This is an optimization exercise on Yosys and OpenROAD, whose aim is a short achievable clock period and few clock cycles, not a production implementation.
Where RTL was checked, it was by simulation tests only, not by an equivalence proof against the original.
The series may have gaps, and a smaller design here may also do less where the tests do not look.
Function not checked in runs 2 to 8 and 12: the RTL went through the layout flow alone.
No activity file was given, so power comes from the tool's default toggle rates.

==> config.mk <==
export PLATFORM = sky130hd
export DESIGN_NAME = MIPS
export DESIGN_NICKNAME = MIPS
export VERILOG_FILES = /design/flow/design.v
export SDC_FILE = /design/flow/constraint.sdc
export NUM_CORES = 4
export LEC_CHECK = 0
export ABC_CLOCK_PERIOD_IN_PS = 3000
export CAP_MARGIN = 20
export CORE_MARGIN = 2
export CORE_UTILIZATION = 50
export SLEW_MARGIN = 20
export TNS_END_PERCENT = 100
==> constraint.sdc <==
create_clock -name core_clock -period 11.5 [get_ports {clk}]
set_input_delay 2.3000 -clock core_clock [delete_from_list [all_inputs] [get_ports {clk}]]
set_output_delay 2.3000 -clock core_clock [all_outputs]
set_load 0.01 [all_outputs]
==> design.v <==
module ks_add #(parameter W = 32)
	(input  [W-1:0] a, b,
	 input          cin,
	 output [W-1:0] s,
	 output         cout);
	localparam L = (W >= 64) ? 7 : (W >= 32) ? 6 : (W >= 16) ? 5 : (W >= 8) ? 4 : (W >= 4) ? 3 : 2;	 
	wire [W-1:0] p = a ^ b;
	wire [W:0]   g0 = {a & b, 1'b0} | {{W{1'b0}}, cin};	 
	wire [W:0]   p0 = {p, 1'b0};
	wire [W:0] G [0:L];
	wire [W:0] P [0:L];
	assign G[0] = g0;
	assign P[0] = p0;
	genvar k, i;
	generate
		for (k = 0; k < L; k = k + 1) begin : lv
			for (i = 0; i <= W; i = i + 1) begin : bt
				if (i >= (1 << k)) begin : op
					assign G[k+1][i] = G[k][i] | (P[k][i] & G[k][i - (1 << k)]);
					assign P[k+1][i] = P[k][i] & P[k][i - (1 << k)];
				end else begin : pass
					assign G[k+1][i] = G[k][i];
					assign P[k+1][i] = P[k][i];
				end
			end
		end
	endgenerate
	assign s    = p ^ G[L][W-1:0];
	assign cout = G[L][W];
endmodule
module booth_enc (input  [15:0] B,
		  output [7:0]  neg, one, two);
	wire [16:0] bb = {B, 1'b0};
	genvar i;
	generate
		for (i = 0; i < 8; i = i + 1) begin : g
			wire [2:0] d = bb[2*i +: 3];
			assign neg[i] = d[2];
			assign one[i] = d[1] ^ d[0];
			assign two[i] = (d == 3'b011) | (d == 3'b100);
		end
	endgenerate
endmodule
module mult_harris (input  [15:0] A,
		    input  [7:0]  neg, one, two,
		    output [31:0] S,
		    output [31:0] C);
	wire [31:0] asx = {{16{A[15]}}, A};
	reg  [31:0] pp [0:8];
	reg  [31:0] sel;
	integer i;
	always @(*) begin
		pp[8] = 32'b0;
		for (i = 0; i < 8; i = i + 1) begin
			sel = ({32{one[i]}} & asx) | ({32{two[i]}} & (asx << 1));
			if (neg[i]) sel = ~sel;
			pp[i] = sel << (2*i);
			pp[8][2*i] = neg[i];
		end
	end
	function [63:0] csa;
		input [31:0] x, y, z;
		reg [31:0] s, c;
		begin
			s = x ^ y ^ z;
			c = (x & y) | (x & z) | (y & z);
			csa = {s, c << 1};
		end
	endfunction
	wire [63:0] l1a = csa(pp[0], pp[1], pp[2]);
	wire [63:0] l1b = csa(pp[3], pp[4], pp[5]);
	wire [63:0] l1c = csa(pp[6], pp[7], pp[8]);
	wire [63:0] l2a = csa(l1a[63:32], l1a[31:0], l1b[63:32]);
	wire [63:0] l2b = csa(l1b[31:0], l1c[63:32], l1c[31:0]);
	wire [63:0] l3a = csa(l2a[63:32], l2a[31:0], l2b[63:32]);
	wire [63:0] l4a = csa(l3a[63:32], l3a[31:0], l2b[31:0]);
	assign S = l4a[63:32];
	assign C = l4a[31:0];
endmodule
module MIPS	(input		clk, reset_n,
		 output	[31:0]	imem_addr,
		 input	[31:0]	imem_data,
		 output	[31:0]	dmem_addr, dmem_wdata,
		 output		dmem_we,
		 input	[31:0]	dmem_rdata);
	reg  [31:0]	pc_f;
	reg  [31:0]	ia_f;		 
	reg		v_d;
	reg  [31:0]	ir_d, alt_d;	 
	reg		pred_d;
	reg  [31:0]	a_e, b_e, sd_e, alt_e;
	reg		fs_e;
	reg  [7:0]	bneg_e, bone_e, btwo_e;	 
	reg		wen_e, ld_e, st_e, mul_e, beq_e, bne_e, pred_e;
	reg  [4:0]	wdst_e;
	reg  [1:0]	sel_e;		 
	reg		sub_e;
	reg  [1:0]	lop_e;		 
	reg  [31:0]	res_m, sd_m, ms_m, mc_m;
	reg		wen_m, ld_m, st_m, mul_m;
	reg  [4:0]	wdst_m;
	reg  [31:0]	rf [1:31];
	wire [31:0]	mprod;
	wire		mprod_co;
	ks_add #(32) madd (.a(ms_m), .b(mc_m), .cin(1'b0), .s(mprod), .cout(mprod_co));
	wire [31:0]	wres  = ld_m ? dmem_rdata : (mul_m ? mprod : res_m);
	assign imem_addr  = ia_f;
	assign dmem_addr  = res_m;
	assign dmem_wdata = sd_m;
	assign dmem_we    = st_m;
	always @(posedge clk)
		if (wen_m)
			rf[wdst_m] <= wres;
	wire [5:0]	op    = ir_d[31:26];
	wire [5:0]	funct = ir_d[5:0];
	wire [4:0]	rs    = ir_d[25:21];
	wire [4:0]	rt    = ir_d[20:16];
	wire [4:0]	rd    = ir_d[15:11];
	wire [15:0]	imm   = ir_d[15:0];
	wire		is_r    = (op == 6'h00);
	wire		is_mul  = (op == 6'h3F);
	wire		is_addi = (op == 6'h08);
	wire		is_slti = (op == 6'h0A);
	wire		is_andi = (op == 6'h0C);
	wire		is_ori  = (op == 6'h0D);
	wire		is_xori = (op == 6'h0E);
	wire		is_lw   = (op == 6'h23);
	wire		is_sw   = (op == 6'h2B);
	wire		is_beq  = (op == 6'h04);
	wire		is_bne  = (op == 6'h05);
	wire		is_j    = (op == 6'h02);
	wire		sext    = is_addi | is_slti | is_lw | is_sw;
	wire		use_imm = sext | is_andi | is_ori | is_xori;
	wire		use_rs  = is_r | is_mul | use_imm | is_beq | is_bne;
	wire		use_rtb = is_r | is_mul | is_beq | is_bne;
	wire		wr      = is_r | is_mul | is_addi | is_slti | is_andi | is_ori | is_xori | is_lw;
	wire [4:0]	wdst    = (is_r | is_mul) ? rd : rt;
	wire		wen_d   = v_d & wr & (wdst != 5'd0);
	reg  [1:0]	sel_d, lop_d;
	reg		sub_d;
	always @(*) begin
		sel_d = 2'd0; sub_d = 1'b0; lop_d = 2'd0;
		if (is_r)
			case (funct)
				6'h22: sub_d = 1'b1;
				6'h24: begin sel_d = 2'd2; lop_d = 2'd0; end
				6'h25: begin sel_d = 2'd2; lop_d = 2'd1; end
				6'h27: begin sel_d = 2'd2; lop_d = 2'd2; end
				6'h26: begin sel_d = 2'd2; lop_d = 2'd3; end
				6'h2A: begin sel_d = 2'd1; sub_d = 1'b1; end
				default: ;
			endcase
		else if (is_slti) begin sel_d = 2'd1; sub_d = 1'b1; end
		else if (is_andi) begin sel_d = 2'd2; lop_d = 2'd0; end
		else if (is_ori)  begin sel_d = 2'd2; lop_d = 2'd1; end
		else if (is_xori) begin sel_d = 2'd2; lop_d = 2'd3; end
	end
	wire		fm_s = wen_m & (wdst_m == rs);
	wire		fm_t = wen_m & (wdst_m == rt);
	wire [31:0]	rs_val = (rs == 5'd0) ? 32'b0 : (fm_s ? wres : rf[rs]);
	wire [31:0]	rt_val = (rt == 5'd0) ? 32'b0 : (fm_t ? wres : rf[rt]);
	wire [31:0]	immx   = {(sext & imm[15]) ? 16'hFFFF : 16'h0000, imm};
	wire		fe_s = wen_e & (wdst_e == rs);
	wire		fe_t = wen_e & (wdst_e == rt);
	wire [15:0]	bm_d = fe_t ? res_e[15:0] : rt_val[15:0];
	wire [7:0]	bneg_d, bone_d, btwo_d;
	booth_enc benc (.B(bm_d), .neg(bneg_d), .one(bone_d), .two(btwo_d));
	wire		stall = v_d & (ld_e | mul_e) & ((use_rs & fe_s) | (use_rtb & fe_t));
	wire [31:0]	pcp1_f = pc_f + 32'd1;
	wire [5:0]	op_f   = imem_data[31:26];
	wire		j_f    = (op_f == 6'h02);
	wire		beq_f  = (op_f == 6'h04);
	wire		bne_f  = (op_f == 6'h05);
	wire		same_f = (imem_data[25:21] == imem_data[20:16]);
	wire		pred_f = j_f | (beq_f & (same_f | imem_data[15])) | (bne_f & ~same_f);
	wire [31:0]	btgt_f;
	wire		btgt_co;
	ks_add #(32) tadd (.a(pc_f), .b({{16{imem_data[15]}}, imem_data[15:0]}), .cin(1'b1), .s(btgt_f), .cout(btgt_co));
	wire [31:0]	tgt_f  = j_f ? {pcp1_f[31:26], imem_data[25:0]} : btgt_f;
	wire [31:0]	A = a_e;
	wire [31:0]	B = b_e;
	wire [31:0]	Bx = sub_e ? ~B : B;
	wire [32:0]	sum;
	ks_add #(32) aadd (.a(A), .b(Bx), .cin(sub_e), .s(sum[31:0]), .cout(sum[32]));
	wire		slt = sum[31] ^ ~sum[32];
	reg  [31:0]	logic_r;
	always @(*)
		case (lop_e)
			2'd0: logic_r = A & B;
			2'd1: logic_r = A | B;
			2'd2: logic_r = ~(A | B);
			default: logic_r = A ^ B;
		endcase
	wire [31:0]	res_e = (sel_e == 2'd2) ? logic_r :
				(sel_e == 2'd1) ? {31'b0, slt} : sum[31:0];
	wire		eq    = (A == B);
	wire		taken = (beq_e & eq) | (bne_e & ~eq);
	wire		mispredict = (beq_e | bne_e) & (taken ^ pred_e);
	wire [31:0]	ms_e, mc_e;
	mult_harris mult (.A(A[15:0]), .neg(bneg_e), .one(bone_e), .two(btwo_e), .S(ms_e), .C(mc_e));
	wire		take_tgt = pred_f & ~mispredict & ~stall;
	wire [31:0]	pc_other = mispredict ? alt_e : (stall ? pc_f : pcp1_f);
	wire [31:0]	pc_next  = take_tgt ? tgt_f : pc_other;
	always @(posedge clk)
		ia_f <= reset_n ? pc_next : 32'b0;
	always @(posedge clk, negedge reset_n)
		if (!reset_n) begin
			pc_f   <= 32'b0;
			v_d    <= 1'b0;
			wen_e  <= 1'b0; ld_e <= 1'b0; st_e <= 1'b0; mul_e <= 1'b0;
			beq_e  <= 1'b0; bne_e <= 1'b0;
			wen_m  <= 1'b0; ld_m <= 1'b0; st_m <= 1'b0; mul_m <= 1'b0;
		end else begin
			pc_f <= pc_next;
			if (mispredict)
				v_d <= 1'b0;
			else if (!stall)
				v_d <= 1'b1;
			if (mispredict | stall | ~v_d) begin
				wen_e <= 1'b0; ld_e <= 1'b0; st_e <= 1'b0; mul_e <= 1'b0;
				beq_e <= 1'b0; bne_e <= 1'b0;
			end else begin
				wen_e <= wen_d; ld_e <= is_lw; st_e <= is_sw; mul_e <= is_mul;
				beq_e <= is_beq; bne_e <= is_bne;
			end
			wen_m <= wen_e; ld_m <= ld_e; st_m <= st_e; mul_m <= mul_e;
		end
	always @(posedge clk) begin
		if (!stall && !mispredict) begin
			ir_d   <= imem_data;
			alt_d  <= pred_f ? pcp1_f : btgt_f;
			pred_d <= pred_f;
		end
		a_e    <= fe_s ? res_e : rs_val;
		b_e    <= (fe_t & ~use_imm) ? res_e : (use_imm ? immx : rt_val);
		sd_e   <= rt_val;
		fs_e   <= fe_t;
		bneg_e <= bneg_d;
		bone_e <= bone_d;
		btwo_e <= btwo_d;
		wdst_e <= wdst;
		sel_e  <= sel_d;
		sub_e  <= sub_d;
		lop_e  <= lop_d;
		pred_e <= pred_d;
		alt_e  <= alt_d;
		res_m  <= res_e;
		sd_m   <= fs_e ? wres : sd_e;
		ms_m   <= ms_e;
		mc_m   <= mc_e;
		wdst_m <= wdst_e;
	end
endmodule
==> flow/run.sh <==
#!/bin/bash
# Layout of the design: the standard flow (standard.sh) with different
# effort settings; the constraints (clock period, I/O delays, loads) are
# the standard flow's, unchanged.
#  - ports are buffered with buf_4 instead of the weakest buffer.
set -euo pipefail
bash standard.sh \
  SETUP_SLACK_MARGIN=8.3 \
  SETUP_MOVE_SEQUENCE=unbuffer,sizeup,swap,split \
  "BUFFER_PORTS_ARGS=-buffer_cell sky130_fd_sc_hd__buf_4" \
  finish > standard_flow.log 2>&1
==> standard.sh <==
#!/bin/bash
# synth_recipe.tcl (not shown) runs the flow's synth.tcl, then flattens the netlist and writes it again
# the make line also repeats each setting of config.mk as NAME=value (left out here)
make -C /OpenROAD-flow-scripts/flow DESIGN_CONFIG=/design/flow/config.mk WORK_HOME=/design/flow/orfs CLKGATE_MAP_FILE= SYNTH_SCRIPT=/design/flow/synth_recipe.tcl "${@:-finish}"
Fig. 1: run 1, M1 wires
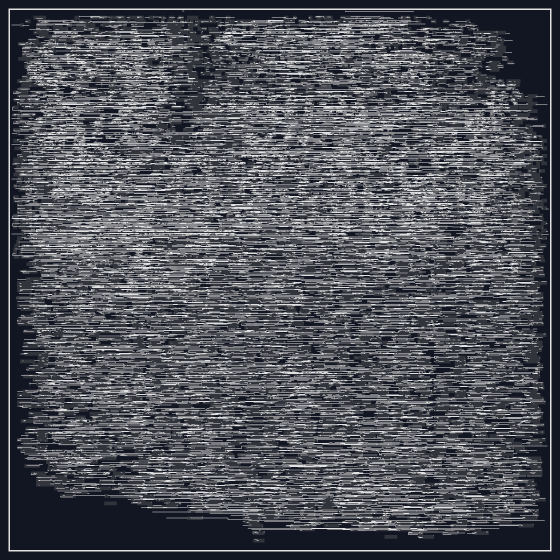
nets with wire on the layer: 5776
longest straight run: 110 um
wire length on this layer: 107 mm
share of all routed wire: 38%
total wire length: 280000 um
routed vias: 53000
GR Layer Usage met1: 48.5%

Fig. 2: run 1, a small window of the routed layout
Bar = 10 um. Window x 177 to 217, y 177 to 217 um. Cells in grey, sequential cells in the stronger grey; small squares are vias.
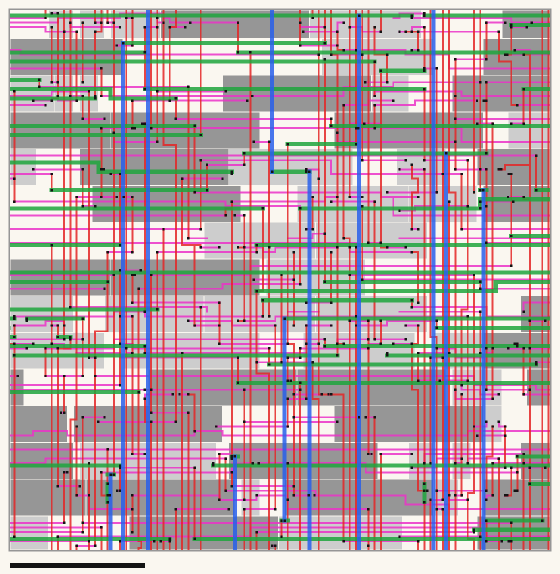
legend:
  met1:
    colour: magenta
  met2:
    colour: red
  met4:
    colour: blue
  met3:
    colour: green
most frequent: edfxtp_1 (20), mux4_2 (10)
sequential cells in the window: 20
netlist names of flops here include: rf (20)
cells with their middle in the window: 51

Fig. 3: run 1, ports around the boundary
Bar = 100 um. Pins as bars across the die edge, other pins in grey.
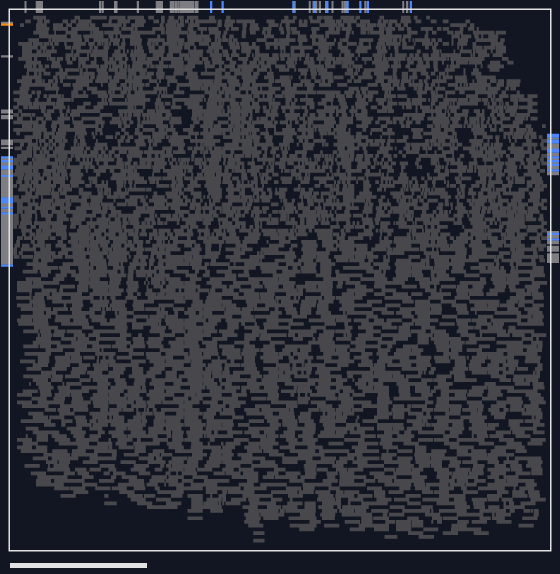
legend:
  dmem_addr:
    colour: blue
    pins: 32
    direction: output
    edge: 12 east, 11 west, 9 north
  reset_n:
    colour: orange
    pins: 1
    direction: input
    edge: west
all pins by edge: 70 west, 56 north, 37 east
Die Y-Extent: 393 um
port bufs: 162

run 1: what timing repair did:
action	4_1_cts	5_1_grt
endpoints found under the setup margin	923	697
buffers inserted	179	42
pin swaps	199	192
gates resized for setup	875	370
run 1: worst max-delay path, stage by stage:
cell	delay [ns]
buf_8	0.11
xnor2_4	0.18
a21oi_2	0.07
a311o_1	0.31
o21ai_4	0.58
clkinv_8	0.24
or3_4	0.40
a31oi_4	0.24
nor4bb_4	0.09
nor4_2	0.29
run 1: sequential cells by signal, summed over array words and instances (netlist names), 8 cells and up, named ones only:
signal / flops
pc_f: 32
bneg_e: 8
alt_e: 32
ir_d: 32
alt_d: 32
bone_e: 8
a_e: 32
rf: 992
ms_m: 32
ia_f: 32
sd_e: 32
sd_m: 32
b_e: 32
btwo_e: 8
res_m: 32
mc_m: 28
run 1: layer usage:
layer  GRT usage [%]  vias up
li1                -    21500
met1            48.5    27600
met2            53.7     3387
met3            7.54      616
met4            15.4        6
met5               0        -
==> summary.txt, run 1 <==
* Initial DRC Count at slightly above 7000
* Synth Area in Compound Gates at ~8.5%
* GRT Residual Overflow at 0
* Period Utilization, post-route at 35.9%
* Max-cap viol count at 0
* Worst Hold Path EP: alt_e[13]
* Area of the core at between 150000 and 200000 um^2
* Main synth FF type: edfxtp_1
* Mean Syn Cell Area at 13.9 um^2
* Post-Synth Simple-Gate Area at about 5.5%
* Pwr/cell area at around 240 nW/um^2
* Power in sequential cells at between 7 and 8 mW
* Drt first pass iters at 6
* Hold path depth at 0
* Synth warnings at 4
* Row count at ~140
* CTS Buf Count at between 150 and 200
* Post-layout min period at 4.13 ns
* Post-Syn Area at 75700 um^2
* GPL Wtd Cong at 0.916
* Synth cell types at 106
* Layout cells sized above 1 at 37.5%
* Hold_sp: alt_d[13]
* Met3 WL at approximately 32000 um
* Residual DRC at 0
* Worst r2r dst: btwo_e[6]
* Final cell count without fillers at between 7000 and 8000
* Avg Vias per Cell at between 6 and 7
* Non-clk buf share at about 7.1%
* Lkg Pwr at about 33 nW
* Seq area share at 42.6%
* Number of clock sinks at approximately 1400
* NumNets Final at around 6100
* FF-to-FF setup slack at 7.85 ns
* Final Max Slew Viols at 0
* Status: timing/DRC/antenna clean
* Hold WC Path Type: reg2reg
* Ant diodes at 0
* Unrepaired setup endpoints after global routing: yes
* Clock network area share at under 10%
* Critical path class: in2reg
* Post-synth ARST share at approximately 3%
* Final Hold Vio Count at 0
* Xor-xnor portion of the synthesized cell area at under 10%
* DIE AREA at roughly 150000 um^2
* Area growth syn-to-layout at 23.4%
* Multi-input combinational area share at between 40% and 50%
* Number of synthesized flops with an enable pin at about 1100
* # IOs at 163
* Setup crit start: imem_data[17]
* CTS clk-pin slew, worst paths at approximately 0.06 ns
* Critical Path AT at ~4.8 ns
* Seq/Total Area, Yosys at 52.2%
* Top-area cell type share of the netlist area at 41.9%
* Gate power share at between 40 and 50%
* Total negative slack at 0 ns
Testbench counts for the RTL of run 1, summed over its fixed seeds: cycles 28,736.
==> run 2: changes to the inputs <==
--- a/design.v
+++ b/design.v
@@ -3,7 +3,7 @@
 	 input          cin,
 	 output [W-1:0] s,
 	 output         cout);
-	localparam L = (W >= 64) ? 7 : (W >= 32) ? 6 : (W >= 16) ? 5 : (W >= 8) ? 4 : (W >= 4) ? 3 : 2;	 
+	localparam L = $clog2(W + 1);	 
 	wire [W-1:0] p = a ^ b;
 	wire [W:0]   g0 = {a & b, 1'b0} | {{W{1'b0}}, cin};	 
 	wire [W:0]   p0 = {p, 1'b0};
Fig. 4: run 2, the whole layout, all layers
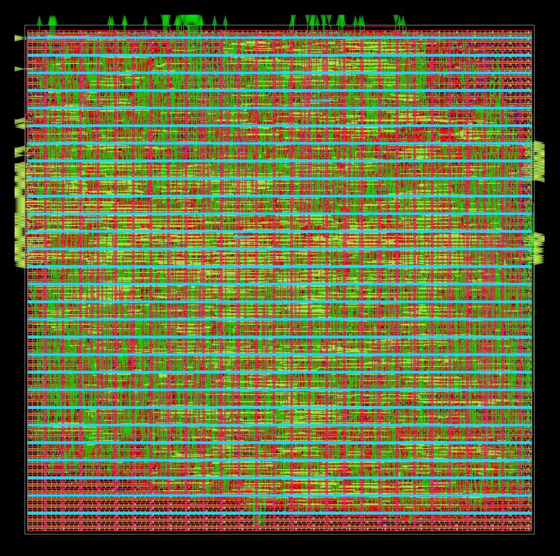
row count: 142
DIE WIDTH: 393 um
# IOs: 163
final cell count without fillers: 7851

==> summary.txt, run 2 <==
* Status: timing/DRC/antenna clean (unchanged)
* FF-to-FF setup slack at 7.85 ns (about the same)
* Number of clock sinks at 1435 (unchanged)
* Drt first pass iters at 6 (unchanged)
* Routed vias at 53000 (unchanged)
* Critical Path Stages at 10 (unchanged)
* Critical path class: in2reg (unchanged)
* CP peak stage delay at 0.58 ns (about the same)
* Area growth syn-to-layout at 23.4% (unchanged)
* Avg Vias per Cell at 6.76 (unchanged)
* Port bufs at 162 (unchanged)
* Residual DRC at 0 (unchanged)
* Mean Syn Cell Area at 13.9 um^2 (unchanged)
* Worst Hold Path EP: alt_e[13] (unchanged)
* Lkg Pwr at 33.2 nW (unchanged)
* Period Utilization, post-route at 35.9% (unchanged)
* Slowest cell on the critical path: o21ai_4 (unchanged)
* Setup crit start: imem_data[17] (unchanged)
* Post-Synth Simple-Gate Area at 5.48% (unchanged)
* Synth Area in Compound Gates at 8.45% (unchanged)
* Synth warnings at 4 (unchanged)
* Area of the core at 150000 um^2 (unchanged)
* NumNets Final at 6107 (unchanged)
* Unrepaired setup endpoints after global routing: yes (unchanged)
* Ant diodes at 0 (unchanged)
* Main synth FF type: edfxtp_1 (unchanged)
* Pwr/cell area at 240 nW/um^2 (unchanged)
* Max-cap viol count at 0 (unchanged)
* GPL Wtd Cong at 0.916 (unchanged)
* Post-synth ARST share at 3.00% (unchanged)
* Final Max Slew Viols at 0 (unchanged)
* GRT Residual Overflow at 0 (unchanged)
* Seq/Total Area, Yosys at 52.2% (unchanged)
* Synth cell types at 106 (unchanged)
* Post-layout min period at 4.13 ns (unchanged)
* Top-area cell type share of the netlist area at 41.9% (unchanged)
* Worst r2r dst: btwo_e[6] (unchanged)
* Total negative slack at 0 ns (unchanged)
* Buf/Inv on CP at 2 (unchanged)
* CTS clk-pin slew, worst paths at 0.06 ns (about the same)
* Final Hold Vio Count at 0 (unchanged)
==> run 2: cell counts after synthesis <==
No cell type changed its count.
==> run 2: power by group <==
part           total (mW)  switching (mW)  internal, mW
clock                5.03            2.24          2.78
sequential           7.36           0.529          6.83
combinational        10.1            5.85          4.24
total                22.5            8.62          13.8
==> run 2: final cells by class <==
| type | instances | area (um^2) | share of cell area (%) |
|---|---|---|---|
| clock buffers | 200 | 4130 | 4.42 |
| multi-input cells | 3310 | 38100 | 40.8 |
| clock inverters | 80 | 938 | 1.00 |
| well taps | 2016 | 2520 | 2.70 |
| flip-flops and latches | 1435 | 39900 | 42.6 |
| inverters | 315 | 1270 | 1.35 |
| repair buffers | 495 | 6660 | 7.12 |
==> run 2: what timing repair did <==
item                                    in CTS  in global routing
pin swaps                                  199                192
resized for setup                          875                370
endpoints found under the setup margin     923                697
buffers inserted                           179                 42
==> run 2: metal layers <==
layer,vias to the layer above,track usage [%],share of wire [%]
li1,21500,-,-
met1,27600,48.5,38
met2,3387,53.7,45
met3,616,7.54,11
met4,6,15.4,5.7
met5,-,0,0.013
==> run 3: changes to the inputs <==
--- a/design.v
+++ b/design.v
@@ -86,7 +86,7 @@
 	reg  [31:0]	pc_f;
 	reg  [31:0]	ia_f;		 
 	reg		v_d;
-	reg  [31:0]	ir_d, alt_d;	 
+	reg  [31:0]	ir_d, pcp1_d;
 	reg		pred_d;
 	reg  [31:0]	a_e, b_e, sd_e, alt_e;
 	reg		fs_e;
@@ -165,17 +165,31 @@
 	wire [15:0]	bm_d = fe_t ? res_e[15:0] : rt_val[15:0];
 	wire [7:0]	bneg_d, bone_d, btwo_d;
 	booth_enc benc (.B(bm_d), .neg(bneg_d), .one(bone_d), .two(btwo_d));
+	wire [31:0]	btgt_d;
+	wire		btgt_co;
+	ks_add #(32) dadd (.a(pcp1_d), .b({{16{imm[15]}}, imm}), .cin(1'b0), .s(btgt_d), .cout(btgt_co));
+	wire [31:0]	alt_d = pred_d ? pcp1_d : btgt_d;
 	wire		stall = v_d & (ld_e | mul_e) & ((use_rs & fe_s) | (use_rtb & fe_t));
-	wire [31:0]	pcp1_f = pc_f + 32'd1;
+	wire [31:0]	pcp1_f;
+	wire		pcp1_co;
+	ks_add #(32) inc (.a(pc_f), .b(32'b0), .cin(1'b1), .s(pcp1_f), .cout(pcp1_co));
 	wire [5:0]	op_f   = imem_data[31:26];
 	wire		j_f    = (op_f == 6'h02);
 	wire		beq_f  = (op_f == 6'h04);
 	wire		bne_f  = (op_f == 6'h05);
 	wire		same_f = (imem_data[25:21] == imem_data[20:16]);
 	wire		pred_f = j_f | (beq_f & (same_f | imem_data[15])) | (bne_f & ~same_f);
-	wire [31:0]	btgt_f;
-	wire		btgt_co;
-	ks_add #(32) tadd (.a(pc_f), .b({{16{imem_data[15]}}, imem_data[15:0]}), .cin(1'b1), .s(btgt_f), .cout(btgt_co));
+	wire [15:0]	imm_f = imem_data[15:0];
+	wire [15:0]	lo_f;
+	wire		lo_co;
+	ks_add #(16) tadd (.a(pc_f[15:0]), .b(imm_f), .cin(1'b1), .s(lo_f), .cout(lo_co));
+	wire [15:0]	hi0_f = pc_f[31:16];
+	wire [15:0]	hip_f, him_f;
+	wire		hip_co, him_co;
+	ks_add #(16) hinc (.a(pc_f[31:16]), .b(16'h0000), .cin(1'b1), .s(hip_f), .cout(hip_co));
+	ks_add #(16) hdec (.a(pc_f[31:16]), .b(16'hFFFF), .cin(1'b0), .s(him_f), .cout(him_co));
+	wire [15:0]	hi_f  = (lo_co ^ imm_f[15]) ? (lo_co ? hip_f : him_f) : hi0_f;
+	wire [31:0]	btgt_f = {hi_f, lo_f};
 	wire [31:0]	tgt_f  = j_f ? {pcp1_f[31:26], imem_data[25:0]} : btgt_f;
 	wire [31:0]	A = a_e;
 	wire [31:0]	B = b_e;
@@ -201,8 +215,10 @@
 	wire		take_tgt = pred_f & ~mispredict & ~stall;
 	wire [31:0]	pc_other = mispredict ? alt_e : (stall ? pc_f : pcp1_f);
 	wire [31:0]	pc_next  = take_tgt ? tgt_f : pc_other;
+	wire		take_tgt_r = take_tgt & reset_n;
+	wire [31:0]	pc_other_r = reset_n ? pc_other : 32'b0;
 	always @(posedge clk)
-		ia_f <= reset_n ? pc_next : 32'b0;
+		ia_f <= take_tgt_r ? tgt_f : pc_other_r;
 	always @(posedge clk, negedge reset_n)
 		if (!reset_n) begin
 			pc_f   <= 32'b0;
@@ -226,9 +242,9 @@
 			wen_m <= wen_e; ld_m <= ld_e; st_m <= st_e; mul_m <= mul_e;
 		end
 	always @(posedge clk) begin
-		if (!stall && !mispredict) begin
+		if (!stall) begin
 			ir_d   <= imem_data;
-			alt_d  <= pred_f ? pcp1_f : btgt_f;
+			pcp1_d <= pcp1_f;
 			pred_d <= pred_f;
 		end
 		a_e    <= fe_s ? res_e : rs_val;
--- a/config.mk
+++ b/config.mk
@@ -5,7 +5,7 @@
 export SDC_FILE = /design/flow/constraint.sdc
 export NUM_CORES = 4
 export LEC_CHECK = 0
-export ABC_CLOCK_PERIOD_IN_PS = 3000
+export ABC_CLOCK_PERIOD_IN_PS = 1000
 export CAP_MARGIN = 20
 export CORE_MARGIN = 2
 export CORE_UTILIZATION = 50
Fig. 5: run 3, M1 wires
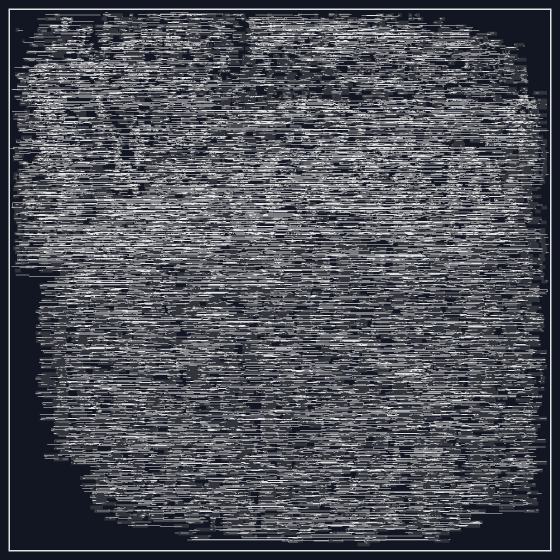
longest straight run: 98.0 um
main direction: horizontal
nets with wire on the layer: 5856
share of all routed wire: 38%
GR Layer Usage met1: 46.4%
total wire length: 274000 um
routed vias: 53800

==> summary.txt, run 3 <==
* Power Clock at 4.98 mW (was 5.03 mW)
* Period Utilization, post-route at 36.5% (was 35.9%)
* Pwr top: combinational logic (unchanged)
* Status: timing/DRC/antenna clean (unchanged)
* Layer with the highest usage: met2 (unchanged)
* Top-area cell type share of the netlist area at 41.1% (was 41.9%)
* Ant diodes at 3 (was 0)
* Gate power share at 42.4% (was 44.9%)
* P_comb at 9.06 mW (was 10.1 mW)
* Inverters at 276 (was 315)
* Row count at 144 (was 142)
* Pwr/cell area at 231 nW/um^2 (was 240 nW/um^2)
* Mean Syn Cell Area at 13.7 um^2 (was 13.9 um^2)
* Final cell count without fillers at 7987 (was 7851)
* Register area at 39800 um^2 (was 39900 um^2)
* Hold WC Path Type: reg2reg (unchanged)
* Total negative slack at 0 ns (unchanged)
* CTS clk-pin slew, worst paths at 0.06 ns (about the same)
* Synth cell types at 95 (was 106)
* P_sw at 8.00 mW (was 8.62 mW)
* GRT Residual Overflow at 0 (unchanged)
* Layout cells sized above 1 at 31.5% (was 37.5%)
* Number of clock sinks at 1435 (unchanged)
* Largest Register: rf (unchanged)
* DIE AREA at 157000 um^2 (was 155000 um^2)
* Max-area cell class: flip-flops and latches (unchanged)
* Met2 WL post-DR at 127000 um (was 125000 um)
* Xor-xnor portion of the synthesized cell area at 3.46% (about the same)
* Clock network area share at 5.43% (was 5.42%)
* Non-clk bufs at 421 (was 495)
* Unrepaired setup endpoints after global routing: yes (unchanged)
* Residual DRC at 0 (unchanged)
* Port bufs at 162 (unchanged)
* Max FFs per register at 992 (unchanged)
* Net Sw Frac at 37.5% (was 38.4%)
* Hold_sp: st_e (was alt_d[13])
* Seq area share at 43.1% (was 42.6%)
* Non-clk buf share at 6.09% (was 7.12%)
* Initial DRC Count at 6905 (was 7259)
* Met3 WL at 28100 um (was 31900 um)
* Clock buffer count at 206 (was 200)
* Critical path class: in2reg (unchanged)
* NumNets Final at 6227 (was 6107)
* Final Max Slew Viols at 0 (unchanged)
* Number of synthesized flops with an enable pin at 1057 (unchanged)
* Multi-In Gates at 3521 (was 3310)
* # IOs at 163 (unchanged)
* Final Hold Vio Count at 0 (unchanged)
* Sequential cell count at 1435 (unchanged)
* Internal power at 13.4 mW (was 13.8 mW)
* Area of the core at 154000 um^2 (was 150000 um^2)
* Sequential share of power at 34.3% (was 32.8%)
Fig. 6: run 3, a small window of the routed layout
Bar = 10 um. Window x 178 to 218, y 178 to 218 um. Cells in grey, sequential cells in the stronger grey; small squares are vias.
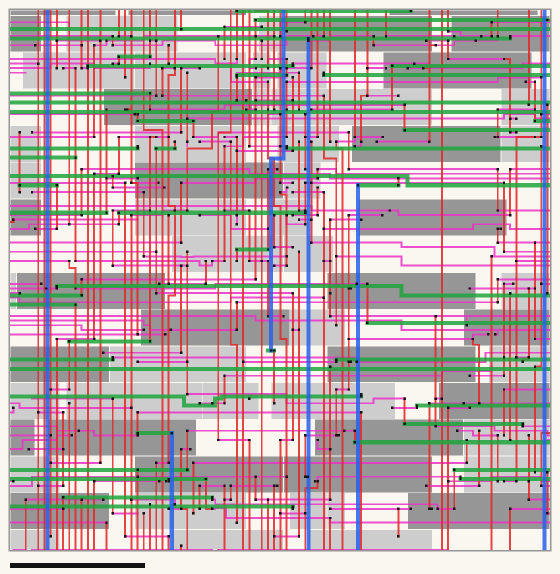
legend:
  met1:
    colour: magenta
  met2:
    colour: red
  met4:
    colour: blue
  met3:
    colour: green
cells with their middle in the window: 49
most frequent: edfxtp_1 (20), mux4_2 (11)
netlist names of flops here include: rf (20)
sequential cells in the window: 20

[run 3: timing repair]
| action | CTS | global route |
|---|---|---|
| endpoints found under the hold margin | 0 | 0 |
| hold buffers | 0 | 0 |
| buffers inserted | 99 | 29 |
| pin swaps | 132 | 136 |
| endpoints found under the setup margin | 866 | 442 |
| resized for setup | 718 | 218 |
[run 3: cell families after synthesis]
logic type	after synthesis
flops	1435
compound gates	1072
simple gates	983
mux	813
buf+inv	665
fa+ha+maj	348
xor+xnor	305
[run 3: final timing paths]
| check | endpoint | slack (ns) | depth (start not counted) |
|---|---|---|---|
| max | ia_f[31] | 7.30 | 13 |
| min | st_m | 0.34 | 0 |
| max reg2reg | ia_f[23] | 7.68 | 12 |
| min reg2reg | st_m | 0.34 | 0 |
| max in group asynchronous | ld_m | 9.24 | 1 |
| min in group asynchronous | pc_f[30] | 1.59 | 1 |
[run 3: worst max-delay path, stage by stage]
cell and delay, ns:
buf_12 0.11, inv_8 0.04, ha_4 0.19, o211ai_1 0.25, a21o_1 0.21, a311oi_2 0.15
o31a_1 0.43, o21ai_4 0.36, buf_6 0.21, nand2_1 0.06, a31oi_1 0.22, xnor2_1 0.13
a211oi_1 0.23
==> run 4: changes to the inputs <==
--- a/design.v
+++ b/design.v
@@ -3,7 +3,7 @@
 	 input          cin,
 	 output [W-1:0] s,
 	 output         cout);
-	localparam L = $clog2(W + 1);	 
+	localparam L = (W >= 64) ? 7 : (W >= 32) ? 6 : (W >= 16) ? 5 : (W >= 8) ? 4 : (W >= 4) ? 3 : 2;	 
 	wire [W-1:0] p = a ^ b;
 	wire [W:0]   g0 = {a & b, 1'b0} | {{W{1'b0}}, cin};	 
 	wire [W:0]   p0 = {p, 1'b0};
@@ -77,6 +77,31 @@
 	assign S = l4a[63:32];
 	assign C = l4a[31:0];
 endmodule
+module next_pc	(input	[31:0]	word,		 
+		 input	[31:0]	pcp1,		 
+		 input	[23:0]	up, dn,		 
+		 input		hold,		 
+		 input	[31:0]	pc_rest,
+		 input		reset_n,
+		 output		short_br,	 
+		 output	[31:0]	pc_next, ia_next);
+	wire [5:0]  op   = word[31:26];
+	wire        same = (word[25:21] == word[20:16]);
+	wire [15:0] imm  = word[15:0];
+	wire        is_j = (op == 6'h02);
+	wire        pred = ((op == 6'h04) & (same | imm[15])) | ((op == 6'h05) & ~same);
+	wire        short = (imm[15:7] == {9{imm[7]}});
+	assign short_br = pred & short;
+	wire [7:0]  lo;
+	wire        lo_co;
+	ks_add #(8) badd (.a(pcp1[7:0]), .b(imm[7:0]), .cin(1'b0), .s(lo), .cout(lo_co));
+	wire [23:0] hi = (lo_co == imm[7]) ? pcp1[31:8] : (lo_co ? up : dn);
+	wire [31:0] btgt = {hi, lo};
+	wire        take = (is_j | short_br) & ~hold;
+	wire [31:0] tgt  = is_j ? {pcp1[31:26], word[25:0]} : btgt;
+	assign pc_next = take ? tgt : pc_rest;
+	assign ia_next = (take & reset_n) ? tgt : (reset_n ? pc_rest : 32'b0);
+endmodule
 module MIPS	(input		clk, reset_n,
 		 output	[31:0]	imem_addr,
 		 input	[31:0]	imem_data,
@@ -87,7 +112,6 @@
 	reg  [31:0]	ia_f;		 
 	reg		v_d;
 	reg  [31:0]	ir_d, pcp1_d;
-	reg		pred_d;
 	reg  [31:0]	a_e, b_e, sd_e, alt_e;
 	reg		fs_e;
 	reg  [7:0]	bneg_e, bone_e, btwo_e;	 
@@ -162,35 +186,24 @@
 	wire [31:0]	immx   = {(sext & imm[15]) ? 16'hFFFF : 16'h0000, imm};
 	wire		fe_s = wen_e & (wdst_e == rs);
 	wire		fe_t = wen_e & (wdst_e == rt);
-	wire [15:0]	bm_d = fe_t ? res_e[15:0] : rt_val[15:0];
 	wire [7:0]	bneg_d, bone_d, btwo_d;
-	booth_enc benc (.B(bm_d), .neg(bneg_d), .one(bone_d), .two(btwo_d));
+	booth_enc benc (.B(rt_val[15:0]), .neg(bneg_d), .one(bone_d), .two(btwo_d));
+	wire		stall = v_d & (((ld_e | mul_e) & ((use_rs & fe_s) | (use_rtb & fe_t))) | (is_mul & fe_t));
+	wire [31:0]	pcp1_f;
+	wire		pcp1_co;
+	ks_add #(32) inc (.a(pc_f), .b(32'b0), .cin(1'b1), .s(pcp1_f), .cout(pcp1_co));
+	wire [23:0]	up_f, dn_f;
+	wire		up_co, dn_co;
+	ks_add #(24) hinc (.a(pcp1_f[31:8]), .b(24'h000000), .cin(1'b1), .s(up_f), .cout(up_co));
+	ks_add #(24) hdec (.a(pcp1_f[31:8]), .b(24'hFFFFFF), .cin(1'b0), .s(dn_f), .cout(dn_co));
+	wire		same   = (rs == rt);
+	wire		pred_s = (is_beq & (same | imm[15])) | (is_bne & ~same);
+	wire		short_d = (imm[15:7] == {9{imm[7]}});
 	wire [31:0]	btgt_d;
 	wire		btgt_co;
 	ks_add #(32) dadd (.a(pcp1_d), .b({{16{imm[15]}}, imm}), .cin(1'b0), .s(btgt_d), .cout(btgt_co));
-	wire [31:0]	alt_d = pred_d ? pcp1_d : btgt_d;
-	wire		stall = v_d & (ld_e | mul_e) & ((use_rs & fe_s) | (use_rtb & fe_t));
-	wire [31:0]	pcp1_f;
-	wire		pcp1_co;
-	ks_add #(32) inc (.a(pc_f), .b(32'b0), .cin(1'b1), .s(pcp1_f), .cout(pcp1_co));
-	wire [5:0]	op_f   = imem_data[31:26];
-	wire		j_f    = (op_f == 6'h02);
-	wire		beq_f  = (op_f == 6'h04);
-	wire		bne_f  = (op_f == 6'h05);
-	wire		same_f = (imem_data[25:21] == imem_data[20:16]);
-	wire		pred_f = j_f | (beq_f & (same_f | imem_data[15])) | (bne_f & ~same_f);
-	wire [15:0]	imm_f = imem_data[15:0];
-	wire [15:0]	lo_f;
-	wire		lo_co;
-	ks_add #(16) tadd (.a(pc_f[15:0]), .b(imm_f), .cin(1'b1), .s(lo_f), .cout(lo_co));
-	wire [15:0]	hi0_f = pc_f[31:16];
-	wire [15:0]	hip_f, him_f;
-	wire		hip_co, him_co;
-	ks_add #(16) hinc (.a(pc_f[31:16]), .b(16'h0000), .cin(1'b1), .s(hip_f), .cout(hip_co));
-	ks_add #(16) hdec (.a(pc_f[31:16]), .b(16'hFFFF), .cin(1'b0), .s(him_f), .cout(him_co));
-	wire [15:0]	hi_f  = (lo_co ^ imm_f[15]) ? (lo_co ? hip_f : him_f) : hi0_f;
-	wire [31:0]	btgt_f = {hi_f, lo_f};
-	wire [31:0]	tgt_f  = j_f ? {pcp1_f[31:26], imem_data[25:0]} : btgt_f;
+	wire		redirect_d = v_d & ~stall & pred_s & ~short_d;
+	wire [31:0]	alt_d  = pred_s ? pcp1_d : btgt_d;
 	wire [31:0]	A = a_e;
 	wire [31:0]	B = b_e;
 	wire [31:0]	Bx = sub_e ? ~B : B;
@@ -212,13 +225,14 @@
 	wire		mispredict = (beq_e | bne_e) & (taken ^ pred_e);
 	wire [31:0]	ms_e, mc_e;
 	mult_harris mult (.A(A[15:0]), .neg(bneg_e), .one(bone_e), .two(btwo_e), .S(ms_e), .C(mc_e));
-	wire		take_tgt = pred_f & ~mispredict & ~stall;
-	wire [31:0]	pc_other = mispredict ? alt_e : (stall ? pc_f : pcp1_f);
-	wire [31:0]	pc_next  = take_tgt ? tgt_f : pc_other;
-	wire		take_tgt_r = take_tgt & reset_n;
-	wire [31:0]	pc_other_r = reset_n ? pc_other : 32'b0;
+	wire [31:0]	pc_rest = mispredict ? alt_e : (redirect_d ? btgt_d : (stall ? pc_f : pcp1_f));
+	wire		short_br;
+	wire [31:0]	pc_next, ia_next;
+	next_pc npc (.word(imem_data), .pcp1(pcp1_f), .up(up_f), .dn(dn_f),
+		     .hold(mispredict | redirect_d | stall), .pc_rest(pc_rest), .reset_n(reset_n),
+		     .short_br(short_br), .pc_next(pc_next), .ia_next(ia_next));
 	always @(posedge clk)
-		ia_f <= take_tgt_r ? tgt_f : pc_other_r;
+		ia_f <= ia_next;
 	always @(posedge clk, negedge reset_n)
 		if (!reset_n) begin
 			pc_f   <= 32'b0;
@@ -228,7 +242,7 @@
 			wen_m  <= 1'b0; ld_m <= 1'b0; st_m <= 1'b0; mul_m <= 1'b0;
 		end else begin
 			pc_f <= pc_next;
-			if (mispredict)
+			if (mispredict | redirect_d)
 				v_d <= 1'b0;
 			else if (!stall)
 				v_d <= 1'b1;
@@ -245,7 +259,6 @@
 		if (!stall) begin
 			ir_d   <= imem_data;
 			pcp1_d <= pcp1_f;
-			pred_d <= pred_f;
 		end
 		a_e    <= fe_s ? res_e : rs_val;
 		b_e    <= (fe_t & ~use_imm) ? res_e : (use_imm ? immx : rt_val);
@@ -258,7 +271,7 @@
 		sel_e  <= sel_d;
 		sub_e  <= sub_d;
 		lop_e  <= lop_d;
-		pred_e <= pred_d;
+		pred_e <= pred_s;
 		alt_e  <= alt_d;
 		res_m  <= res_e;
 		sd_m   <= fs_e ? wres : sd_e;
--- a/config.mk
+++ b/config.mk
@@ -5,7 +5,7 @@
 export SDC_FILE = /design/flow/constraint.sdc
 export NUM_CORES = 4
 export LEC_CHECK = 0
-export ABC_CLOCK_PERIOD_IN_PS = 1000
+export ABC_CLOCK_PERIOD_IN_PS = 3000
 export CAP_MARGIN = 20
 export CORE_MARGIN = 2
 export CORE_UTILIZATION = 50
Fig. 7: run 4, the whole layout, all layers
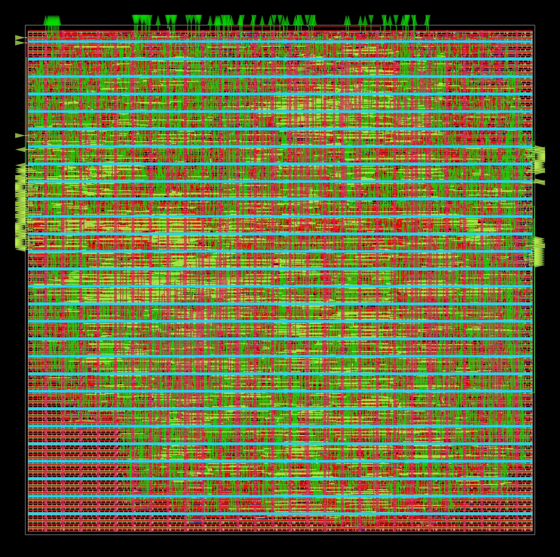
design area: 93500 um^2
row count: 143
DIE AREA: 157000 um^2
Util after Layout: 61.3%

==> summary.txt, run 4 <==
* Status: timing/DRC/antenna clean (unchanged)
* Residual DRC at 0 (unchanged)
* Total wire length at 281000 um (was 274000 um)
* P_sw at 8.49 mW (was 8.00 mW)
* Critical path class: in2reg (unchanged)
* Hold_buf cts at 0 (unchanged)
* Number of clock sinks at 1425 (was 1435)
* FF-to-FF setup slack at 7.13 ns (was 7.68 ns)
* R2R depth at 12 (unchanged)
* Pwr top: combinational logic (unchanged)
* Setup crit start: imem_data[0] (unchanged)
* Port bufs at 162 (unchanged)
* Share of power burned in the clock network at 22.8% (was 23.3%)
* Met3 WL at 30400 um (was 28100 um)
* Max Used Layer: met4 (was met5)
* Drt first pass iters at 8 (was 6)
* Buf/Inv on CP at 1 (was 3)
* Synth warnings at 6 (was 5)
* Gate power share at 44.2% (was 42.4%)
* CTS resizes at 736 (was 718)
* CP peak stage delay at 0.39 ns (was 0.43 ns)
* Power Clock at 5.05 mW (was 4.98 mW)
* P_comb at 9.79 mW (was 9.06 mW)
* Hold path depth at 0 (unchanged)
* Post-synth ARST share at 3.02% (was 3.00%)
* CTS Buf Count at 157 (was 158)
* Layer with the highest usage: met2 (unchanged)
* Power in sequential cells at 7.33 mW (about the same)
* Crit path cell chain: buf_8 > ha_4 > fa_2 > a21o_1 > a41oi_2 > nand3_4 > nand2_8 > nand4_1 > nor4_4 > a31oi_1 > xor2_1 > nor2_1 > or3b_4 > and2_1 (was buf_12 > inv_8 > ha_4 > o211ai_1 > a21o_1 > a311oi_2 > o31a_1 > o21ai_4 > buf_6 > nand2_1 > a31oi_1 > xnor2_1 > a211oi_1)
* Mean Syn Cell Area at 13.8 um^2 (was 13.7 um^2)
* Slowest cell on the critical path: or3b_4 (was o31a_1)
* Met2 WL post-DR at 127000 um (about the same)
* Hold_sp: ld_e (was st_e)
* Hold WC Path Type: reg2reg (unchanged)
* Pwr/cell area at 237 nW/um^2 (was 231 nW/um^2)
* Critical Path AT at 5.30 ns (was 4.90 ns)
* Area growth syn-to-layout at 21.5% (was 19.7%)
* Seq/Total Area, Yosys at 51.1% (was 51.2%)
* Unrepaired setup endpoints after global routing: yes (unchanged)
* Worst Hold Path EP: ld_m (was st_m)
* Largest Register: rf (unchanged)
* Top-area cell type share of the netlist area at 41.2% (was 41.1%)
* CTS clk-pin slew, worst paths at 0.06 ns (about the same)
* NumNets Final at 6242 (was 6227)
* # IOs at 163 (unchanged)
* CP Capture Point: ia_f[25] (was ia_f[31])
* Die Y-Extent at 396 um (was 397 um)
* Post-CTS setup buffers at 113 (was 99)
* Met2 global-route usage at 52.5% (was 52.7%)
* Internal power at 13.7 mW (was 13.4 mW)
* Number of synthesized flops with an enable pin at 1056 (was 1057)
* Avg Vias per Cell at 6.73 (was 6.74)
* Max FFs per register at 992 (unchanged)
Fig. 8: run 4, M1 wires
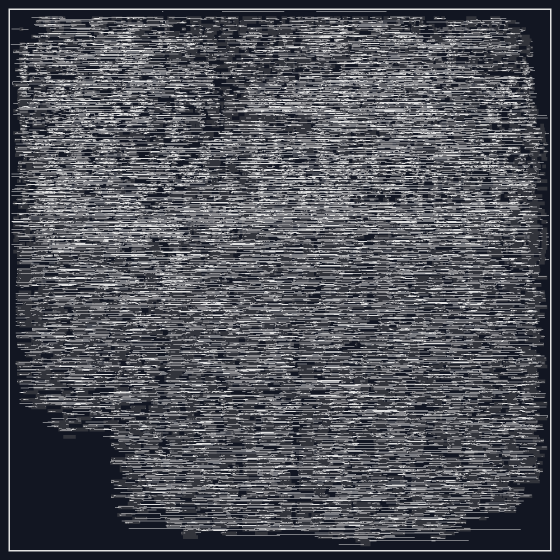
longest straight run: 101 um
wire length on this layer: 106 mm
main direction: horizontal
nets with wire on the layer: 5913
share of all routed wire: 38%
GR Layer Usage met1: 46.3%
routed vias: 53800

==> run 4: cell families after synthesis <==
family | Yosys count | synth area share [%]
simple gates | 932 | 5.69
fa+ha+maj | 341 | 6.70
flops | 1425 | 51.1
xor+xnor | 371 | 4.22
mux | 886 | 20.9
buf+inv | 686 | 3.48
compound gates | 948 | 7.88
==> run 4: stage by stage <==
step | worst slack (ns) | instance area (um^2) | power, mW | hold slack [ns]
after floorplan | 6.57 | 78000 | 12.6 | 0.331
after global placement | 5.90 | 81300 | 15.1 | 0.343
after detailed placement | 5.88 | 81300 | 15.2 | 0.344
after CTS | 6.99 | 90900 | 21.4 | 0.361
after global routing | 6.77 | 93400 | 23.4 | 0.366
final | 6.90 | 93500 | 22.2 | 0.360
==> run 4: layout make-up <==
cell class / instances / area [um^2]
clock inverter: 81 / 847
tap: 2030 / 2540
sequential: 1425 / 39700
timing repair buffer: 476 / 6240
clock buffer: 207 / 4260
inverter: 297 / 1160
fill: 11500 / 59000
antenna: 4 / 10.0
multi-input combinational: 3478 / 38700
==> run 5: changes to the inputs <==
--- a/config.mk
+++ b/config.mk
@@ -10,4 +10,6 @@
 export CORE_MARGIN = 2
 export CORE_UTILIZATION = 50
 export SLEW_MARGIN = 20
+export SYNTH_HIERARCHICAL = 1
+export SYNTH_MINIMUM_KEEP_SIZE = 0
 export TNS_END_PERCENT = 100
Fig. 9: run 5, a small window of the routed layout
Bar = 10 um. Window x 186 to 226, y 186 to 226 um. Cells in grey, sequential cells in the stronger grey; small squares are vias.
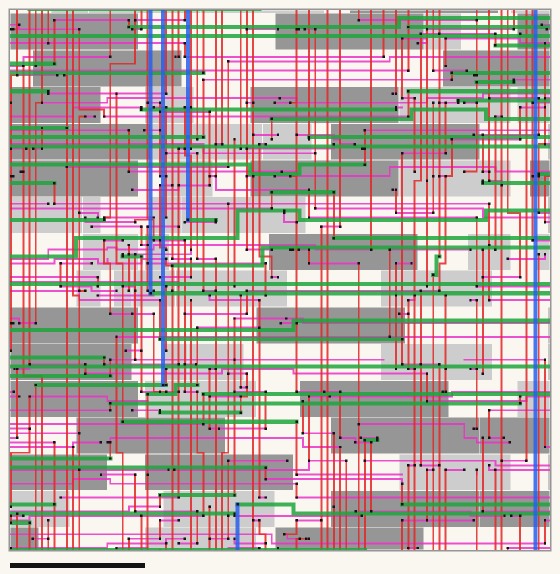
legend:
  met3:
    colour: green
  met2:
    colour: red
  met4:
    colour: blue
  met1:
    colour: magenta
most frequent: edfxtp_1 (22), mux4_2 (11), mux2i_1 (3)
netlist names of flops here include: rf (22)
sequential cells in the window: 22
cells with their middle in the window: 50

==> summary.txt, run 5 <==
* Status: timing/DRC/antenna clean (unchanged)
* Worst slack, placed at 6.08 ns (was 5.88 ns)
* Critical Path Stages at 18 (was 14)
* # IOs at 163 (unchanged)
* Port bufs at 162 (unchanged)
* GPL Wtd Cong at 0.970 (was 0.913)
* Area after DPL at 87800 um^2 (was 81300 um^2)
* Util after Layout at 62.2% (was 61.3%)
* Design area at 103000 um^2 (was 93500 um^2)
* Largest Register: rf (unchanged)
* Residual DRC at 0 (unchanged)
* Max-cap viol count at 0 (unchanged)
* NumNets Final at 7290 (was 6242)
* Pwr/cell area at 293 nW/um^2 (was 237 nW/um^2)
* Hold path depth at 0 (unchanged)
* Max FFs per register at 992 (unchanged)
* Post-CTS setup buffers at 167 (was 113)
* Met2 global-route usage at 54.7% (was 52.5%)
* Number of clock sinks at 1438 (was 1425)
* Initial DRC Count at 9504 (was 7391)
* Hold_sp: st_e (was ld_e)
* Final Hold Slack at 0.350 ns (was 0.360 ns)
* Total power at 30.2 mW (was 22.2 mW)
* Post-Syn Area at 83400 um^2 (was 76900 um^2)
* Unrepaired setup endpoints after global routing: yes (unchanged)
* CTS resizes at 1003 (was 736)
* Total negative slack at 0 ns (unchanged)
* GRT Residual Overflow at 0 (unchanged)
* Area of the core at 165000 um^2 (was 152000 um^2)
* CTS clk-pin slew, worst paths at 0.05 ns (was 0.06 ns)
* Register area at 39900 um^2 (was 39700 um^2)
* P_sw at 13.1 mW (was 8.49 mW)
* Period Utilization, post-route at 42.9% (was 40.0%)
* Layer with the highest usage: met2 (unchanged)
* Buf/Inv on CP at 0 (was 1)
* Mean Syn Cell Area at 12.8 um^2 (was 13.8 um^2)
* Synth warnings at 12 (was 6)
* Area growth syn-to-layout at 23.3% (was 21.5%)
* CP Capture Point: pc_f[26] (was ia_f[25])
* Slowest cell on the critical path: a31oi_4 (was or3b_4)
* Routed vias at 62900 (was 53800)
* Area occupied by multi-input gates at 46000 um^2 (was 38700 um^2)
* Hold_buf cts at 0 (unchanged)
Fig. 10: run 5, M1 wires
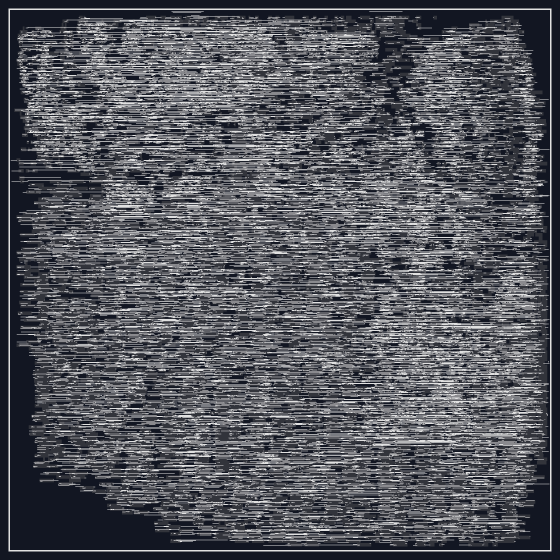
longest straight run: 148 um
nets with wire on the layer: 6904
share of all routed wire: 37%
GR Layer Usage met1: 49.6%
total wire length: 333000 um

==> run 5: changes by cell type in the layout (fill, tap and decap cells not counted), moves of 57 or more <==
cell | before | now
a211oi_1 | 48 | 168
a21o_1 | 43 | 117
buf_12 | 62 | 132
conb_1 | 0 | 99
inv_1 | 270 | 327
mux2_2 | 55 | 129
mux4_2 | 571 | 492
==> run 5: power by group through the flow <==
| stage | logic, mW | clock network, mW | registers, mW |
|---|---|---|---|
| 2_1_floorplan | 9.08 | 0 | 7.15 |
| 3_3_place_gp | 12.8 | 0 | 7.40 |
| 3_5_place_dp | 12.9 | 0 | 7.40 |
| 4_1_cts | 15.6 | 5.42 | 7.37 |
| 5_1_grt | 18.5 | 5.63 | 7.43 |
| 6_report | 17.4 | 5.40 | 7.40 |
==> run 5: area by class of cell <==
class                           count  share of cell area (%)
Antenna cell                       25                  0.0608
Clock buffer                      205                    4.28
Clock inverter                     93                    1.10
Inverter                          346                    1.28
Multi-Input combinational cell   4324                    44.7
Sequential cell                  1438                    38.8
Tap cell                         2189                    2.66
Timing Repair Buffer              533                    7.08
==> run 6: changes to the inputs <==
--- a/design.v
+++ b/design.v
@@ -78,10 +78,13 @@
 	assign C = l4a[31:0];
 endmodule
 module next_pc	(input	[31:0]	word,		 
+		 input	[31:0]	pc,		 
 		 input	[31:0]	pcp1,		 
 		 input	[23:0]	up, dn,		 
 		 input		hold,		 
 		 input	[31:0]	pc_rest,
+		 input		mispredict,	 
+		 input	[31:0]	alt,		 
 		 input		reset_n,
 		 output		short_br,	 
 		 output	[31:0]	pc_next, ia_next);
@@ -94,13 +97,14 @@
 	assign short_br = pred & short;
 	wire [7:0]  lo;
 	wire        lo_co;
-	ks_add #(8) badd (.a(pcp1[7:0]), .b(imm[7:0]), .cin(1'b0), .s(lo), .cout(lo_co));
-	wire [23:0] hi = (lo_co == imm[7]) ? pcp1[31:8] : (lo_co ? up : dn);
+	ks_add #(8) badd (.a(pc[7:0]), .b(imm[7:0]), .cin(1'b1), .s(lo), .cout(lo_co));
+	wire [23:0] hi = (lo_co == imm[7]) ? pc[31:8] : (lo_co ? up : dn);
 	wire [31:0] btgt = {hi, lo};
 	wire        take = (is_j | short_br) & ~hold;
 	wire [31:0] tgt  = is_j ? {pcp1[31:26], word[25:0]} : btgt;
-	assign pc_next = take ? tgt : pc_rest;
-	assign ia_next = (take & reset_n) ? tgt : (reset_n ? pc_rest : 32'b0);
+	wire [31:0] pc_f_next = take ? tgt : pc_rest;
+	assign pc_next = mispredict ? alt : pc_f_next;
+	assign ia_next = ~reset_n ? 32'b0 : pc_next;
 endmodule
 module MIPS	(input		clk, reset_n,
 		 output	[31:0]	imem_addr,
@@ -194,8 +198,8 @@
 	ks_add #(32) inc (.a(pc_f), .b(32'b0), .cin(1'b1), .s(pcp1_f), .cout(pcp1_co));
 	wire [23:0]	up_f, dn_f;
 	wire		up_co, dn_co;
-	ks_add #(24) hinc (.a(pcp1_f[31:8]), .b(24'h000000), .cin(1'b1), .s(up_f), .cout(up_co));
-	ks_add #(24) hdec (.a(pcp1_f[31:8]), .b(24'hFFFFFF), .cin(1'b0), .s(dn_f), .cout(dn_co));
+	ks_add #(24) hinc (.a(pc_f[31:8]), .b(24'h000000), .cin(1'b1), .s(up_f), .cout(up_co));
+	ks_add #(24) hdec (.a(pc_f[31:8]), .b(24'hFFFFFF), .cin(1'b0), .s(dn_f), .cout(dn_co));
 	wire		same   = (rs == rt);
 	wire		pred_s = (is_beq & (same | imm[15])) | (is_bne & ~same);
 	wire		short_d = (imm[15:7] == {9{imm[7]}});
@@ -225,11 +229,11 @@
 	wire		mispredict = (beq_e | bne_e) & (taken ^ pred_e);
 	wire [31:0]	ms_e, mc_e;
 	mult_harris mult (.A(A[15:0]), .neg(bneg_e), .one(bone_e), .two(btwo_e), .S(ms_e), .C(mc_e));
-	wire [31:0]	pc_rest = mispredict ? alt_e : (redirect_d ? btgt_d : (stall ? pc_f : pcp1_f));
+	wire [31:0]	pc_rest = redirect_d ? btgt_d : (stall ? pc_f : pcp1_f);
 	wire		short_br;
 	wire [31:0]	pc_next, ia_next;
-	next_pc npc (.word(imem_data), .pcp1(pcp1_f), .up(up_f), .dn(dn_f),
-		     .hold(mispredict | redirect_d | stall), .pc_rest(pc_rest), .reset_n(reset_n),
+	next_pc npc (.word(imem_data), .pc(pc_f), .pcp1(pcp1_f), .up(up_f), .dn(dn_f),
+		     .hold(redirect_d | stall), .pc_rest(pc_rest), .mispredict(mispredict), .alt(alt_e), .reset_n(reset_n),
 		     .short_br(short_br), .pc_next(pc_next), .ia_next(ia_next));
 	always @(posedge clk)
 		ia_f <= ia_next;
Fig. 11: run 6, M1 wires
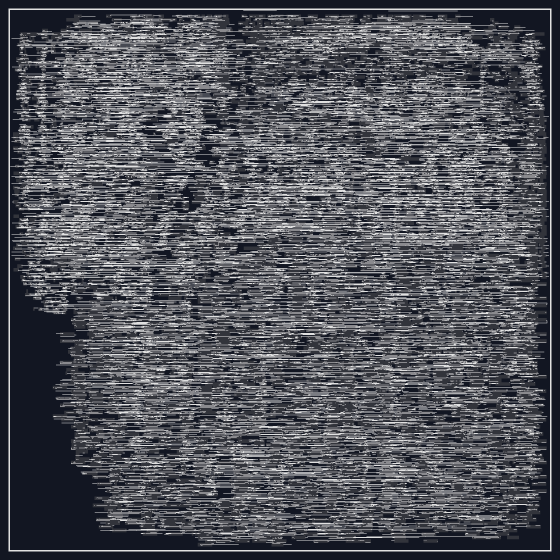
share of all routed wire: 36%
nets with wire on the layer: 6989
longest straight run: 88.1 um
routed vias: 62300
GR Layer Usage met1: 45.9%
total wire length: 320000 um

==> summary.txt, run 6 <==
* Status: timing/DRC/antenna clean (unchanged)
* Max Used Layer: met5 (unchanged)
* Hold_sp: st_e (unchanged)
* Area of the core at 165000 um^2 (about the same)
* DIE WIDTH at 411 um (was 412 um)
* # IOs at 163 (unchanged)
* Row count at 149 (unchanged)
* Critical Path AT at 4.74 ns (was 5.64 ns)
* Setup crit start: imem_data[0] (was pc_f[0])
* Total negative slack at 0 ns (unchanged)
* Pwr/cell area at 252 nW/um^2 (was 293 nW/um^2)
* Synth warnings at 12 (unchanged)
* NumNets Final at 7376 (was 7290)
* Unrepaired setup endpoints after global routing: yes (unchanged)
* Port bufs at 162 (unchanged)
* Gate power share at 50.0% (was 57.6%)
* Drt first pass iters at 12 (was 8)
* Layer with the highest usage: met2 (unchanged)
* Max-cap viol count at 0 (unchanged)
* Final Max Slew Viols at 0 (unchanged)
* Net Sw Frac at 40.6% (was 43.3%)
* Avg Vias per Cell at 6.76 (was 6.88)
* Internal power at 15.0 mW (was 17.1 mW)
* Post-layout min period at 4.05 ns (was 4.93 ns)
* Worst slack, placed at 6.36 ns (was 6.08 ns)
* Area growth syn-to-layout at 21.0% (was 23.3%)
Fig. 12: run 6, the whole layout, all layers
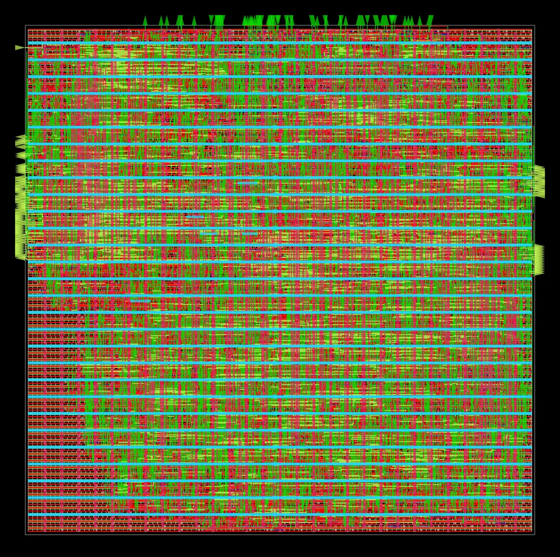
Die Y-Extent: 411 um
DIE AREA: 169000 um^2
design area: 100000 um^2

run 6: cell type report:
class                           count  share of cell area, %
Clock inverter                     78                  0.945
Tap cell                         2189                   2.73
Inverter                          339                   1.28
Sequential cell                  1438                   39.7
Antenna cell                        5                 0.0125
Clock buffer                      210                   4.26
Multi-Input combinational cell   4457                   44.7
Timing Repair Buffer              498                   6.38
run 6: critical path, cell delays in order:
cell and delay (ns):
buf_8 0.11, ha_4 0.25, a21o_1 0.12, nand4_1 0.14
nand2_2 0.14, a21oi_4 0.07, o21ai_4 0.16, buf_12 0.19
buf_16 0.17, buf_16 0.19, mux2i_1 0.21, mux2_2 0.17
o211ai_1 0.09, o31ai_2 0.28, o31ai_1 0.12
run 6: worst paths after layout:
kind | slack (ns) | to | cells after the start
min in group asynchronous | 1.57 | pc_f[17] | 1
max reg2reg | 7.52 | b_e[0] | 14
min reg2reg | 0.36 | st_m | 0
max | 7.45 | pc_f[9] | 15
min | 0.36 | st_m | 0
max in group asynchronous | 9.30 | ld_m | 1
run 6: repair_timing:
item | in CTS | in global routing
gates resized for setup | 907 | 365
pin swaps | 166 | 158
setup endpoints to repair | 1088 | 608
gates cloned | 0 | 0
buffers inserted | 144 | 32
==> run 7: changes to the inputs <==
--- a/design.v
+++ b/design.v
@@ -77,32 +77,19 @@
 	assign S = l4a[63:32];
 	assign C = l4a[31:0];
 endmodule
-module next_pc	(input	[31:0]	word,		 
-		 input	[31:0]	pc,		 
-		 input	[31:0]	pcp1,		 
-		 input	[23:0]	up, dn,		 
+module next_pc	(input	[5:0]	op,		 
+		 input	[25:0]	target,		 
+		 input	[5:0]	pcp1_hi,	 
 		 input		hold,		 
 		 input	[31:0]	pc_rest,
 		 input		mispredict,	 
 		 input	[31:0]	alt,		 
 		 input		reset_n,
-		 output		short_br,	 
+		 output		take_j,
 		 output	[31:0]	pc_next, ia_next);
-	wire [5:0]  op   = word[31:26];
-	wire        same = (word[25:21] == word[20:16]);
-	wire [15:0] imm  = word[15:0];
-	wire        is_j = (op == 6'h02);
-	wire        pred = ((op == 6'h04) & (same | imm[15])) | ((op == 6'h05) & ~same);
-	wire        short = (imm[15:7] == {9{imm[7]}});
-	assign short_br = pred & short;
-	wire [7:0]  lo;
-	wire        lo_co;
-	ks_add #(8) badd (.a(pc[7:0]), .b(imm[7:0]), .cin(1'b1), .s(lo), .cout(lo_co));
-	wire [23:0] hi = (lo_co == imm[7]) ? pc[31:8] : (lo_co ? up : dn);
-	wire [31:0] btgt = {hi, lo};
-	wire        take = (is_j | short_br) & ~hold;
-	wire [31:0] tgt  = is_j ? {pcp1[31:26], word[25:0]} : btgt;
-	wire [31:0] pc_f_next = take ? tgt : pc_rest;
+	assign take_j = (op == 6'h02) & ~hold;
+	wire [31:0] jtgt = {pcp1_hi, target};
+	wire [31:0] pc_f_next = take_j ? jtgt : pc_rest;
 	assign pc_next = mispredict ? alt : pc_f_next;
 	assign ia_next = ~reset_n ? 32'b0 : pc_next;
 endmodule
@@ -115,7 +102,18 @@
 	reg  [31:0]	pc_f;
 	reg  [31:0]	ia_f;		 
 	reg		v_d;
-	reg  [31:0]	ir_d, pcp1_d;
+	reg  [31:0]	ir_d, pc_d, pcp1_d;
+	reg		bt_d;		 
+	reg  [31:0]	bw_d;		 
+	reg  [2:0]	bi_d;		 
+	reg  [31:0]	bt_tag [0:7];
+	reg  [31:0]	bt_tgt [0:7];
+	reg  [31:0]	bt_word [0:7];
+	reg  [7:0]	bt_v;
+	reg  [2:0]	bt_rr;		 
+	reg		wq_v, kq_v;	 
+	reg  [31:0]	wq_pc, wq_tgt, wq_word;
+	reg  [2:0]	kq_idx;
 	reg  [31:0]	a_e, b_e, sd_e, alt_e;
 	reg		fs_e;
 	reg  [7:0]	bneg_e, bone_e, btwo_e;	 
@@ -196,18 +194,32 @@
 	wire [31:0]	pcp1_f;
 	wire		pcp1_co;
 	ks_add #(32) inc (.a(pc_f), .b(32'b0), .cin(1'b1), .s(pcp1_f), .cout(pcp1_co));
-	wire [23:0]	up_f, dn_f;
-	wire		up_co, dn_co;
-	ks_add #(24) hinc (.a(pc_f[31:8]), .b(24'h000000), .cin(1'b1), .s(up_f), .cout(up_co));
-	ks_add #(24) hdec (.a(pc_f[31:8]), .b(24'hFFFFFF), .cin(1'b0), .s(dn_f), .cout(dn_co));
+	wire		j_f    = (imem_data[31:26] == 6'h02);
+	reg  [7:0]	hitv;
+	reg  [31:0]	hit_tgt, hit_word;
+	reg  [2:0]	hit_idx;
+	integer		bi;
+	always @(*) begin
+		hit_tgt = 32'b0; hit_word = 32'b0; hit_idx = 3'd0;
+		for (bi = 0; bi < 8; bi = bi + 1) begin
+			hitv[bi] = bt_v[bi] & (bt_tag[bi] == pc_f);
+			hit_tgt  = hit_tgt  | ({32{hitv[bi]}} & bt_tgt[bi]);
+			hit_word = hit_word | ({32{hitv[bi]}} & bt_word[bi]);
+			hit_idx  = hit_idx  | ({3{hitv[bi]}} & bi[2:0]);
+		end
+	end
+	wire		bhit = |hitv;
 	wire		same   = (rs == rt);
 	wire		pred_s = (is_beq & (same | imm[15])) | (is_bne & ~same);
-	wire		short_d = (imm[15:7] == {9{imm[7]}});
 	wire [31:0]	btgt_d;
 	wire		btgt_co;
 	ks_add #(32) dadd (.a(pcp1_d), .b({{16{imm[15]}}, imm}), .cin(1'b0), .s(btgt_d), .cout(btgt_co));
-	wire		redirect_d = v_d & ~stall & pred_s & ~short_d;
+	wire		word_ok = (bw_d == ir_d);
+	wire		redirect_d = v_d & ~stall & ~is_j & (bt_d ? ~word_ok : pred_s);
+	wire [31:0]	rtgt_d = pred_s ? btgt_d : pcp1_d;
 	wire [31:0]	alt_d  = pred_s ? pcp1_d : btgt_d;
+	wire		bt_ins = v_d & ~stall & ~is_j & pred_s & ~(bt_d & word_ok);
+	wire		bt_kill = v_d & ~stall & bt_d & ~word_ok;
 	wire [31:0]	A = a_e;
 	wire [31:0]	B = b_e;
 	wire [31:0]	Bx = sub_e ? ~B : B;
@@ -229,16 +241,43 @@
 	wire		mispredict = (beq_e | bne_e) & (taken ^ pred_e);
 	wire [31:0]	ms_e, mc_e;
 	mult_harris mult (.A(A[15:0]), .neg(bneg_e), .one(bone_e), .two(btwo_e), .S(ms_e), .C(mc_e));
-	wire [31:0]	pc_rest = redirect_d ? btgt_d : (stall ? pc_f : pcp1_f);
-	wire		short_br;
+	wire [31:0]	pc_rest = redirect_d ? rtgt_d : (stall ? pc_f : (bhit ? hit_tgt : pcp1_f));
+	wire		take_j;
 	wire [31:0]	pc_next, ia_next;
-	next_pc npc (.word(imem_data), .pc(pc_f), .pcp1(pcp1_f), .up(up_f), .dn(dn_f),
+	next_pc npc (.op(imem_data[31:26]), .target(imem_data[25:0]), .pcp1_hi(pcp1_f[31:26]),
 		     .hold(redirect_d | stall), .pc_rest(pc_rest), .mispredict(mispredict), .alt(alt_e), .reset_n(reset_n),
-		     .short_br(short_br), .pc_next(pc_next), .ia_next(ia_next));
+		     .take_j(take_j), .pc_next(pc_next), .ia_next(ia_next));
 	always @(posedge clk)
 		ia_f <= ia_next;
 	always @(posedge clk, negedge reset_n)
 		if (!reset_n) begin
+			bt_v  <= 8'b0;
+			bt_rr <= 3'd0;
+			wq_v  <= 1'b0;
+			kq_v  <= 1'b0;
+		end else begin
+			wq_v <= bt_ins;
+			kq_v <= bt_kill;
+			if (kq_v)
+				bt_v[kq_idx] <= 1'b0;
+			if (wq_v) begin
+				bt_v[bt_rr] <= 1'b1;
+				bt_rr <= bt_rr + 3'd1;
+			end
+		end
+	always @(posedge clk) begin
+		wq_pc   <= pc_d;
+		wq_tgt  <= btgt_d;
+		wq_word <= ir_d;
+		kq_idx  <= bi_d;
+		if (wq_v) begin
+			bt_tag[bt_rr]  <= wq_pc;
+			bt_tgt[bt_rr]  <= wq_tgt;
+			bt_word[bt_rr] <= wq_word;
+		end
+	end
+	always @(posedge clk, negedge reset_n)
+		if (!reset_n) begin
 			pc_f   <= 32'b0;
 			v_d    <= 1'b0;
 			wen_e  <= 1'b0; ld_e <= 1'b0; st_e <= 1'b0; mul_e <= 1'b0;
@@ -262,7 +301,11 @@
 	always @(posedge clk) begin
 		if (!stall) begin
 			ir_d   <= imem_data;
+			pc_d   <= pc_f;
 			pcp1_d <= pcp1_f;
+			bt_d   <= bhit & ~j_f;
+			bw_d   <= hit_word;
+			bi_d   <= hit_idx;
 		end
 		a_e    <= fe_s ? res_e : rs_val;
 		b_e    <= (fe_t & ~use_imm) ? res_e : (use_imm ? immx : rt_val);
Fig. 13: run 7, the whole layout, all layers
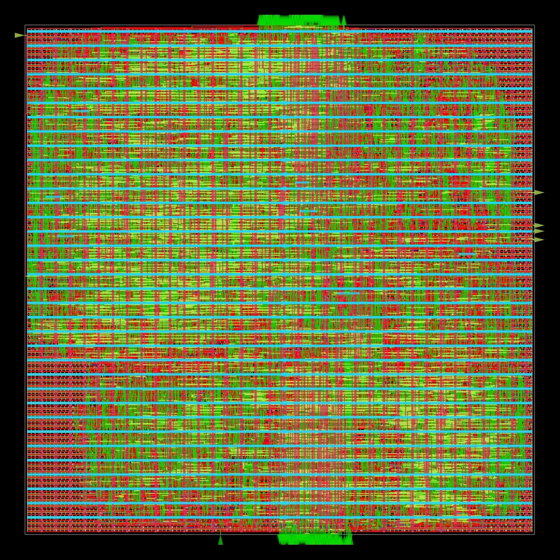
row count: 176
Die Y-Extent: 485 um

==> summary.txt, run 7 <==
* Status: timing/DRC/antenna clean (unchanged)
* Unrepaired setup endpoints after global routing: yes (unchanged)
* WL met1 at 170000 um (was 117000 um)
* Layout fillers at 17000 (was 12700)
* Met2 global-route usage at 50.7% (was 55.6%)
* CP Capture Point: b_e[0] (was pc_f[9])
* Post-layout min period at 3.89 ns (was 4.05 ns)
* Net Sw Frac at 37.4% (was 40.6%)
* Final Hold Vio Count at 0 (unchanged)
* Initial DRC Count at 11700 (was 7953)
* Hold path depth at 0 (unchanged)
* Total negative slack at 0 ns (unchanged)
* Port bufs at 162 (unchanged)
* Critical path class: reg2reg (was in2reg)
* Util after Layout at 60.9% (about the same)
* Number of clock sinks at 2386 (was 1438)
* Met3 WL at 59300 um (was 31500 um)
* Post-Syn Area at 116000 um^2 (was 83000 um^2)
* Final Max Slew Viols at 0 (unchanged)
* # IOs at 163 (unchanged)
* Synth warnings at 10 (was 12)
* Area growth syn-to-layout at 21.2% (was 21.0%)
* Hold_buf cts at 0 (unchanged)
* Critical Path AT at 4.70 ns (was 4.74 ns)
* Power in sequential cells at 12.3 mW (was 7.47 mW)
* Setup crit start: sub_e (was imem_data[0])
* Critical Path Stages at 16 (was 15)
* Layer with the highest usage: met2 (unchanged)
* CTS resizes at 1079 (was 907)
* Layout cells sized above 1 at 31.1% (was 30.7%)
* CP peak stage delay at 0.39 ns (was 0.28 ns)
* Max FFs per register at 992 (unchanged)
* Met3 Use GR at 9.56% (was 7.89%)
* Mean Syn Cell Area at 14.3 um^2 (was 12.5 um^2)
* Post-CTS setup buffers at 173 (was 144)
* Power Clock at 8.62 mW (was 5.17 mW)
* Buf/Inv on CP at 2 (was 4)
* Avg Vias per Cell at 6.90 (was 6.76)
* Internal power at 21.5 mW (was 15.0 mW)
* Lkg Pwr at 48.6 nW (was 36.4 nW)
* Hold_sp: pc_d[4] (was st_e)
* GR Layer Usage met1 at 50.5% (was 45.9%)
* Largest Register: rf (unchanged)
* Routed vias at 80200 (was 62300)
* FF-to-FF setup slack at 7.61 ns (was 7.52 ns)
* Pwr/cell area at 245 nW/um^2 (was 252 nW/um^2)
* DIE WIDTH at 485 um (was 411 um)
* GPL Wtd Cong at 0.952 (was 0.928)
* Crit-path leading delay family: compound AO/OA/AOI/OAI gates (unchanged)
* Crit path cell chain: buf_12 > buf_12 > xor2_4 > fa_2 > a21o_1 > a221oi_4 > o21ai_4 > a31oi_4 > o41a_4 > o31ai_4 > xor2_2 > xnor2_2 > a211oi_2 > a21oi_2 > a21oi_2 > a21oi_2 (was buf_8 > ha_4 > a21o_1 > nand4_1 > nand2_2 > a21oi_4 > o21ai_4 > buf_12 > buf_16 > buf_16 > mux2i_1 > mux2_2 > o211ai_1 > o31ai_2 > o31ai_1)
* GRT Residual Overflow at 0 (unchanged)
* Residual DRC at 0 (unchanged)
Fig. 14: run 7, a small window of the routed layout
Bar = 10 um. Window x 222 to 262, y 222 to 262 um. Cells in grey, sequential cells in the stronger grey; small squares are vias.
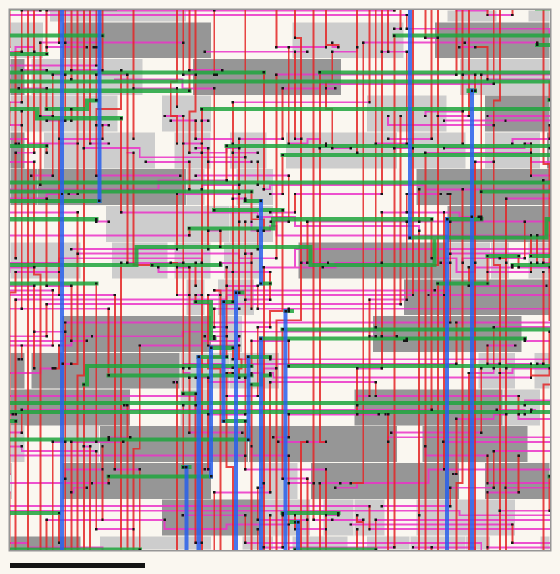
legend:
  met3:
    colour: green
  met2:
    colour: red
  met4:
    colour: blue
  met1:
    colour: magenta
netlist names of flops here include: bt_word (9), rf (8), wdst_m (2)
sequential cells in the window: 21
most frequent: edfxtp_1 (17), mux4_2 (6), a211oi_1 (6)
cells with their middle in the window: 59

-- run 7: changes by cell type in the layout (fill, tap and decap cells not counted), moves of 96 or more --
cell,change
a211oi_1,+108
clkbuf_16,+127
o21ai_0,-102
edfxtp_1,+836
nand4_1,+260
nand2_1,-170
mux2i_1,-98
xnor2_1,+155
dfxtp_1,+96
-- run 7: through the flow --
step / hold WS [ns] / total power, mW / instance area, um^2 / setup WS [ns] / cells
after floorplan: 0.323 / 18.4 / 117000 / 7.88 / 8107
after global placement: 0.324 / 22.4 / 121000 / 6.45 / 10900
after detailed placement: 0.327 / 22.4 / 121000 / 6.34 / 10900
after CTS: 0.331 / 33.0 / 137000 / 7.58 / 11500
after global routing: 0.346 / 35.7 / 140000 / 7.52 / 11600
final: 0.328 / 34.4 / 140000 / 7.61 / 11600
-- run 7: final cells by class --
type                    count  area (um^2)  area share (%)
flip-flops and latches   2386        67400            48.1
multi-input cells        4742        50800            36.2
repair buffers            618         8060            5.75
clock buffers             365         7610            5.43
well taps                3026         3790            2.70
inverters                 362         1370           0.976
clock inverters           113         1050           0.751
diodes                     13         32.5          0.0232
==> run 8: changes to the inputs <==
--- a/design.v
+++ b/design.v
@@ -82,16 +82,14 @@
 		 input	[5:0]	pcp1_hi,	 
 		 input		hold,		 
 		 input	[31:0]	pc_rest,
-		 input		mispredict,	 
-		 input	[31:0]	alt,		 
 		 input		reset_n,
 		 output		take_j,
 		 output	[31:0]	pc_next, ia_next);
 	assign take_j = (op == 6'h02) & ~hold;
+	wire   take_r = take_j & reset_n;
 	wire [31:0] jtgt = {pcp1_hi, target};
-	wire [31:0] pc_f_next = take_j ? jtgt : pc_rest;
-	assign pc_next = mispredict ? alt : pc_f_next;
-	assign ia_next = ~reset_n ? 32'b0 : pc_next;
+	assign pc_next = take_j ? jtgt : pc_rest;
+	assign ia_next = take_r ? jtgt : (reset_n ? pc_rest : 32'b0);
 endmodule
 module MIPS	(input		clk, reset_n,
 		 output	[31:0]	imem_addr,
@@ -241,11 +239,12 @@
 	wire		mispredict = (beq_e | bne_e) & (taken ^ pred_e);
 	wire [31:0]	ms_e, mc_e;
 	mult_harris mult (.A(A[15:0]), .neg(bneg_e), .one(bone_e), .two(btwo_e), .S(ms_e), .C(mc_e));
-	wire [31:0]	pc_rest = redirect_d ? rtgt_d : (stall ? pc_f : (bhit ? hit_tgt : pcp1_f));
+	wire [31:0]	pc_rest = mispredict ? alt_e : (redirect_d ? rtgt_d :
+				  (stall ? pc_f : (bhit ? hit_tgt : pcp1_f)));
 	wire		take_j;
 	wire [31:0]	pc_next, ia_next;
 	next_pc npc (.op(imem_data[31:26]), .target(imem_data[25:0]), .pcp1_hi(pcp1_f[31:26]),
-		     .hold(redirect_d | stall), .pc_rest(pc_rest), .mispredict(mispredict), .alt(alt_e), .reset_n(reset_n),
+		     .hold(mispredict | redirect_d | stall), .pc_rest(pc_rest), .reset_n(reset_n),
 		     .take_j(take_j), .pc_next(pc_next), .ia_next(ia_next));
 	always @(posedge clk)
 		ia_f <= ia_next;
Fig. 15: run 8, ports around the boundary
Bar = 100 um. Pins as bars across the die edge, other pins in grey.
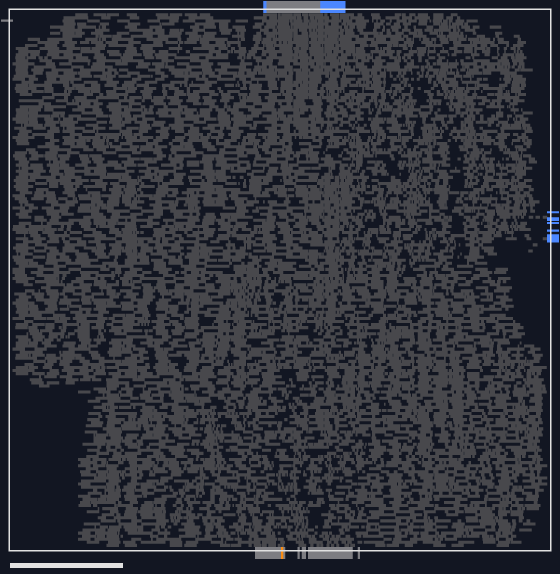
legend:
  reset_n:
    colour: orange
    pins: 1
    direction: input
    edge: south
  dmem_addr:
    colour: blue
    pins: 32
    direction: output
    edge: 22 north, 10 east
DIE WIDTH: 479 um
Die Y-Extent: 479 um

==> summary.txt, run 8 <==
* Status: timing/DRC/antenna clean (unchanged)
* CTS Buf Count at 276 (unchanged)
* Final Hold Slack at 0.311 ns (was 0.328 ns)
* Ant diodes at 8 (was 13)
* R2R depth at 18 (was 16)
* Internal power at 21.6 mW (was 21.5 mW)
* Non-clk bufs at 622 (was 618)
* Net Sw Frac at 36.6% (was 37.4%)
* Pwr top: combinational logic (unchanged)
* Area occupied by multi-input gates at 47700 um^2 (was 50800 um^2)
* Period Utilization, post-route at 36.9% (was 33.8%)
* Avg Vias per Cell at 6.68 (was 6.90)
* Final Max Slew Viols at 0 (unchanged)
* Clock network area share at 6.27% (was 6.18%)
* Critical path class: reg2reg (unchanged)
* Largest Register: rf (unchanged)
* Max-cap viol count at 0 (unchanged)
* NumNets Final at 8383 (was 8820)
* Total wire length at 412000 um (was 438000 um)
* Pwr/cell area at 248 nW/um^2 (was 245 nW/um^2)
* Initial DRC Count at 10900 (was 11700)
* Sequential share of power at 35.8% (about the same)
* Port bufs at 162 (unchanged)
* Share of power burned in the clock network at 25.1% (about the same)
* Drt first pass iters at 6 (unchanged)
* Total power at 34.0 mW (was 34.4 mW)
* Mean Syn Cell Area at 14.9 um^2 (was 14.3 um^2)
* Fin worst setup slack at 7.26 ns (was 7.61 ns)
Fig. 16: run 8, the whole layout, all layers
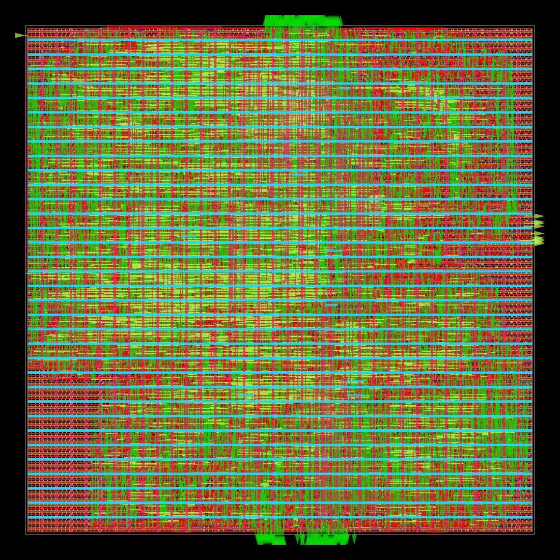
design area: 137000 um^2
DIE AREA: 229000 um^2
row count: 174

==> run 8: critical path: stages, from the launching register on <==
cell      delay, ns
dfxtp_4        0.41
inv_1          0.06
ha_1           0.30
nor4_1         0.31
nand4_1        0.29
nor2_4         0.27
mux2i_1        0.11
a22o_1         0.25
buf_12         0.16
nand2b_4       0.15
buf_12         0.16
clkinv_4       0.05
nand2_2        0.04
or4b_4         0.49
nor4_4         0.29
buf_12         0.22
buf_12         0.16
buf_12         0.14
mux2_4         0.29
==> run 8: path summary, 6_finish.rpt <==
check | end | start | slack, ns
max | pc_f[13] | a_e[6] | 7.26
min | wq_pc[6] | pc_d[6] | 0.31
max reg2reg | pc_f[13] | a_e[6] | 7.26
min reg2reg | wq_pc[6] | pc_d[6] | 0.31
max in group asynchronous | ld_m | reset_n | 8.62
min in group asynchronous | pc_f[29] | reset_n | 1.44
==> run 8: layer usage <==
layer	track usage (%)	part of all wire, %	vias up
met2	51.0	44	4897
met4	13.5	4.9	16
met1	49.7	39	38600
li1	-	-	30000
met3	8.25	13	946
met5	0	0.022	-
==> run 8: what timing repair did <==
action,CTS,global route
setup endpoints to repair,1324,1144
pin swaps,173,154
buffers inserted,220,56
endpoints found under the hold margin,0,0
resized for setup,1194,402
==> run 9: changes to the inputs <==
--- a/design.v
+++ b/design.v
@@ -77,20 +77,6 @@
 	assign S = l4a[63:32];
 	assign C = l4a[31:0];
 endmodule
-module next_pc	(input	[5:0]	op,		 
-		 input	[25:0]	target,		 
-		 input	[5:0]	pcp1_hi,	 
-		 input		hold,		 
-		 input	[31:0]	pc_rest,
-		 input		reset_n,
-		 output		take_j,
-		 output	[31:0]	pc_next, ia_next);
-	assign take_j = (op == 6'h02) & ~hold;
-	wire   take_r = take_j & reset_n;
-	wire [31:0] jtgt = {pcp1_hi, target};
-	assign pc_next = take_j ? jtgt : pc_rest;
-	assign ia_next = take_r ? jtgt : (reset_n ? pc_rest : 32'b0);
-endmodule
 module MIPS	(input		clk, reset_n,
 		 output	[31:0]	imem_addr,
 		 input	[31:0]	imem_data,
@@ -193,6 +179,7 @@
 	wire		pcp1_co;
 	ks_add #(32) inc (.a(pc_f), .b(32'b0), .cin(1'b1), .s(pcp1_f), .cout(pcp1_co));
 	wire		j_f    = (imem_data[31:26] == 6'h02);
+	wire [31:0]	jtgt_f = {pcp1_f[31:26], imem_data[25:0]};
 	reg  [7:0]	hitv;
 	reg  [31:0]	hit_tgt, hit_word;
 	reg  [2:0]	hit_idx;
@@ -239,15 +226,12 @@
 	wire		mispredict = (beq_e | bne_e) & (taken ^ pred_e);
 	wire [31:0]	ms_e, mc_e;
 	mult_harris mult (.A(A[15:0]), .neg(bneg_e), .one(bone_e), .two(btwo_e), .S(ms_e), .C(mc_e));
+	wire		take_j  = j_f & ~mispredict & ~redirect_d & ~stall;
 	wire [31:0]	pc_rest = mispredict ? alt_e : (redirect_d ? rtgt_d :
 				  (stall ? pc_f : (bhit ? hit_tgt : pcp1_f)));
-	wire		take_j;
-	wire [31:0]	pc_next, ia_next;
-	next_pc npc (.op(imem_data[31:26]), .target(imem_data[25:0]), .pcp1_hi(pcp1_f[31:26]),
-		     .hold(mispredict | redirect_d | stall), .pc_rest(pc_rest), .reset_n(reset_n),
-		     .take_j(take_j), .pc_next(pc_next), .ia_next(ia_next));
+	wire [31:0]	pc_next = take_j ? jtgt_f : pc_rest;
 	always @(posedge clk)
-		ia_f <= ia_next;
+		ia_f <= reset_n ? pc_next : 32'b0;
 	always @(posedge clk, negedge reset_n)
 		if (!reset_n) begin
 			bt_v  <= 8'b0;
--- a/config.mk
+++ b/config.mk
@@ -10,6 +10,4 @@
 export CORE_MARGIN = 2
 export CORE_UTILIZATION = 50
 export SLEW_MARGIN = 20
-export SYNTH_HIERARCHICAL = 1
-export SYNTH_MINIMUM_KEEP_SIZE = 0
 export TNS_END_PERCENT = 100
Fig. 17: run 9, ports around the boundary
Bar = 100 um. Pins as bars across the die edge, other pins in grey.
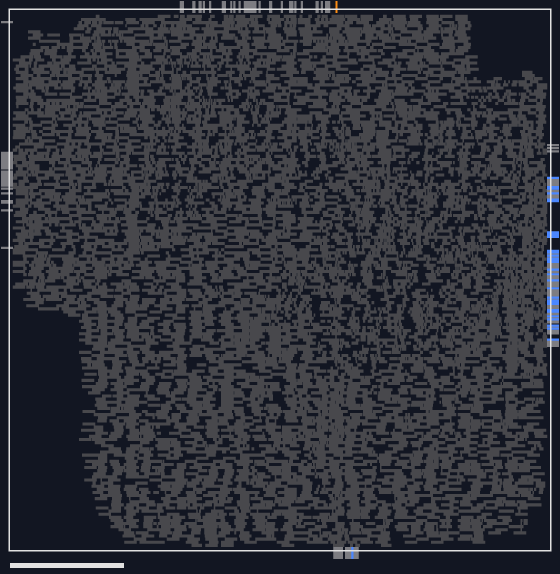
legend:
  dmem_addr:
    colour: blue
    pins: 32
    direction: output
    edge: 31 east, 1 south
  reset_n:
    colour: orange
    pins: 1
    direction: input
    edge: north
all pins by edge: 81 east, 38 north, 28 west, 16 south
Die Y-Extent: 472 um
DIE WIDTH: 472 um

==> summary.txt, run 9 <==
* Total wire length at 390000 um (was 412000 um)
* CTS clk-pin slew, worst paths at 0.06 ns (about the same)
* Avg Vias per Cell at 6.71 (was 6.68)
* Met3 WL at 46500 um (was 51800 um)
* Routed vias at 71400 (was 74500)
* Post-Syn Area at 110000 um^2 (was 113000 um^2)
* Final Hold Vio Count at 0 (unchanged)
* GRT Residual Overflow at 0 (unchanged)
* Period Utilization, post-route at 33.5% (was 36.9%)
* Area of the core at 217000 um^2 (was 224000 um^2)
* Post-layout min period at 3.85 ns (was 4.24 ns)
* Number of synthesized flops with an enable pin at approximately 1900
* Final Max Slew Viols at 0 (unchanged)
* P_comb at 10.1 mW (was 13.3 mW)
* CTS Buf Count at 240 (was 276)
* Post-synth ARST share at 2.36%
* Drt first pass iters at 8 (was 6)
* Layout fillers at 16100 (was 16400)
* Met2 global-route usage at 51.8% (was 51.0%)
* Post-Synth Adder-Cell Area at 4.64%
* Crit path cell chain: buf_8 > nor4_4 > nand3b_1 > o21bai_4 > o22ai_4 > or3_4 > a2bb2oi_2 > o21ai_1 > a221o_1 > and2_1 (was inv_1 > ha_1 > nor4_1 > nand4_1 > nor2_4 > mux2i_1 > a22o_1 > buf_12 > nand2b_4 > buf_12 > clkinv_4 > nand2_2 > or4b_4 > nor4_4 > buf_12 > buf_12 > buf_12 > mux2_4)
* Internal power at 19.4 mW (was 21.6 mW)
* Met2 WL post-DR at 175000 um (was 179000 um)
* Number of clock sinks at 2373 (was 2386)
* Max-cap viol count at 0 (unchanged)
* Status: timing/DRC/antenna clean (unchanged)
* Total negative slack at 0 ns (unchanged)
* Power Clock at 7.89 mW (was 8.55 mW)
* GPL Wtd Cong at 0.956 (was 0.925)
* Main synth FF type: edfxtp_1
* Synth cell types at 90
* Mean Syn Cell Area at 15.0 um^2 (was 14.9 um^2)
* Area after DPL at 115000 um^2 (was 118000 um^2)
* Lkg Pwr at 45.4 nW (was 48.2 nW)
* Max Used Layer: met5 (unchanged)
* Top-area cell type share of the netlist area at approximately 52%
* Design area at 131000 um^2 (was 137000 um^2)
Testbench counts for the RTL of run 9, summed over its fixed seeds: cycles 29,524.
Fig. 18: run 9, a small window of the routed layout
Bar = 10 um. Window x 216 to 256, y 216 to 256 um. Cells in grey, sequential cells in the stronger grey; small squares are vias.
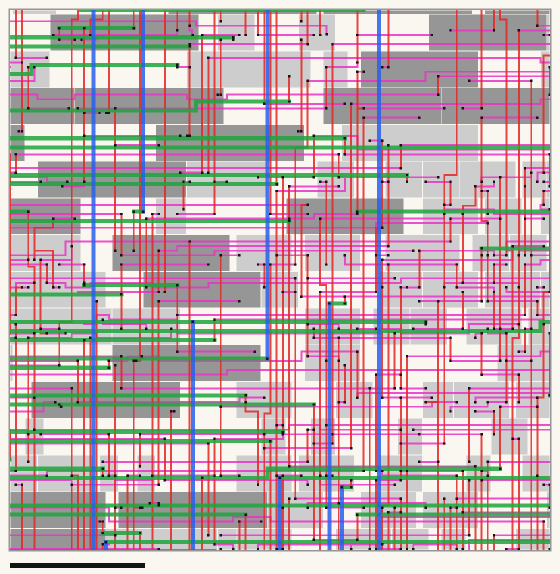
legend:
  met4:
    colour: blue
  met3:
    colour: green
  met1:
    colour: magenta
  met2:
    colour: red
cells with their middle in the window: 79
sequential cells in the window: 16
netlist names of flops here include: rf (5), bt_tgt (4)
most frequent: nor2_4 (20), buf_4 (11), edfxtp_1 (9)

-- run 9: final timing paths --
path | from | endpoint | slack (ns) | cells after the start
max | imem_data[29] | ia_f[27] | 7.65 | 10
min | pc_d[1] | wq_pc[1] | 0.34 | 0
max reg2reg | ms_m[2] | rf[2][28] | 7.71 | 12
min reg2reg | pc_d[1] | wq_pc[1] | 0.34 | 0
max in group asynchronous | reset_n | pc_f[26] | 9.18 | 2
min in group asynchronous | reset_n | pc_f[10] | 1.20 | 1
-- run 9: per-stage QoR --
step                total power, mW  setup WS, ns  utilization [%]
finish                         30.0          7.65             60.2
floorplan                      17.0          7.47                -
detailed placement             20.1          6.13             52.8
global placement               20.0          6.18             52.8
global route                   31.2          7.62             60.2
CTS                            29.3          7.60             59.2
-- run 9: layout make-up --
class	count	area, um^2	area share, %
clock inverters	131	1340	1.02
flip-flops and latches	2373	67100	51.3
well taps	2854	3570	2.73
clock buffers	327	6620	5.06
diodes	9	22.5	0.0172
multi-input cells	4136	44100	33.7
repair buffers	515	6950	5.31
inverters	295	1190	0.911
-- run 9: repair_timing --
item	CTS	global route
setup endpoints to repair	1053	593
resized for setup	904	363
pin swaps	145	177
setup buffers	139	32
==> run 10: changes to the inputs <==
--- a/design.v
+++ b/design.v
@@ -2,6 +2,7 @@
 	(input  [W-1:0] a, b,
 	 input          cin,
 	 output [W-1:0] s,
+	 output [W-1:0] c,	 
 	 output         cout);
 	localparam L = (W >= 64) ? 7 : (W >= 32) ? 6 : (W >= 16) ? 5 : (W >= 8) ? 4 : (W >= 4) ? 3 : 2;	 
 	wire [W-1:0] p = a ^ b;
@@ -25,7 +26,8 @@
 			end
 		end
 	endgenerate
-	assign s    = p ^ G[L][W-1:0];
+	assign c    = G[L][W-1:0];
+	assign s    = p ^ c;
 	assign cout = G[L][W];
 endmodule
 module booth_enc (input  [15:0] B,
@@ -77,6 +79,22 @@
 	assign S = l4a[63:32];
 	assign C = l4a[31:0];
 endmodule
+module next_pc	(input	[5:0]	op,		 
+		 input	[25:0]	target,		 
+		 input	[5:0]	pcp1_hi,	 
+		 input		hold,		 
+		 input	[31:0]	pc_rest,
+		 input		mispredict,	 
+		 input	[31:0]	alt,		 
+		 input		reset_n,
+		 output		take_j,
+		 output	[31:0]	pc_next, ia_next);
+	assign take_j = (op == 6'h02) & ~hold;
+	wire [31:0] jtgt = {pcp1_hi, target};
+	wire [31:0] pc_f_next = take_j ? jtgt : pc_rest;
+	assign pc_next = mispredict ? alt : pc_f_next;
+	assign ia_next = ~reset_n ? 32'b0 : pc_next;
+endmodule
 module MIPS	(input		clk, reset_n,
 		 output	[31:0]	imem_addr,
 		 input	[31:0]	imem_data,
@@ -89,15 +107,15 @@
 	reg  [31:0]	ir_d, pc_d, pcp1_d;
 	reg		bt_d;		 
 	reg  [31:0]	bw_d;		 
-	reg  [2:0]	bi_d;		 
-	reg  [31:0]	bt_tag [0:7];
-	reg  [31:0]	bt_tgt [0:7];
-	reg  [31:0]	bt_word [0:7];
-	reg  [7:0]	bt_v;
-	reg  [2:0]	bt_rr;		 
+	reg  [1:0]	bi_d;		 
+	reg  [31:0]	bt_tag [0:3];
+	reg  [31:0]	bt_tgt [0:3];
+	reg  [31:0]	bt_word [0:3];
+	reg  [3:0]	bt_v;
+	reg  [1:0]	bt_rr;		 
 	reg		wq_v, kq_v;	 
 	reg  [31:0]	wq_pc, wq_tgt, wq_word;
-	reg  [2:0]	kq_idx;
+	reg  [1:0]	kq_idx;
 	reg  [31:0]	a_e, b_e, sd_e, alt_e;
 	reg		fs_e;
 	reg  [7:0]	bneg_e, bone_e, btwo_e;	 
@@ -179,18 +197,17 @@
 	wire		pcp1_co;
 	ks_add #(32) inc (.a(pc_f), .b(32'b0), .cin(1'b1), .s(pcp1_f), .cout(pcp1_co));
 	wire		j_f    = (imem_data[31:26] == 6'h02);
-	wire [31:0]	jtgt_f = {pcp1_f[31:26], imem_data[25:0]};
-	reg  [7:0]	hitv;
+	reg  [3:0]	hitv;
 	reg  [31:0]	hit_tgt, hit_word;
-	reg  [2:0]	hit_idx;
+	reg  [1:0]	hit_idx;
 	integer		bi;
 	always @(*) begin
-		hit_tgt = 32'b0; hit_word = 32'b0; hit_idx = 3'd0;
-		for (bi = 0; bi < 8; bi = bi + 1) begin
+		hit_tgt = 32'b0; hit_word = 32'b0; hit_idx = 2'd0;
+		for (bi = 0; bi < 4; bi = bi + 1) begin
 			hitv[bi] = bt_v[bi] & (bt_tag[bi] == pc_f);
 			hit_tgt  = hit_tgt  | ({32{hitv[bi]}} & bt_tgt[bi]);
 			hit_word = hit_word | ({32{hitv[bi]}} & bt_word[bi]);
-			hit_idx  = hit_idx  | ({3{hitv[bi]}} & bi[2:0]);
+			hit_idx  = hit_idx  | ({2{hitv[bi]}} & bi[1:0]);
 		end
 	end
 	wire		bhit = |hitv;
@@ -209,8 +226,11 @@
 	wire [31:0]	B = b_e;
 	wire [31:0]	Bx = sub_e ? ~B : B;
 	wire [32:0]	sum;
-	ks_add #(32) aadd (.a(A), .b(Bx), .cin(sub_e), .s(sum[31:0]), .cout(sum[32]));
-	wire		slt = sum[31] ^ ~sum[32];
+	wire [31:0]	carry;
+	ks_add #(32) aadd (.a(A), .b(Bx), .cin(sub_e), .s(sum[31:0]), .c(carry), .cout(sum[32]));
+	wire		p31 = A[31] ^ Bx[31];
+	wire		g31 = A[31] & Bx[31];
+	wire		slt = carry[31] ? (p31 ^ (g31 | p31)) : (p31 ^ ~g31);
 	reg  [31:0]	logic_r;
 	always @(*)
 		case (lop_e)
@@ -226,16 +246,18 @@
 	wire		mispredict = (beq_e | bne_e) & (taken ^ pred_e);
 	wire [31:0]	ms_e, mc_e;
 	mult_harris mult (.A(A[15:0]), .neg(bneg_e), .one(bone_e), .two(btwo_e), .S(ms_e), .C(mc_e));
-	wire		take_j  = j_f & ~mispredict & ~redirect_d & ~stall;
-	wire [31:0]	pc_rest = mispredict ? alt_e : (redirect_d ? rtgt_d :
-				  (stall ? pc_f : (bhit ? hit_tgt : pcp1_f)));
-	wire [31:0]	pc_next = take_j ? jtgt_f : pc_rest;
+	wire [31:0]	pc_rest = redirect_d ? rtgt_d : (stall ? pc_f : (bhit ? hit_tgt : pcp1_f));
+	wire		take_j;
+	wire [31:0]	pc_next, ia_next;
+	next_pc npc (.op(imem_data[31:26]), .target(imem_data[25:0]), .pcp1_hi(pcp1_f[31:26]),
+		     .hold(redirect_d | stall), .pc_rest(pc_rest), .mispredict(mispredict), .alt(alt_e), .reset_n(reset_n),
+		     .take_j(take_j), .pc_next(pc_next), .ia_next(ia_next));
 	always @(posedge clk)
-		ia_f <= reset_n ? pc_next : 32'b0;
+		ia_f <= ia_next;
 	always @(posedge clk, negedge reset_n)
 		if (!reset_n) begin
-			bt_v  <= 8'b0;
-			bt_rr <= 3'd0;
+			bt_v  <= 4'b0;
+			bt_rr <= 2'd0;
 			wq_v  <= 1'b0;
 			kq_v  <= 1'b0;
 		end else begin
@@ -245,7 +267,7 @@
 				bt_v[kq_idx] <= 1'b0;
 			if (wq_v) begin
 				bt_v[bt_rr] <= 1'b1;
-				bt_rr <= bt_rr + 3'd1;
+				bt_rr <= bt_rr + 2'd1;
 			end
 		end
 	always @(posedge clk) begin
--- a/config.mk
+++ b/config.mk
@@ -10,4 +10,6 @@
 export CORE_MARGIN = 2
 export CORE_UTILIZATION = 50
 export SLEW_MARGIN = 20
+export SYNTH_HIERARCHICAL = 1
+export SYNTH_MINIMUM_KEEP_SIZE = 0
 export TNS_END_PERCENT = 100
Fig. 19: run 10, a small window of the routed layout
Bar = 10 um. Window x 204 to 244, y 204 to 244 um. Cells in grey, sequential cells in the stronger grey; small squares are vias.
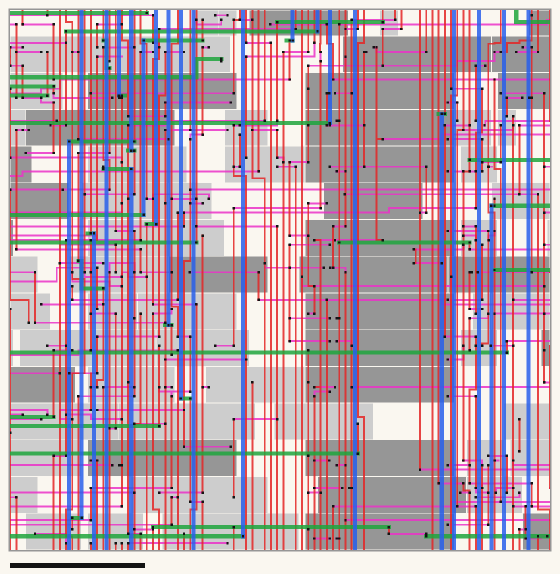
legend:
  met3:
    colour: green
  met4:
    colour: blue
  met2:
    colour: red
  met1:
    colour: magenta
most frequent: edfxtp_1 (16), a22oi_1 (6), buf_16 (6)
cells with their middle in the window: 58
sequential cells in the window: 19
netlist names of flops here include: bt_word (12), rf (3), wq_word (3)

==> summary.txt, run 10 <==
* Status: timing/DRC/antenna clean (unchanged)
* Worst slack, placed at 6.61 ns (was 6.13 ns)
* CTS clk-pin slew, worst paths at 0.06 ns (about the same)
* R2R depth at 15 (was 12)
* Hold_sp: pc_d[12] (was pc_d[1])
* Area of the core at 195000 um^2 (was 217000 um^2)
* Avg Vias per Cell at 6.68 (was 6.71)
* Hold WC Path Type: reg2reg (unchanged)
* Net Sw Frac at 37.7% (was 35.4%)
* Total power at 30.0 mW (about the same)
* Mean Syn Cell Area at 14.5 um^2 (was 15.0 um^2)
* Share of power burned in the clock network at 23.3% (was 26.3%)
* Area growth syn-to-layout at 20.7% (was 19.5%)
* Power Clock at 6.99 mW (was 7.89 mW)
* Port bufs at 162 (unchanged)
* Setup crit start: ir_d[26] (was imem_data[29])
* DIE WIDTH at 447 um (was 472 um)
* Lkg Pwr at 42.2 nW (was 45.4 nW)
* Pwr/cell area at 252 nW/um^2 (was 229 nW/um^2)
* Period Utilization, post-route at 32.6% (was 33.5%)
* CTS Buf Count at 210 (was 240)
* Number of clock sinks at 1995 (was 2373)
* Total negative slack at 0 ns (unchanged)
* GRT Residual Overflow at 0 (unchanged)
* # IOs at 163 (unchanged)
* Worst r2r dst: pc_f[16] (was rf[2][28])
* Area after DPL at 103000 um^2 (was 115000 um^2)
* DIE AREA at 200000 um^2 (was 223000 um^2)
* Hold_buf cts at 0 (unchanged)
* Total wire length at 363000 um (was 390000 um)
* CP Capture Point: pc_f[16] (was ia_f[27])
* Crit Reg-Reg Startpoint: ir_d[26] (was ms_m[2])
* Post-Syn Area at 98300 um^2 (was 110000 um^2)
* Final cell count without fillers at 9845 (was 10600)
* Final Hold Vio Count at 0 (unchanged)
* FF-to-FF setup slack at 7.75 ns (was 7.71 ns)
* Internal power at 18.7 mW (was 19.4 mW)
* Placed instance count at 9242 (was 10000)
* Unrepaired setup endpoints after global routing: yes (unchanged)
* Largest Register: rf (unchanged)
Testbench counts for the RTL of run 10, summed over its fixed seeds: cycles 29,524.
Fig. 20: run 10, the whole layout, all layers
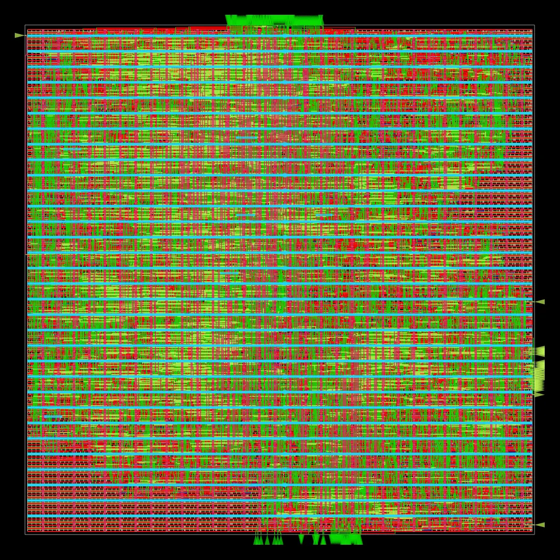
design area: 119000 um^2
row count: 162

## run 10: critical path, stage by stage (launching register included)
cell and delay [ns]:
edfxtp_1 0.54, nand3_2 0.23, nor2_1 0.10, o21bai_4 0.35
buf_6 0.24, or2_1 0.18, a21oi_4 0.08, buf_12 0.18
a21o_1 0.19, buf_12 0.16, or4_4 0.56, nor2_4 0.15
buf_12 0.17, buf_16 0.16, buf_16 0.19, a21oi_1 0.10
## run 10: layout make-up
class,count,area (um^2),share of cell area (%)
sequential,1995,55600,46.9
inverter,335,1300,1.09
clock buffer,273,5820,4.90
tap,2624,3280,2.77
timing repair buffer,514,7050,5.94
multi-input combinational,3973,44300,37.3
clock inverter,120,1240,1.05
antenna,11,27.5,0.0232
## run 10: per-layer routing
metal,track usage [%],vias up,part of all wire [%]
met1,46.8,34100,38
met3,8.00,898,11
met2,53.4,4124,45
met4,18.3,12,6.4
li1,-,26600,-
met5,0,-,0.023
## run 10: repair_timing
action / CTS / global route
setup buffers: 151 / 48
hold endpoints to repair: 0 / 0
gates resized for setup: 965 / 301
pin swaps: 172 / 177
setup endpoints to repair: 1169 / 714
==> run 11: changes to the inputs <==
--- a/config.mk
+++ b/config.mk
@@ -8,7 +8,7 @@
 export ABC_CLOCK_PERIOD_IN_PS = 3000
 export CAP_MARGIN = 20
 export CORE_MARGIN = 2
-export CORE_UTILIZATION = 50
+export CORE_UTILIZATION = 62
 export SLEW_MARGIN = 20
 export SYNTH_HIERARCHICAL = 1
 export SYNTH_MINIMUM_KEEP_SIZE = 0
Fig. 21: run 11, ports around the boundary
Bar = 100 um. Pins as bars across the die edge, other pins in grey.
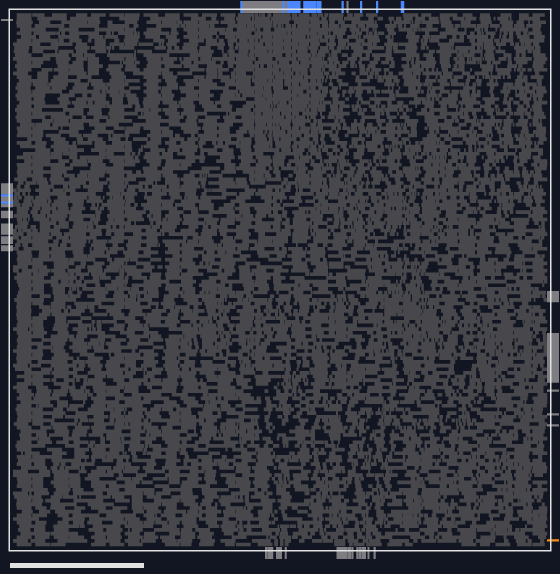
legend:
  dmem_addr:
    colour: blue
    pins: 32
    direction: output
    edge: 30 north, 2 west
  reset_n:
    colour: orange
    pins: 1
    direction: input
    edge: east
all pins by edge: 67 north, 37 east, 31 west, 28 south
Die Y-Extent: 402 um
DIE WIDTH: 402 um

==> summary.txt, run 11 <==
* Status: timing/DRC/antenna clean (unchanged)
* Final Hold Slack at 0.340 ns (was 0.338 ns)
* Sequential share of power at 34.9% (was 34.5%)
* P_sw at 11.1 mW (was 11.3 mW)
* Layout fillers at 9708 (was 14400)
* Tap Cells at 2072 (was 2624)
* Crit path cell chain: xor2_1 > nor4_1 > nand4_1 > o21ai_1 > a221oi_2 > a21o_1 > buf_12 > or4_4 > nor2_4 > buf_12 > buf_16 > a211oi_2 (was nand3_2 > nor2_1 > o21bai_4 > buf_6 > or2_1 > a21oi_4 > buf_12 > a21o_1 > buf_12 > or4_4 > nor2_4 > buf_12 > buf_16 > buf_16 > a21oi_1)
* Worst slack, placed at 6.33 ns (was 6.61 ns)
* GPL Wtd Cong at 0.945 (was 0.923)
* Critical path class: reg2reg (unchanged)
* Total negative slack at 0 ns (unchanged)
* Placed instance count at 8685 (was 9242)
* Internal power at 18.5 mW (was 18.7 mW)
* Worst r2r dst: ia_f[7] (was pc_f[16])
* Hold_sp: pc_d[23] (was pc_d[12])
* Unrepaired setup endpoints after global routing: yes (unchanged)
* Share of power burned in the clock network at 22.9% (was 23.3%)
* Lkg Pwr at 41.8 nW (was 42.2 nW)
* Synth warnings at 10 (unchanged)
* Max FFs per register at 992 (unchanged)
* Crit-path most repeated cell: buf_12 (unchanged)
* Ant diodes at 2 (was 11)
* Seq area share at 47.7% (was 46.9%)
* Post-layout min period at 3.88 ns (was 3.75 ns)
* Area growth syn-to-layout at 18.7% (was 20.7%)
* Crit Reg-Reg Startpoint: ir_d[14] (was ir_d[26])
* DIE AREA at 162000 um^2 (was 200000 um^2)
* Pwr/cell area at 254 nW/um^2 (was 252 nW/um^2)
* Drt first pass iters at 6 (was 5)
* Crit-path leading delay family: simple AND/OR/NAND/NOR gates (unchanged)
* Period Utilization, post-route at 33.7% (was 32.6%)
* Number of clock sinks at 1995 (unchanged)
* Avg Vias per Cell at 7.14 (was 6.68)
* Total power at 29.6 mW (was 30.0 mW)
* Hold WC Path Type: reg2reg (unchanged)
* FF-to-FF setup slack at 7.62 ns (was 7.75 ns)
* R2R depth at 12 (was 15)
* Register area at 55600 um^2 (about the same)
* Setup crit start: ir_d[14] (was ir_d[26])
* Residual DRC at 0 (unchanged)
* Clock buffer count at 270 (was 273)
* Worst Hold Path EP: wq_pc[23] (was wq_pc[12])
* # IOs at 163 (unchanged)
* Final cell count without fillers at 9268 (was 9845)
* Multi-input combinational area share at 37.4% (was 37.3%)
* Slowest cell on the critical path: edfxtp_1 (was or4_4)
* Non-clk bufs at 514 (unchanged)
* Hold path depth at 0 (unchanged)
* GRT Residual Overflow at 0 (unchanged)
* Multi-In Gates at 3973 (unchanged)
* Final Hold Vio Count at 0 (unchanged)
* Final Max Slew Viols at 0 (unchanged)
* Post-Syn Area at 98300 um^2 (unchanged)
* Inverters at 335 (unchanged)
Fig. 22: run 11, M1 wires
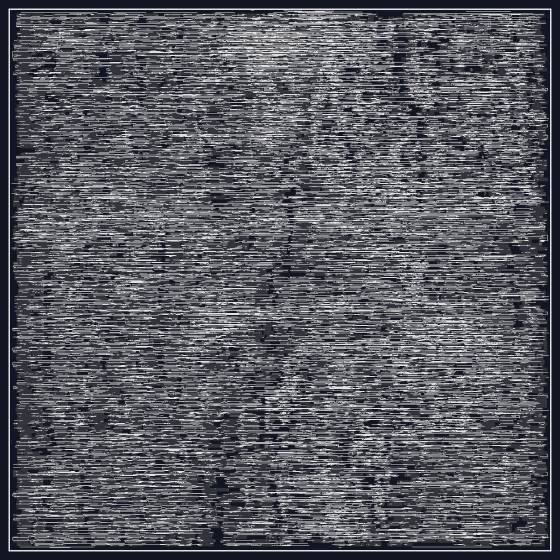
main direction: horizontal
share of all routed wire: 36%
routed vias: 66100
GR Layer Usage met1: 55.4%
total wire length: 344000 um

## run 11: worst max-delay path by stage
| stage | to | slack (ns) | cells after the start |
|---|---|---|---|
| 6_report | ia_f[7] | 7.62 | 12 |
| 5_1_grt | ia_f[5] | 7.51 | 12 |
| 4_1_cts | dmem_we | 7.67 | 1 |
| 3_5_place_dp | btwo_e[2] | 6.33 | 9 |
| 3_3_place_gp | btwo_e[2] | 6.38 | 9 |
| 2_1_floorplan | ia_f[16] | 7.96 | 6 |
## run 11: layer usage
metal  routed length, um  share of wire [%]  GRT usage (%)
met1              123000                 36           55.4
met2              148000                 43           60.1
met3               47200                 14           10.8
met4               24400                7.1           21.6
met5                 320              0.093          0.654
## run 11: power groups by stage
stage | Sequential, mW | Combinational [mW] | Clock, mW
after floorplan | 9.87 | 6.34 | 0
after global placement | 10.3 | 9.35 | 0
after detailed placement | 10.3 | 9.30 | 0
after CTS | 10.3 | 11.1 | 6.78
after global routing | 10.4 | 13.4 | 7.06
final | 10.3 | 12.5 | 6.77
## run 11: what timing repair did
action                                  in CTS  in global routing
resized for setup                          860                365
hold buffers                                 0                  0
endpoints found under the setup margin    1240                836
pin swaps                                  159                199
setup buffers                              140                 63
==> run 12: changes to the inputs <==
--- a/design.v
+++ b/design.v
@@ -105,6 +105,7 @@
 	reg  [31:0]	ia_f;		 
 	reg		v_d;
 	reg  [31:0]	ir_d, pc_d, pcp1_d;
+	reg  [31:0]	btgt_d;		 
 	reg		bt_d;		 
 	reg  [31:0]	bw_d;		 
 	reg  [1:0]	bi_d;		 
@@ -197,6 +198,9 @@
 	wire		pcp1_co;
 	ks_add #(32) inc (.a(pc_f), .b(32'b0), .cin(1'b1), .s(pcp1_f), .cout(pcp1_co));
 	wire		j_f    = (imem_data[31:26] == 6'h02);
+	wire [31:0]	btgt_f;
+	wire		btgt_co;
+	ks_add #(32) tadd (.a(pc_f), .b({{16{imem_data[15]}}, imem_data[15:0]}), .cin(1'b1), .s(btgt_f), .cout(btgt_co));
 	reg  [3:0]	hitv;
 	reg  [31:0]	hit_tgt, hit_word;
 	reg  [1:0]	hit_idx;
@@ -213,9 +217,6 @@
 	wire		bhit = |hitv;
 	wire		same   = (rs == rt);
 	wire		pred_s = (is_beq & (same | imm[15])) | (is_bne & ~same);
-	wire [31:0]	btgt_d;
-	wire		btgt_co;
-	ks_add #(32) dadd (.a(pcp1_d), .b({{16{imm[15]}}, imm}), .cin(1'b0), .s(btgt_d), .cout(btgt_co));
 	wire		word_ok = (bw_d == ir_d);
 	wire		redirect_d = v_d & ~stall & ~is_j & (bt_d ? ~word_ok : pred_s);
 	wire [31:0]	rtgt_d = pred_s ? btgt_d : pcp1_d;
@@ -308,6 +309,7 @@
 			ir_d   <= imem_data;
 			pc_d   <= pc_f;
 			pcp1_d <= pcp1_f;
+			btgt_d <= btgt_f;
 			bt_d   <= bhit & ~j_f;
 			bw_d   <= hit_word;
 			bi_d   <= hit_idx;
--- a/config.mk
+++ b/config.mk
@@ -8,7 +8,7 @@
 export ABC_CLOCK_PERIOD_IN_PS = 3000
 export CAP_MARGIN = 20
 export CORE_MARGIN = 2
-export CORE_UTILIZATION = 62
+export CORE_UTILIZATION = 50
 export SLEW_MARGIN = 20
 export SYNTH_HIERARCHICAL = 1
 export SYNTH_MINIMUM_KEEP_SIZE = 0
Fig. 23: run 12, ports around the boundary
Bar = 100 um. Pins as bars across the die edge, other pins in grey.
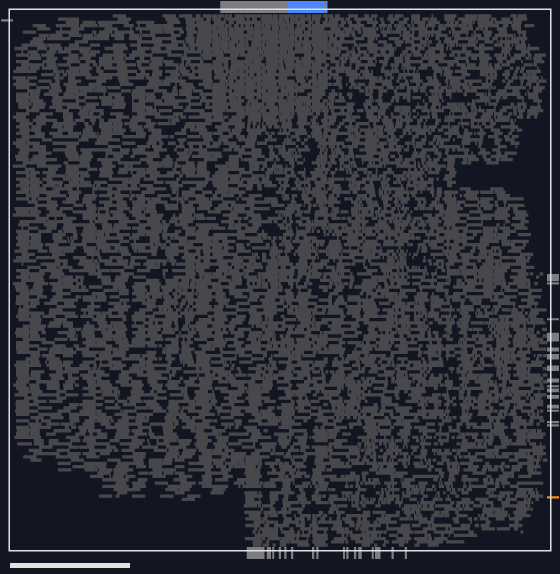
legend:
  dmem_addr:
    colour: blue
    pins: 32
    direction: output
    edge: north
  reset_n:
    colour: orange
    pins: 1
    direction: input
    edge: east
DIE WIDTH: 450 um
Die Y-Extent: 450 um

==> summary.txt, run 12 <==
* Crit Reg-Reg Startpoint: ir_d[21] (was ir_d[14])
* Share of power burned in the clock network at 22.7% (was 22.9%)
* Worst-Margin Slew at 1.19 ns (was 1.21 ns)
* Mean Syn Cell Area at 14.6 um^2 (was 14.5 um^2)
* Setup crit start: ir_d[21] (was ir_d[14])
* Hold WC Path Type: reg2reg (unchanged)
* Routed vias at 65900 (was 66100)
* GRT Residual Overflow at 0 (unchanged)
* P_comb at 13.2 mW (was 12.5 mW)
* P_sw at 11.7 mW (was 11.1 mW)
* Critical path class: reg2reg (unchanged)
* Worst slack, placed at 6.26 ns (was 6.33 ns)
* Post-Syn Area at 99300 um^2 (was 98300 um^2)
* Number of global-route vias before repair at 64300 (was 63800)
* Critical Path AT at 4.68 ns (was 4.57 ns)
* Residual DRC at 0 (unchanged)
* Max FFs per register at 992 (unchanged)
* Worst r2r dst: pc_f[10] (was ia_f[7])
* Lkg Pwr at 42.9 nW (was 41.8 nW)
* Total power at 30.7 mW (was 29.6 mW)
* Layout cells sized above 1 at 33.3% (was 32.0%)
* Power Clock at 6.97 mW (was 6.77 mW)
* Port bufs at 162 (unchanged)
* Synth warnings at 10 (unchanged)
* Post-CTS setup buffers at 167 (was 140)
* Area growth syn-to-layout at 21.3% (was 18.7%)
* Pwr top: combinational logic (unchanged)
* Sequential share of power at 34.4% (was 34.9%)
* # IOs at 163 (unchanged)
* Initial DRC Count at 8623 (was 9516)
* Status: timing/DRC/antenna clean (unchanged)
* Mapped Cells at 6795 (was 6763)
* Period Utilization, post-route at 34.2% (was 33.7%)
* Total negative slack at 0 ns (unchanged)
* Hold path depth at 0 (unchanged)
* Max-cap viol count at 0 (unchanged)
* Net Sw Frac at 38.1% (was 37.5%)
* GPL Wtd Cong at 0.895 (was 0.945)
* CTS resizes at 945 (was 860)
* CTS clk-pin slew, worst paths at 0.06 ns (about the same)
* Final Max Slew Viols at 0 (unchanged)
* Hold_buf cts at 0 (unchanged)
* Internal power at 19.0 mW (was 18.5 mW)
* Largest Register: rf (unchanged)
* Final Hold Vio Count at 0 (unchanged)
* Number of clock sinks at 2027 (was 1995)
* Fin worst setup slack at 7.57 ns (was 7.62 ns)
* FF-to-FF setup slack at 7.57 ns (was 7.62 ns)
* Drt first pass iters at 6 (unchanged)
* Area of the core at 197000 um^2 (was 158000 um^2)
* CP Capture Point: pc_f[10] (was ia_f[7])
* CTS Buf Count at 209 (was 200)
* Worst Hold Path EP: wq_pc[17] (was wq_pc[23])
* Unrepaired setup endpoints after global routing: yes (unchanged)
* R2R depth at 13 (was 12)
Fig. 24: run 12, the whole layout, all layers
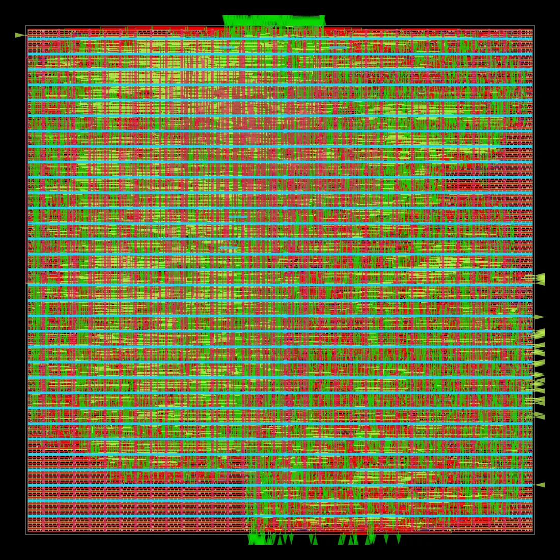
final cell count without fillers: 9928
row count: 163
design area: 120000 um^2
DIE AREA: 202000 um^2
Util after Layout: 61.0%

[run 12: worst max-delay path, cell delays in order, from the launching register on]
cell and delay, ns:
edfxtp_1 0.65, xor2_1 0.28, nor4_2 0.26, nand4_1 0.19, o21ai_2 0.25, a221oi_2 0.13
a21o_1 0.23, buf_12 0.16, or4_4 0.66, nor2_4 0.29, buf_12 0.22, buf_16 0.18
buf_16 0.19, a21oi_2 0.07
[run 12: routing by layer]
layer | vias up | wire length (um) | global-route usage (%)
met1 | 34000 | 137000 | 46.3
met5 | - | 52 | 0
met3 | 935 | 42500 | 8.71
met2 | 4163 | 164000 | 53.3
li1 | 26800 | - | -
met4 | 8 | 27900 | 21.0
[run 12: layout make-up]
class	count	area [um^2]
fillers	14700	77000
multi-input cells	3973	44500
clock inverters	124	1310
repair buffers	545	7640
clock buffers	272	5710
flip-flops and latches	2027	56600
inverters	335	1310
well taps	2640	3300
diodes	12	30.0
[run 12: per-stage QoR]
step                cells  hold WS, ns
floorplan            6835        0.323
global placement     9293        0.324
detailed placement   9293        0.328
CTS                  9856        0.325
global route         9920        0.338
finish               9928        0.328

==> notes/layouts.md <==
Pictures saved along the way, in no particular order.

M1 wires.
(a)
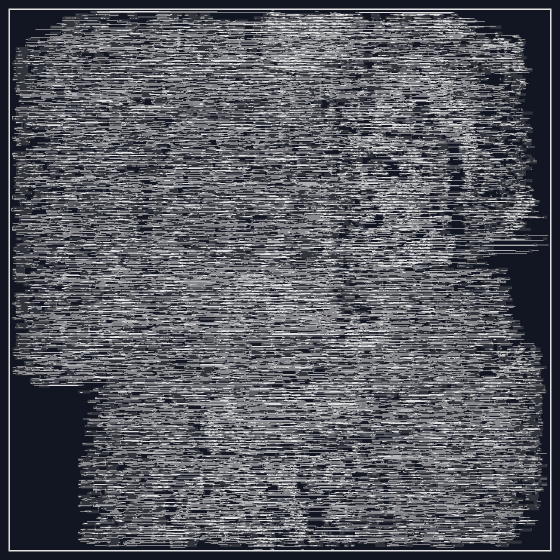
(b)
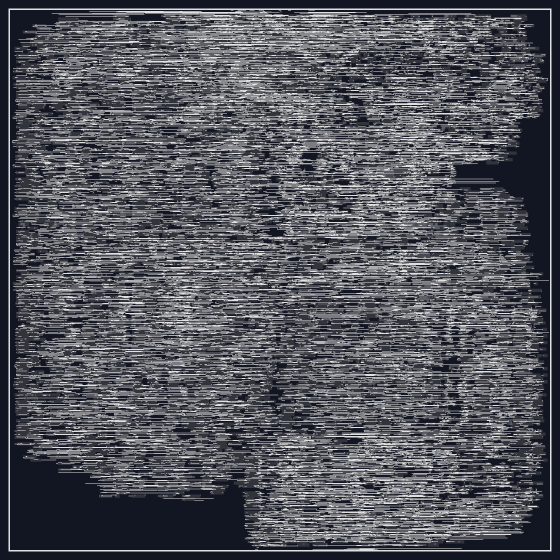
(c)
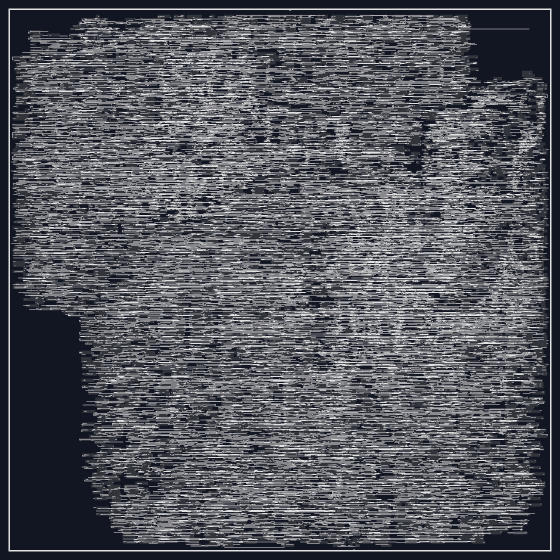
(d)
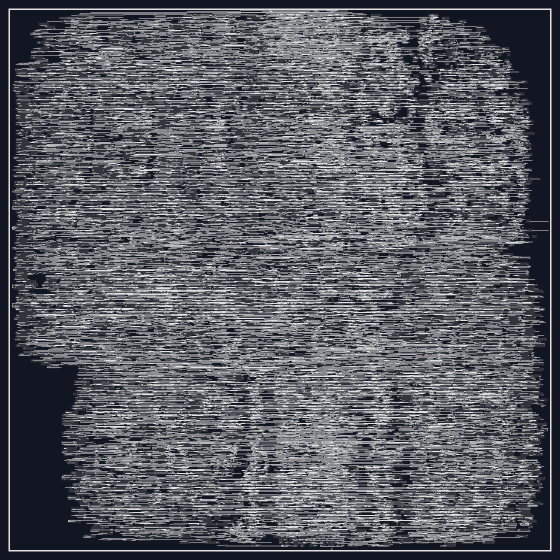
(b) comes from run 12.
(c) comes from run 9.
(d) comes from run 7.
(a) comes from run 8.


==> layout pictures side by side <==
The whole layout, all layers.
image #1
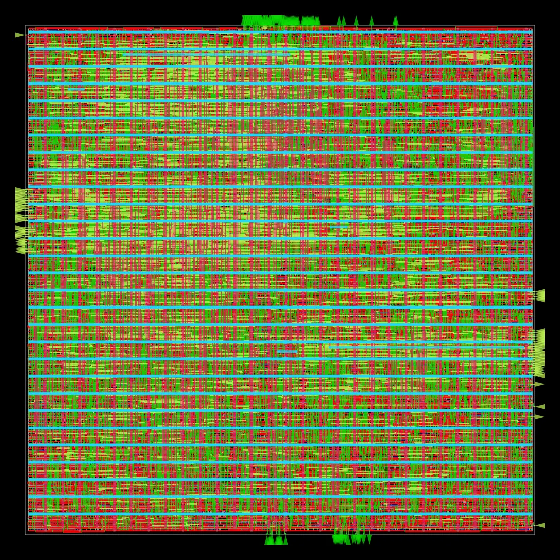
image #2
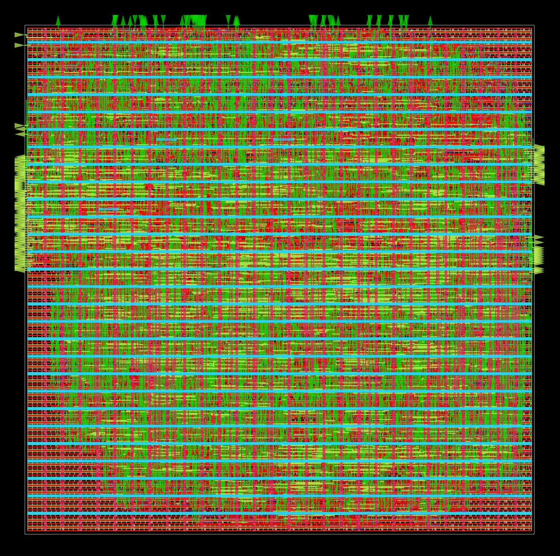
image #3
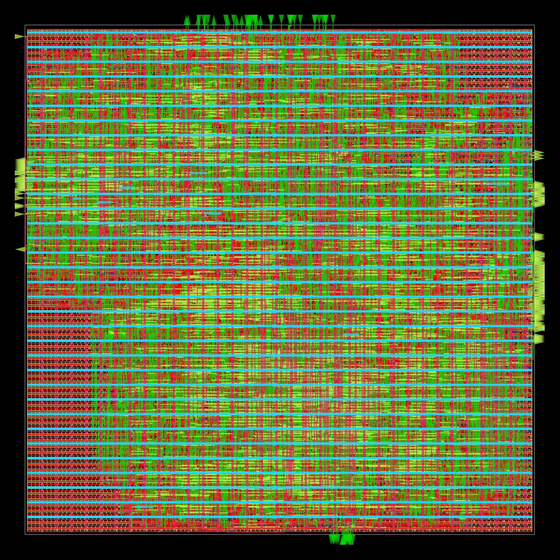
image #4
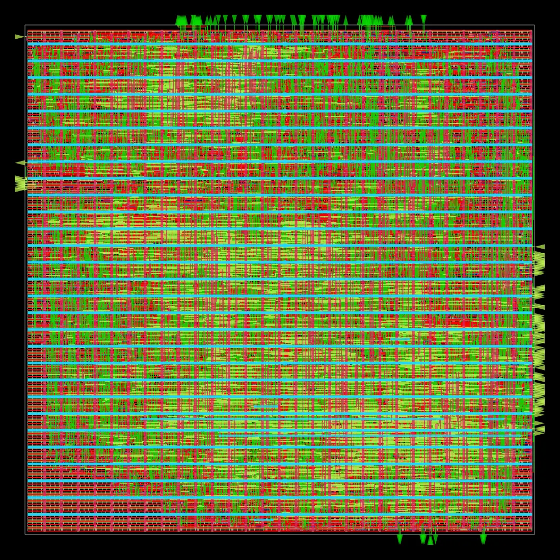
Of these, highest utilization: image #1
Of these, largest die: image #3
run 11 -> image #1
run 9 -> image #3
run 3 -> image #2
run 5 -> image #4

[separate check: timing with driven ports]
Ports are ideal in the flow. The routed layouts listed here were re-timed in OpenROAD.
Step 1 assumes that a clkbuf_16 drives the clock port and a buf_2 every other input.
Step 2 moves the port delays by t, midway between the first and last clock arrival at a register: inputs arrive t later, outputs are due t later. That takes back most of the time a late clock gives input paths.
a / b / c = ideal / step 1 / step 2; a / b = the first two.
run | t, ns | setup slack, ns | pins driven straight from the clock port
run 1 | 0.893 | 7.375 / 7.419 / 6.526 | 1
run 2 | 0.893 | 7.375 / 7.419 / 6.526 | 1
run 3 | 0.891 | 7.300 / 7.311 / 6.420 | 1
run 4 | 0.885 | 6.904 / 6.951 / 6.066 | 1
run 5 | 0.913 | 6.570 / 6.570 / 6.570 | 1
run 6 | 0.905 | 7.454 / 7.511 / 6.606 | 1
run 7 | 1.015 | 7.615 / 7.542 / 7.098 | 1
run 8 | 1.003 | 7.256 / 7.256 / 7.238 | 1
run 9 | 0.967 | 7.653 / 7.568 / 6.738 | 1
run 10 | 0.926 | 7.753 / 7.674 / 7.313 | 1
run 11 | 0.927 | 7.620 / 7.613 / 7.322 | 1
run 12 | 0.960 | 7.571 / 7.571 / 6.863 | 1
After both steps setup and hold are still met in every run listed. The setup slack of run 9, which loses most, moves by -0.085 ns with the drivers and by -0.915 ns with both steps.
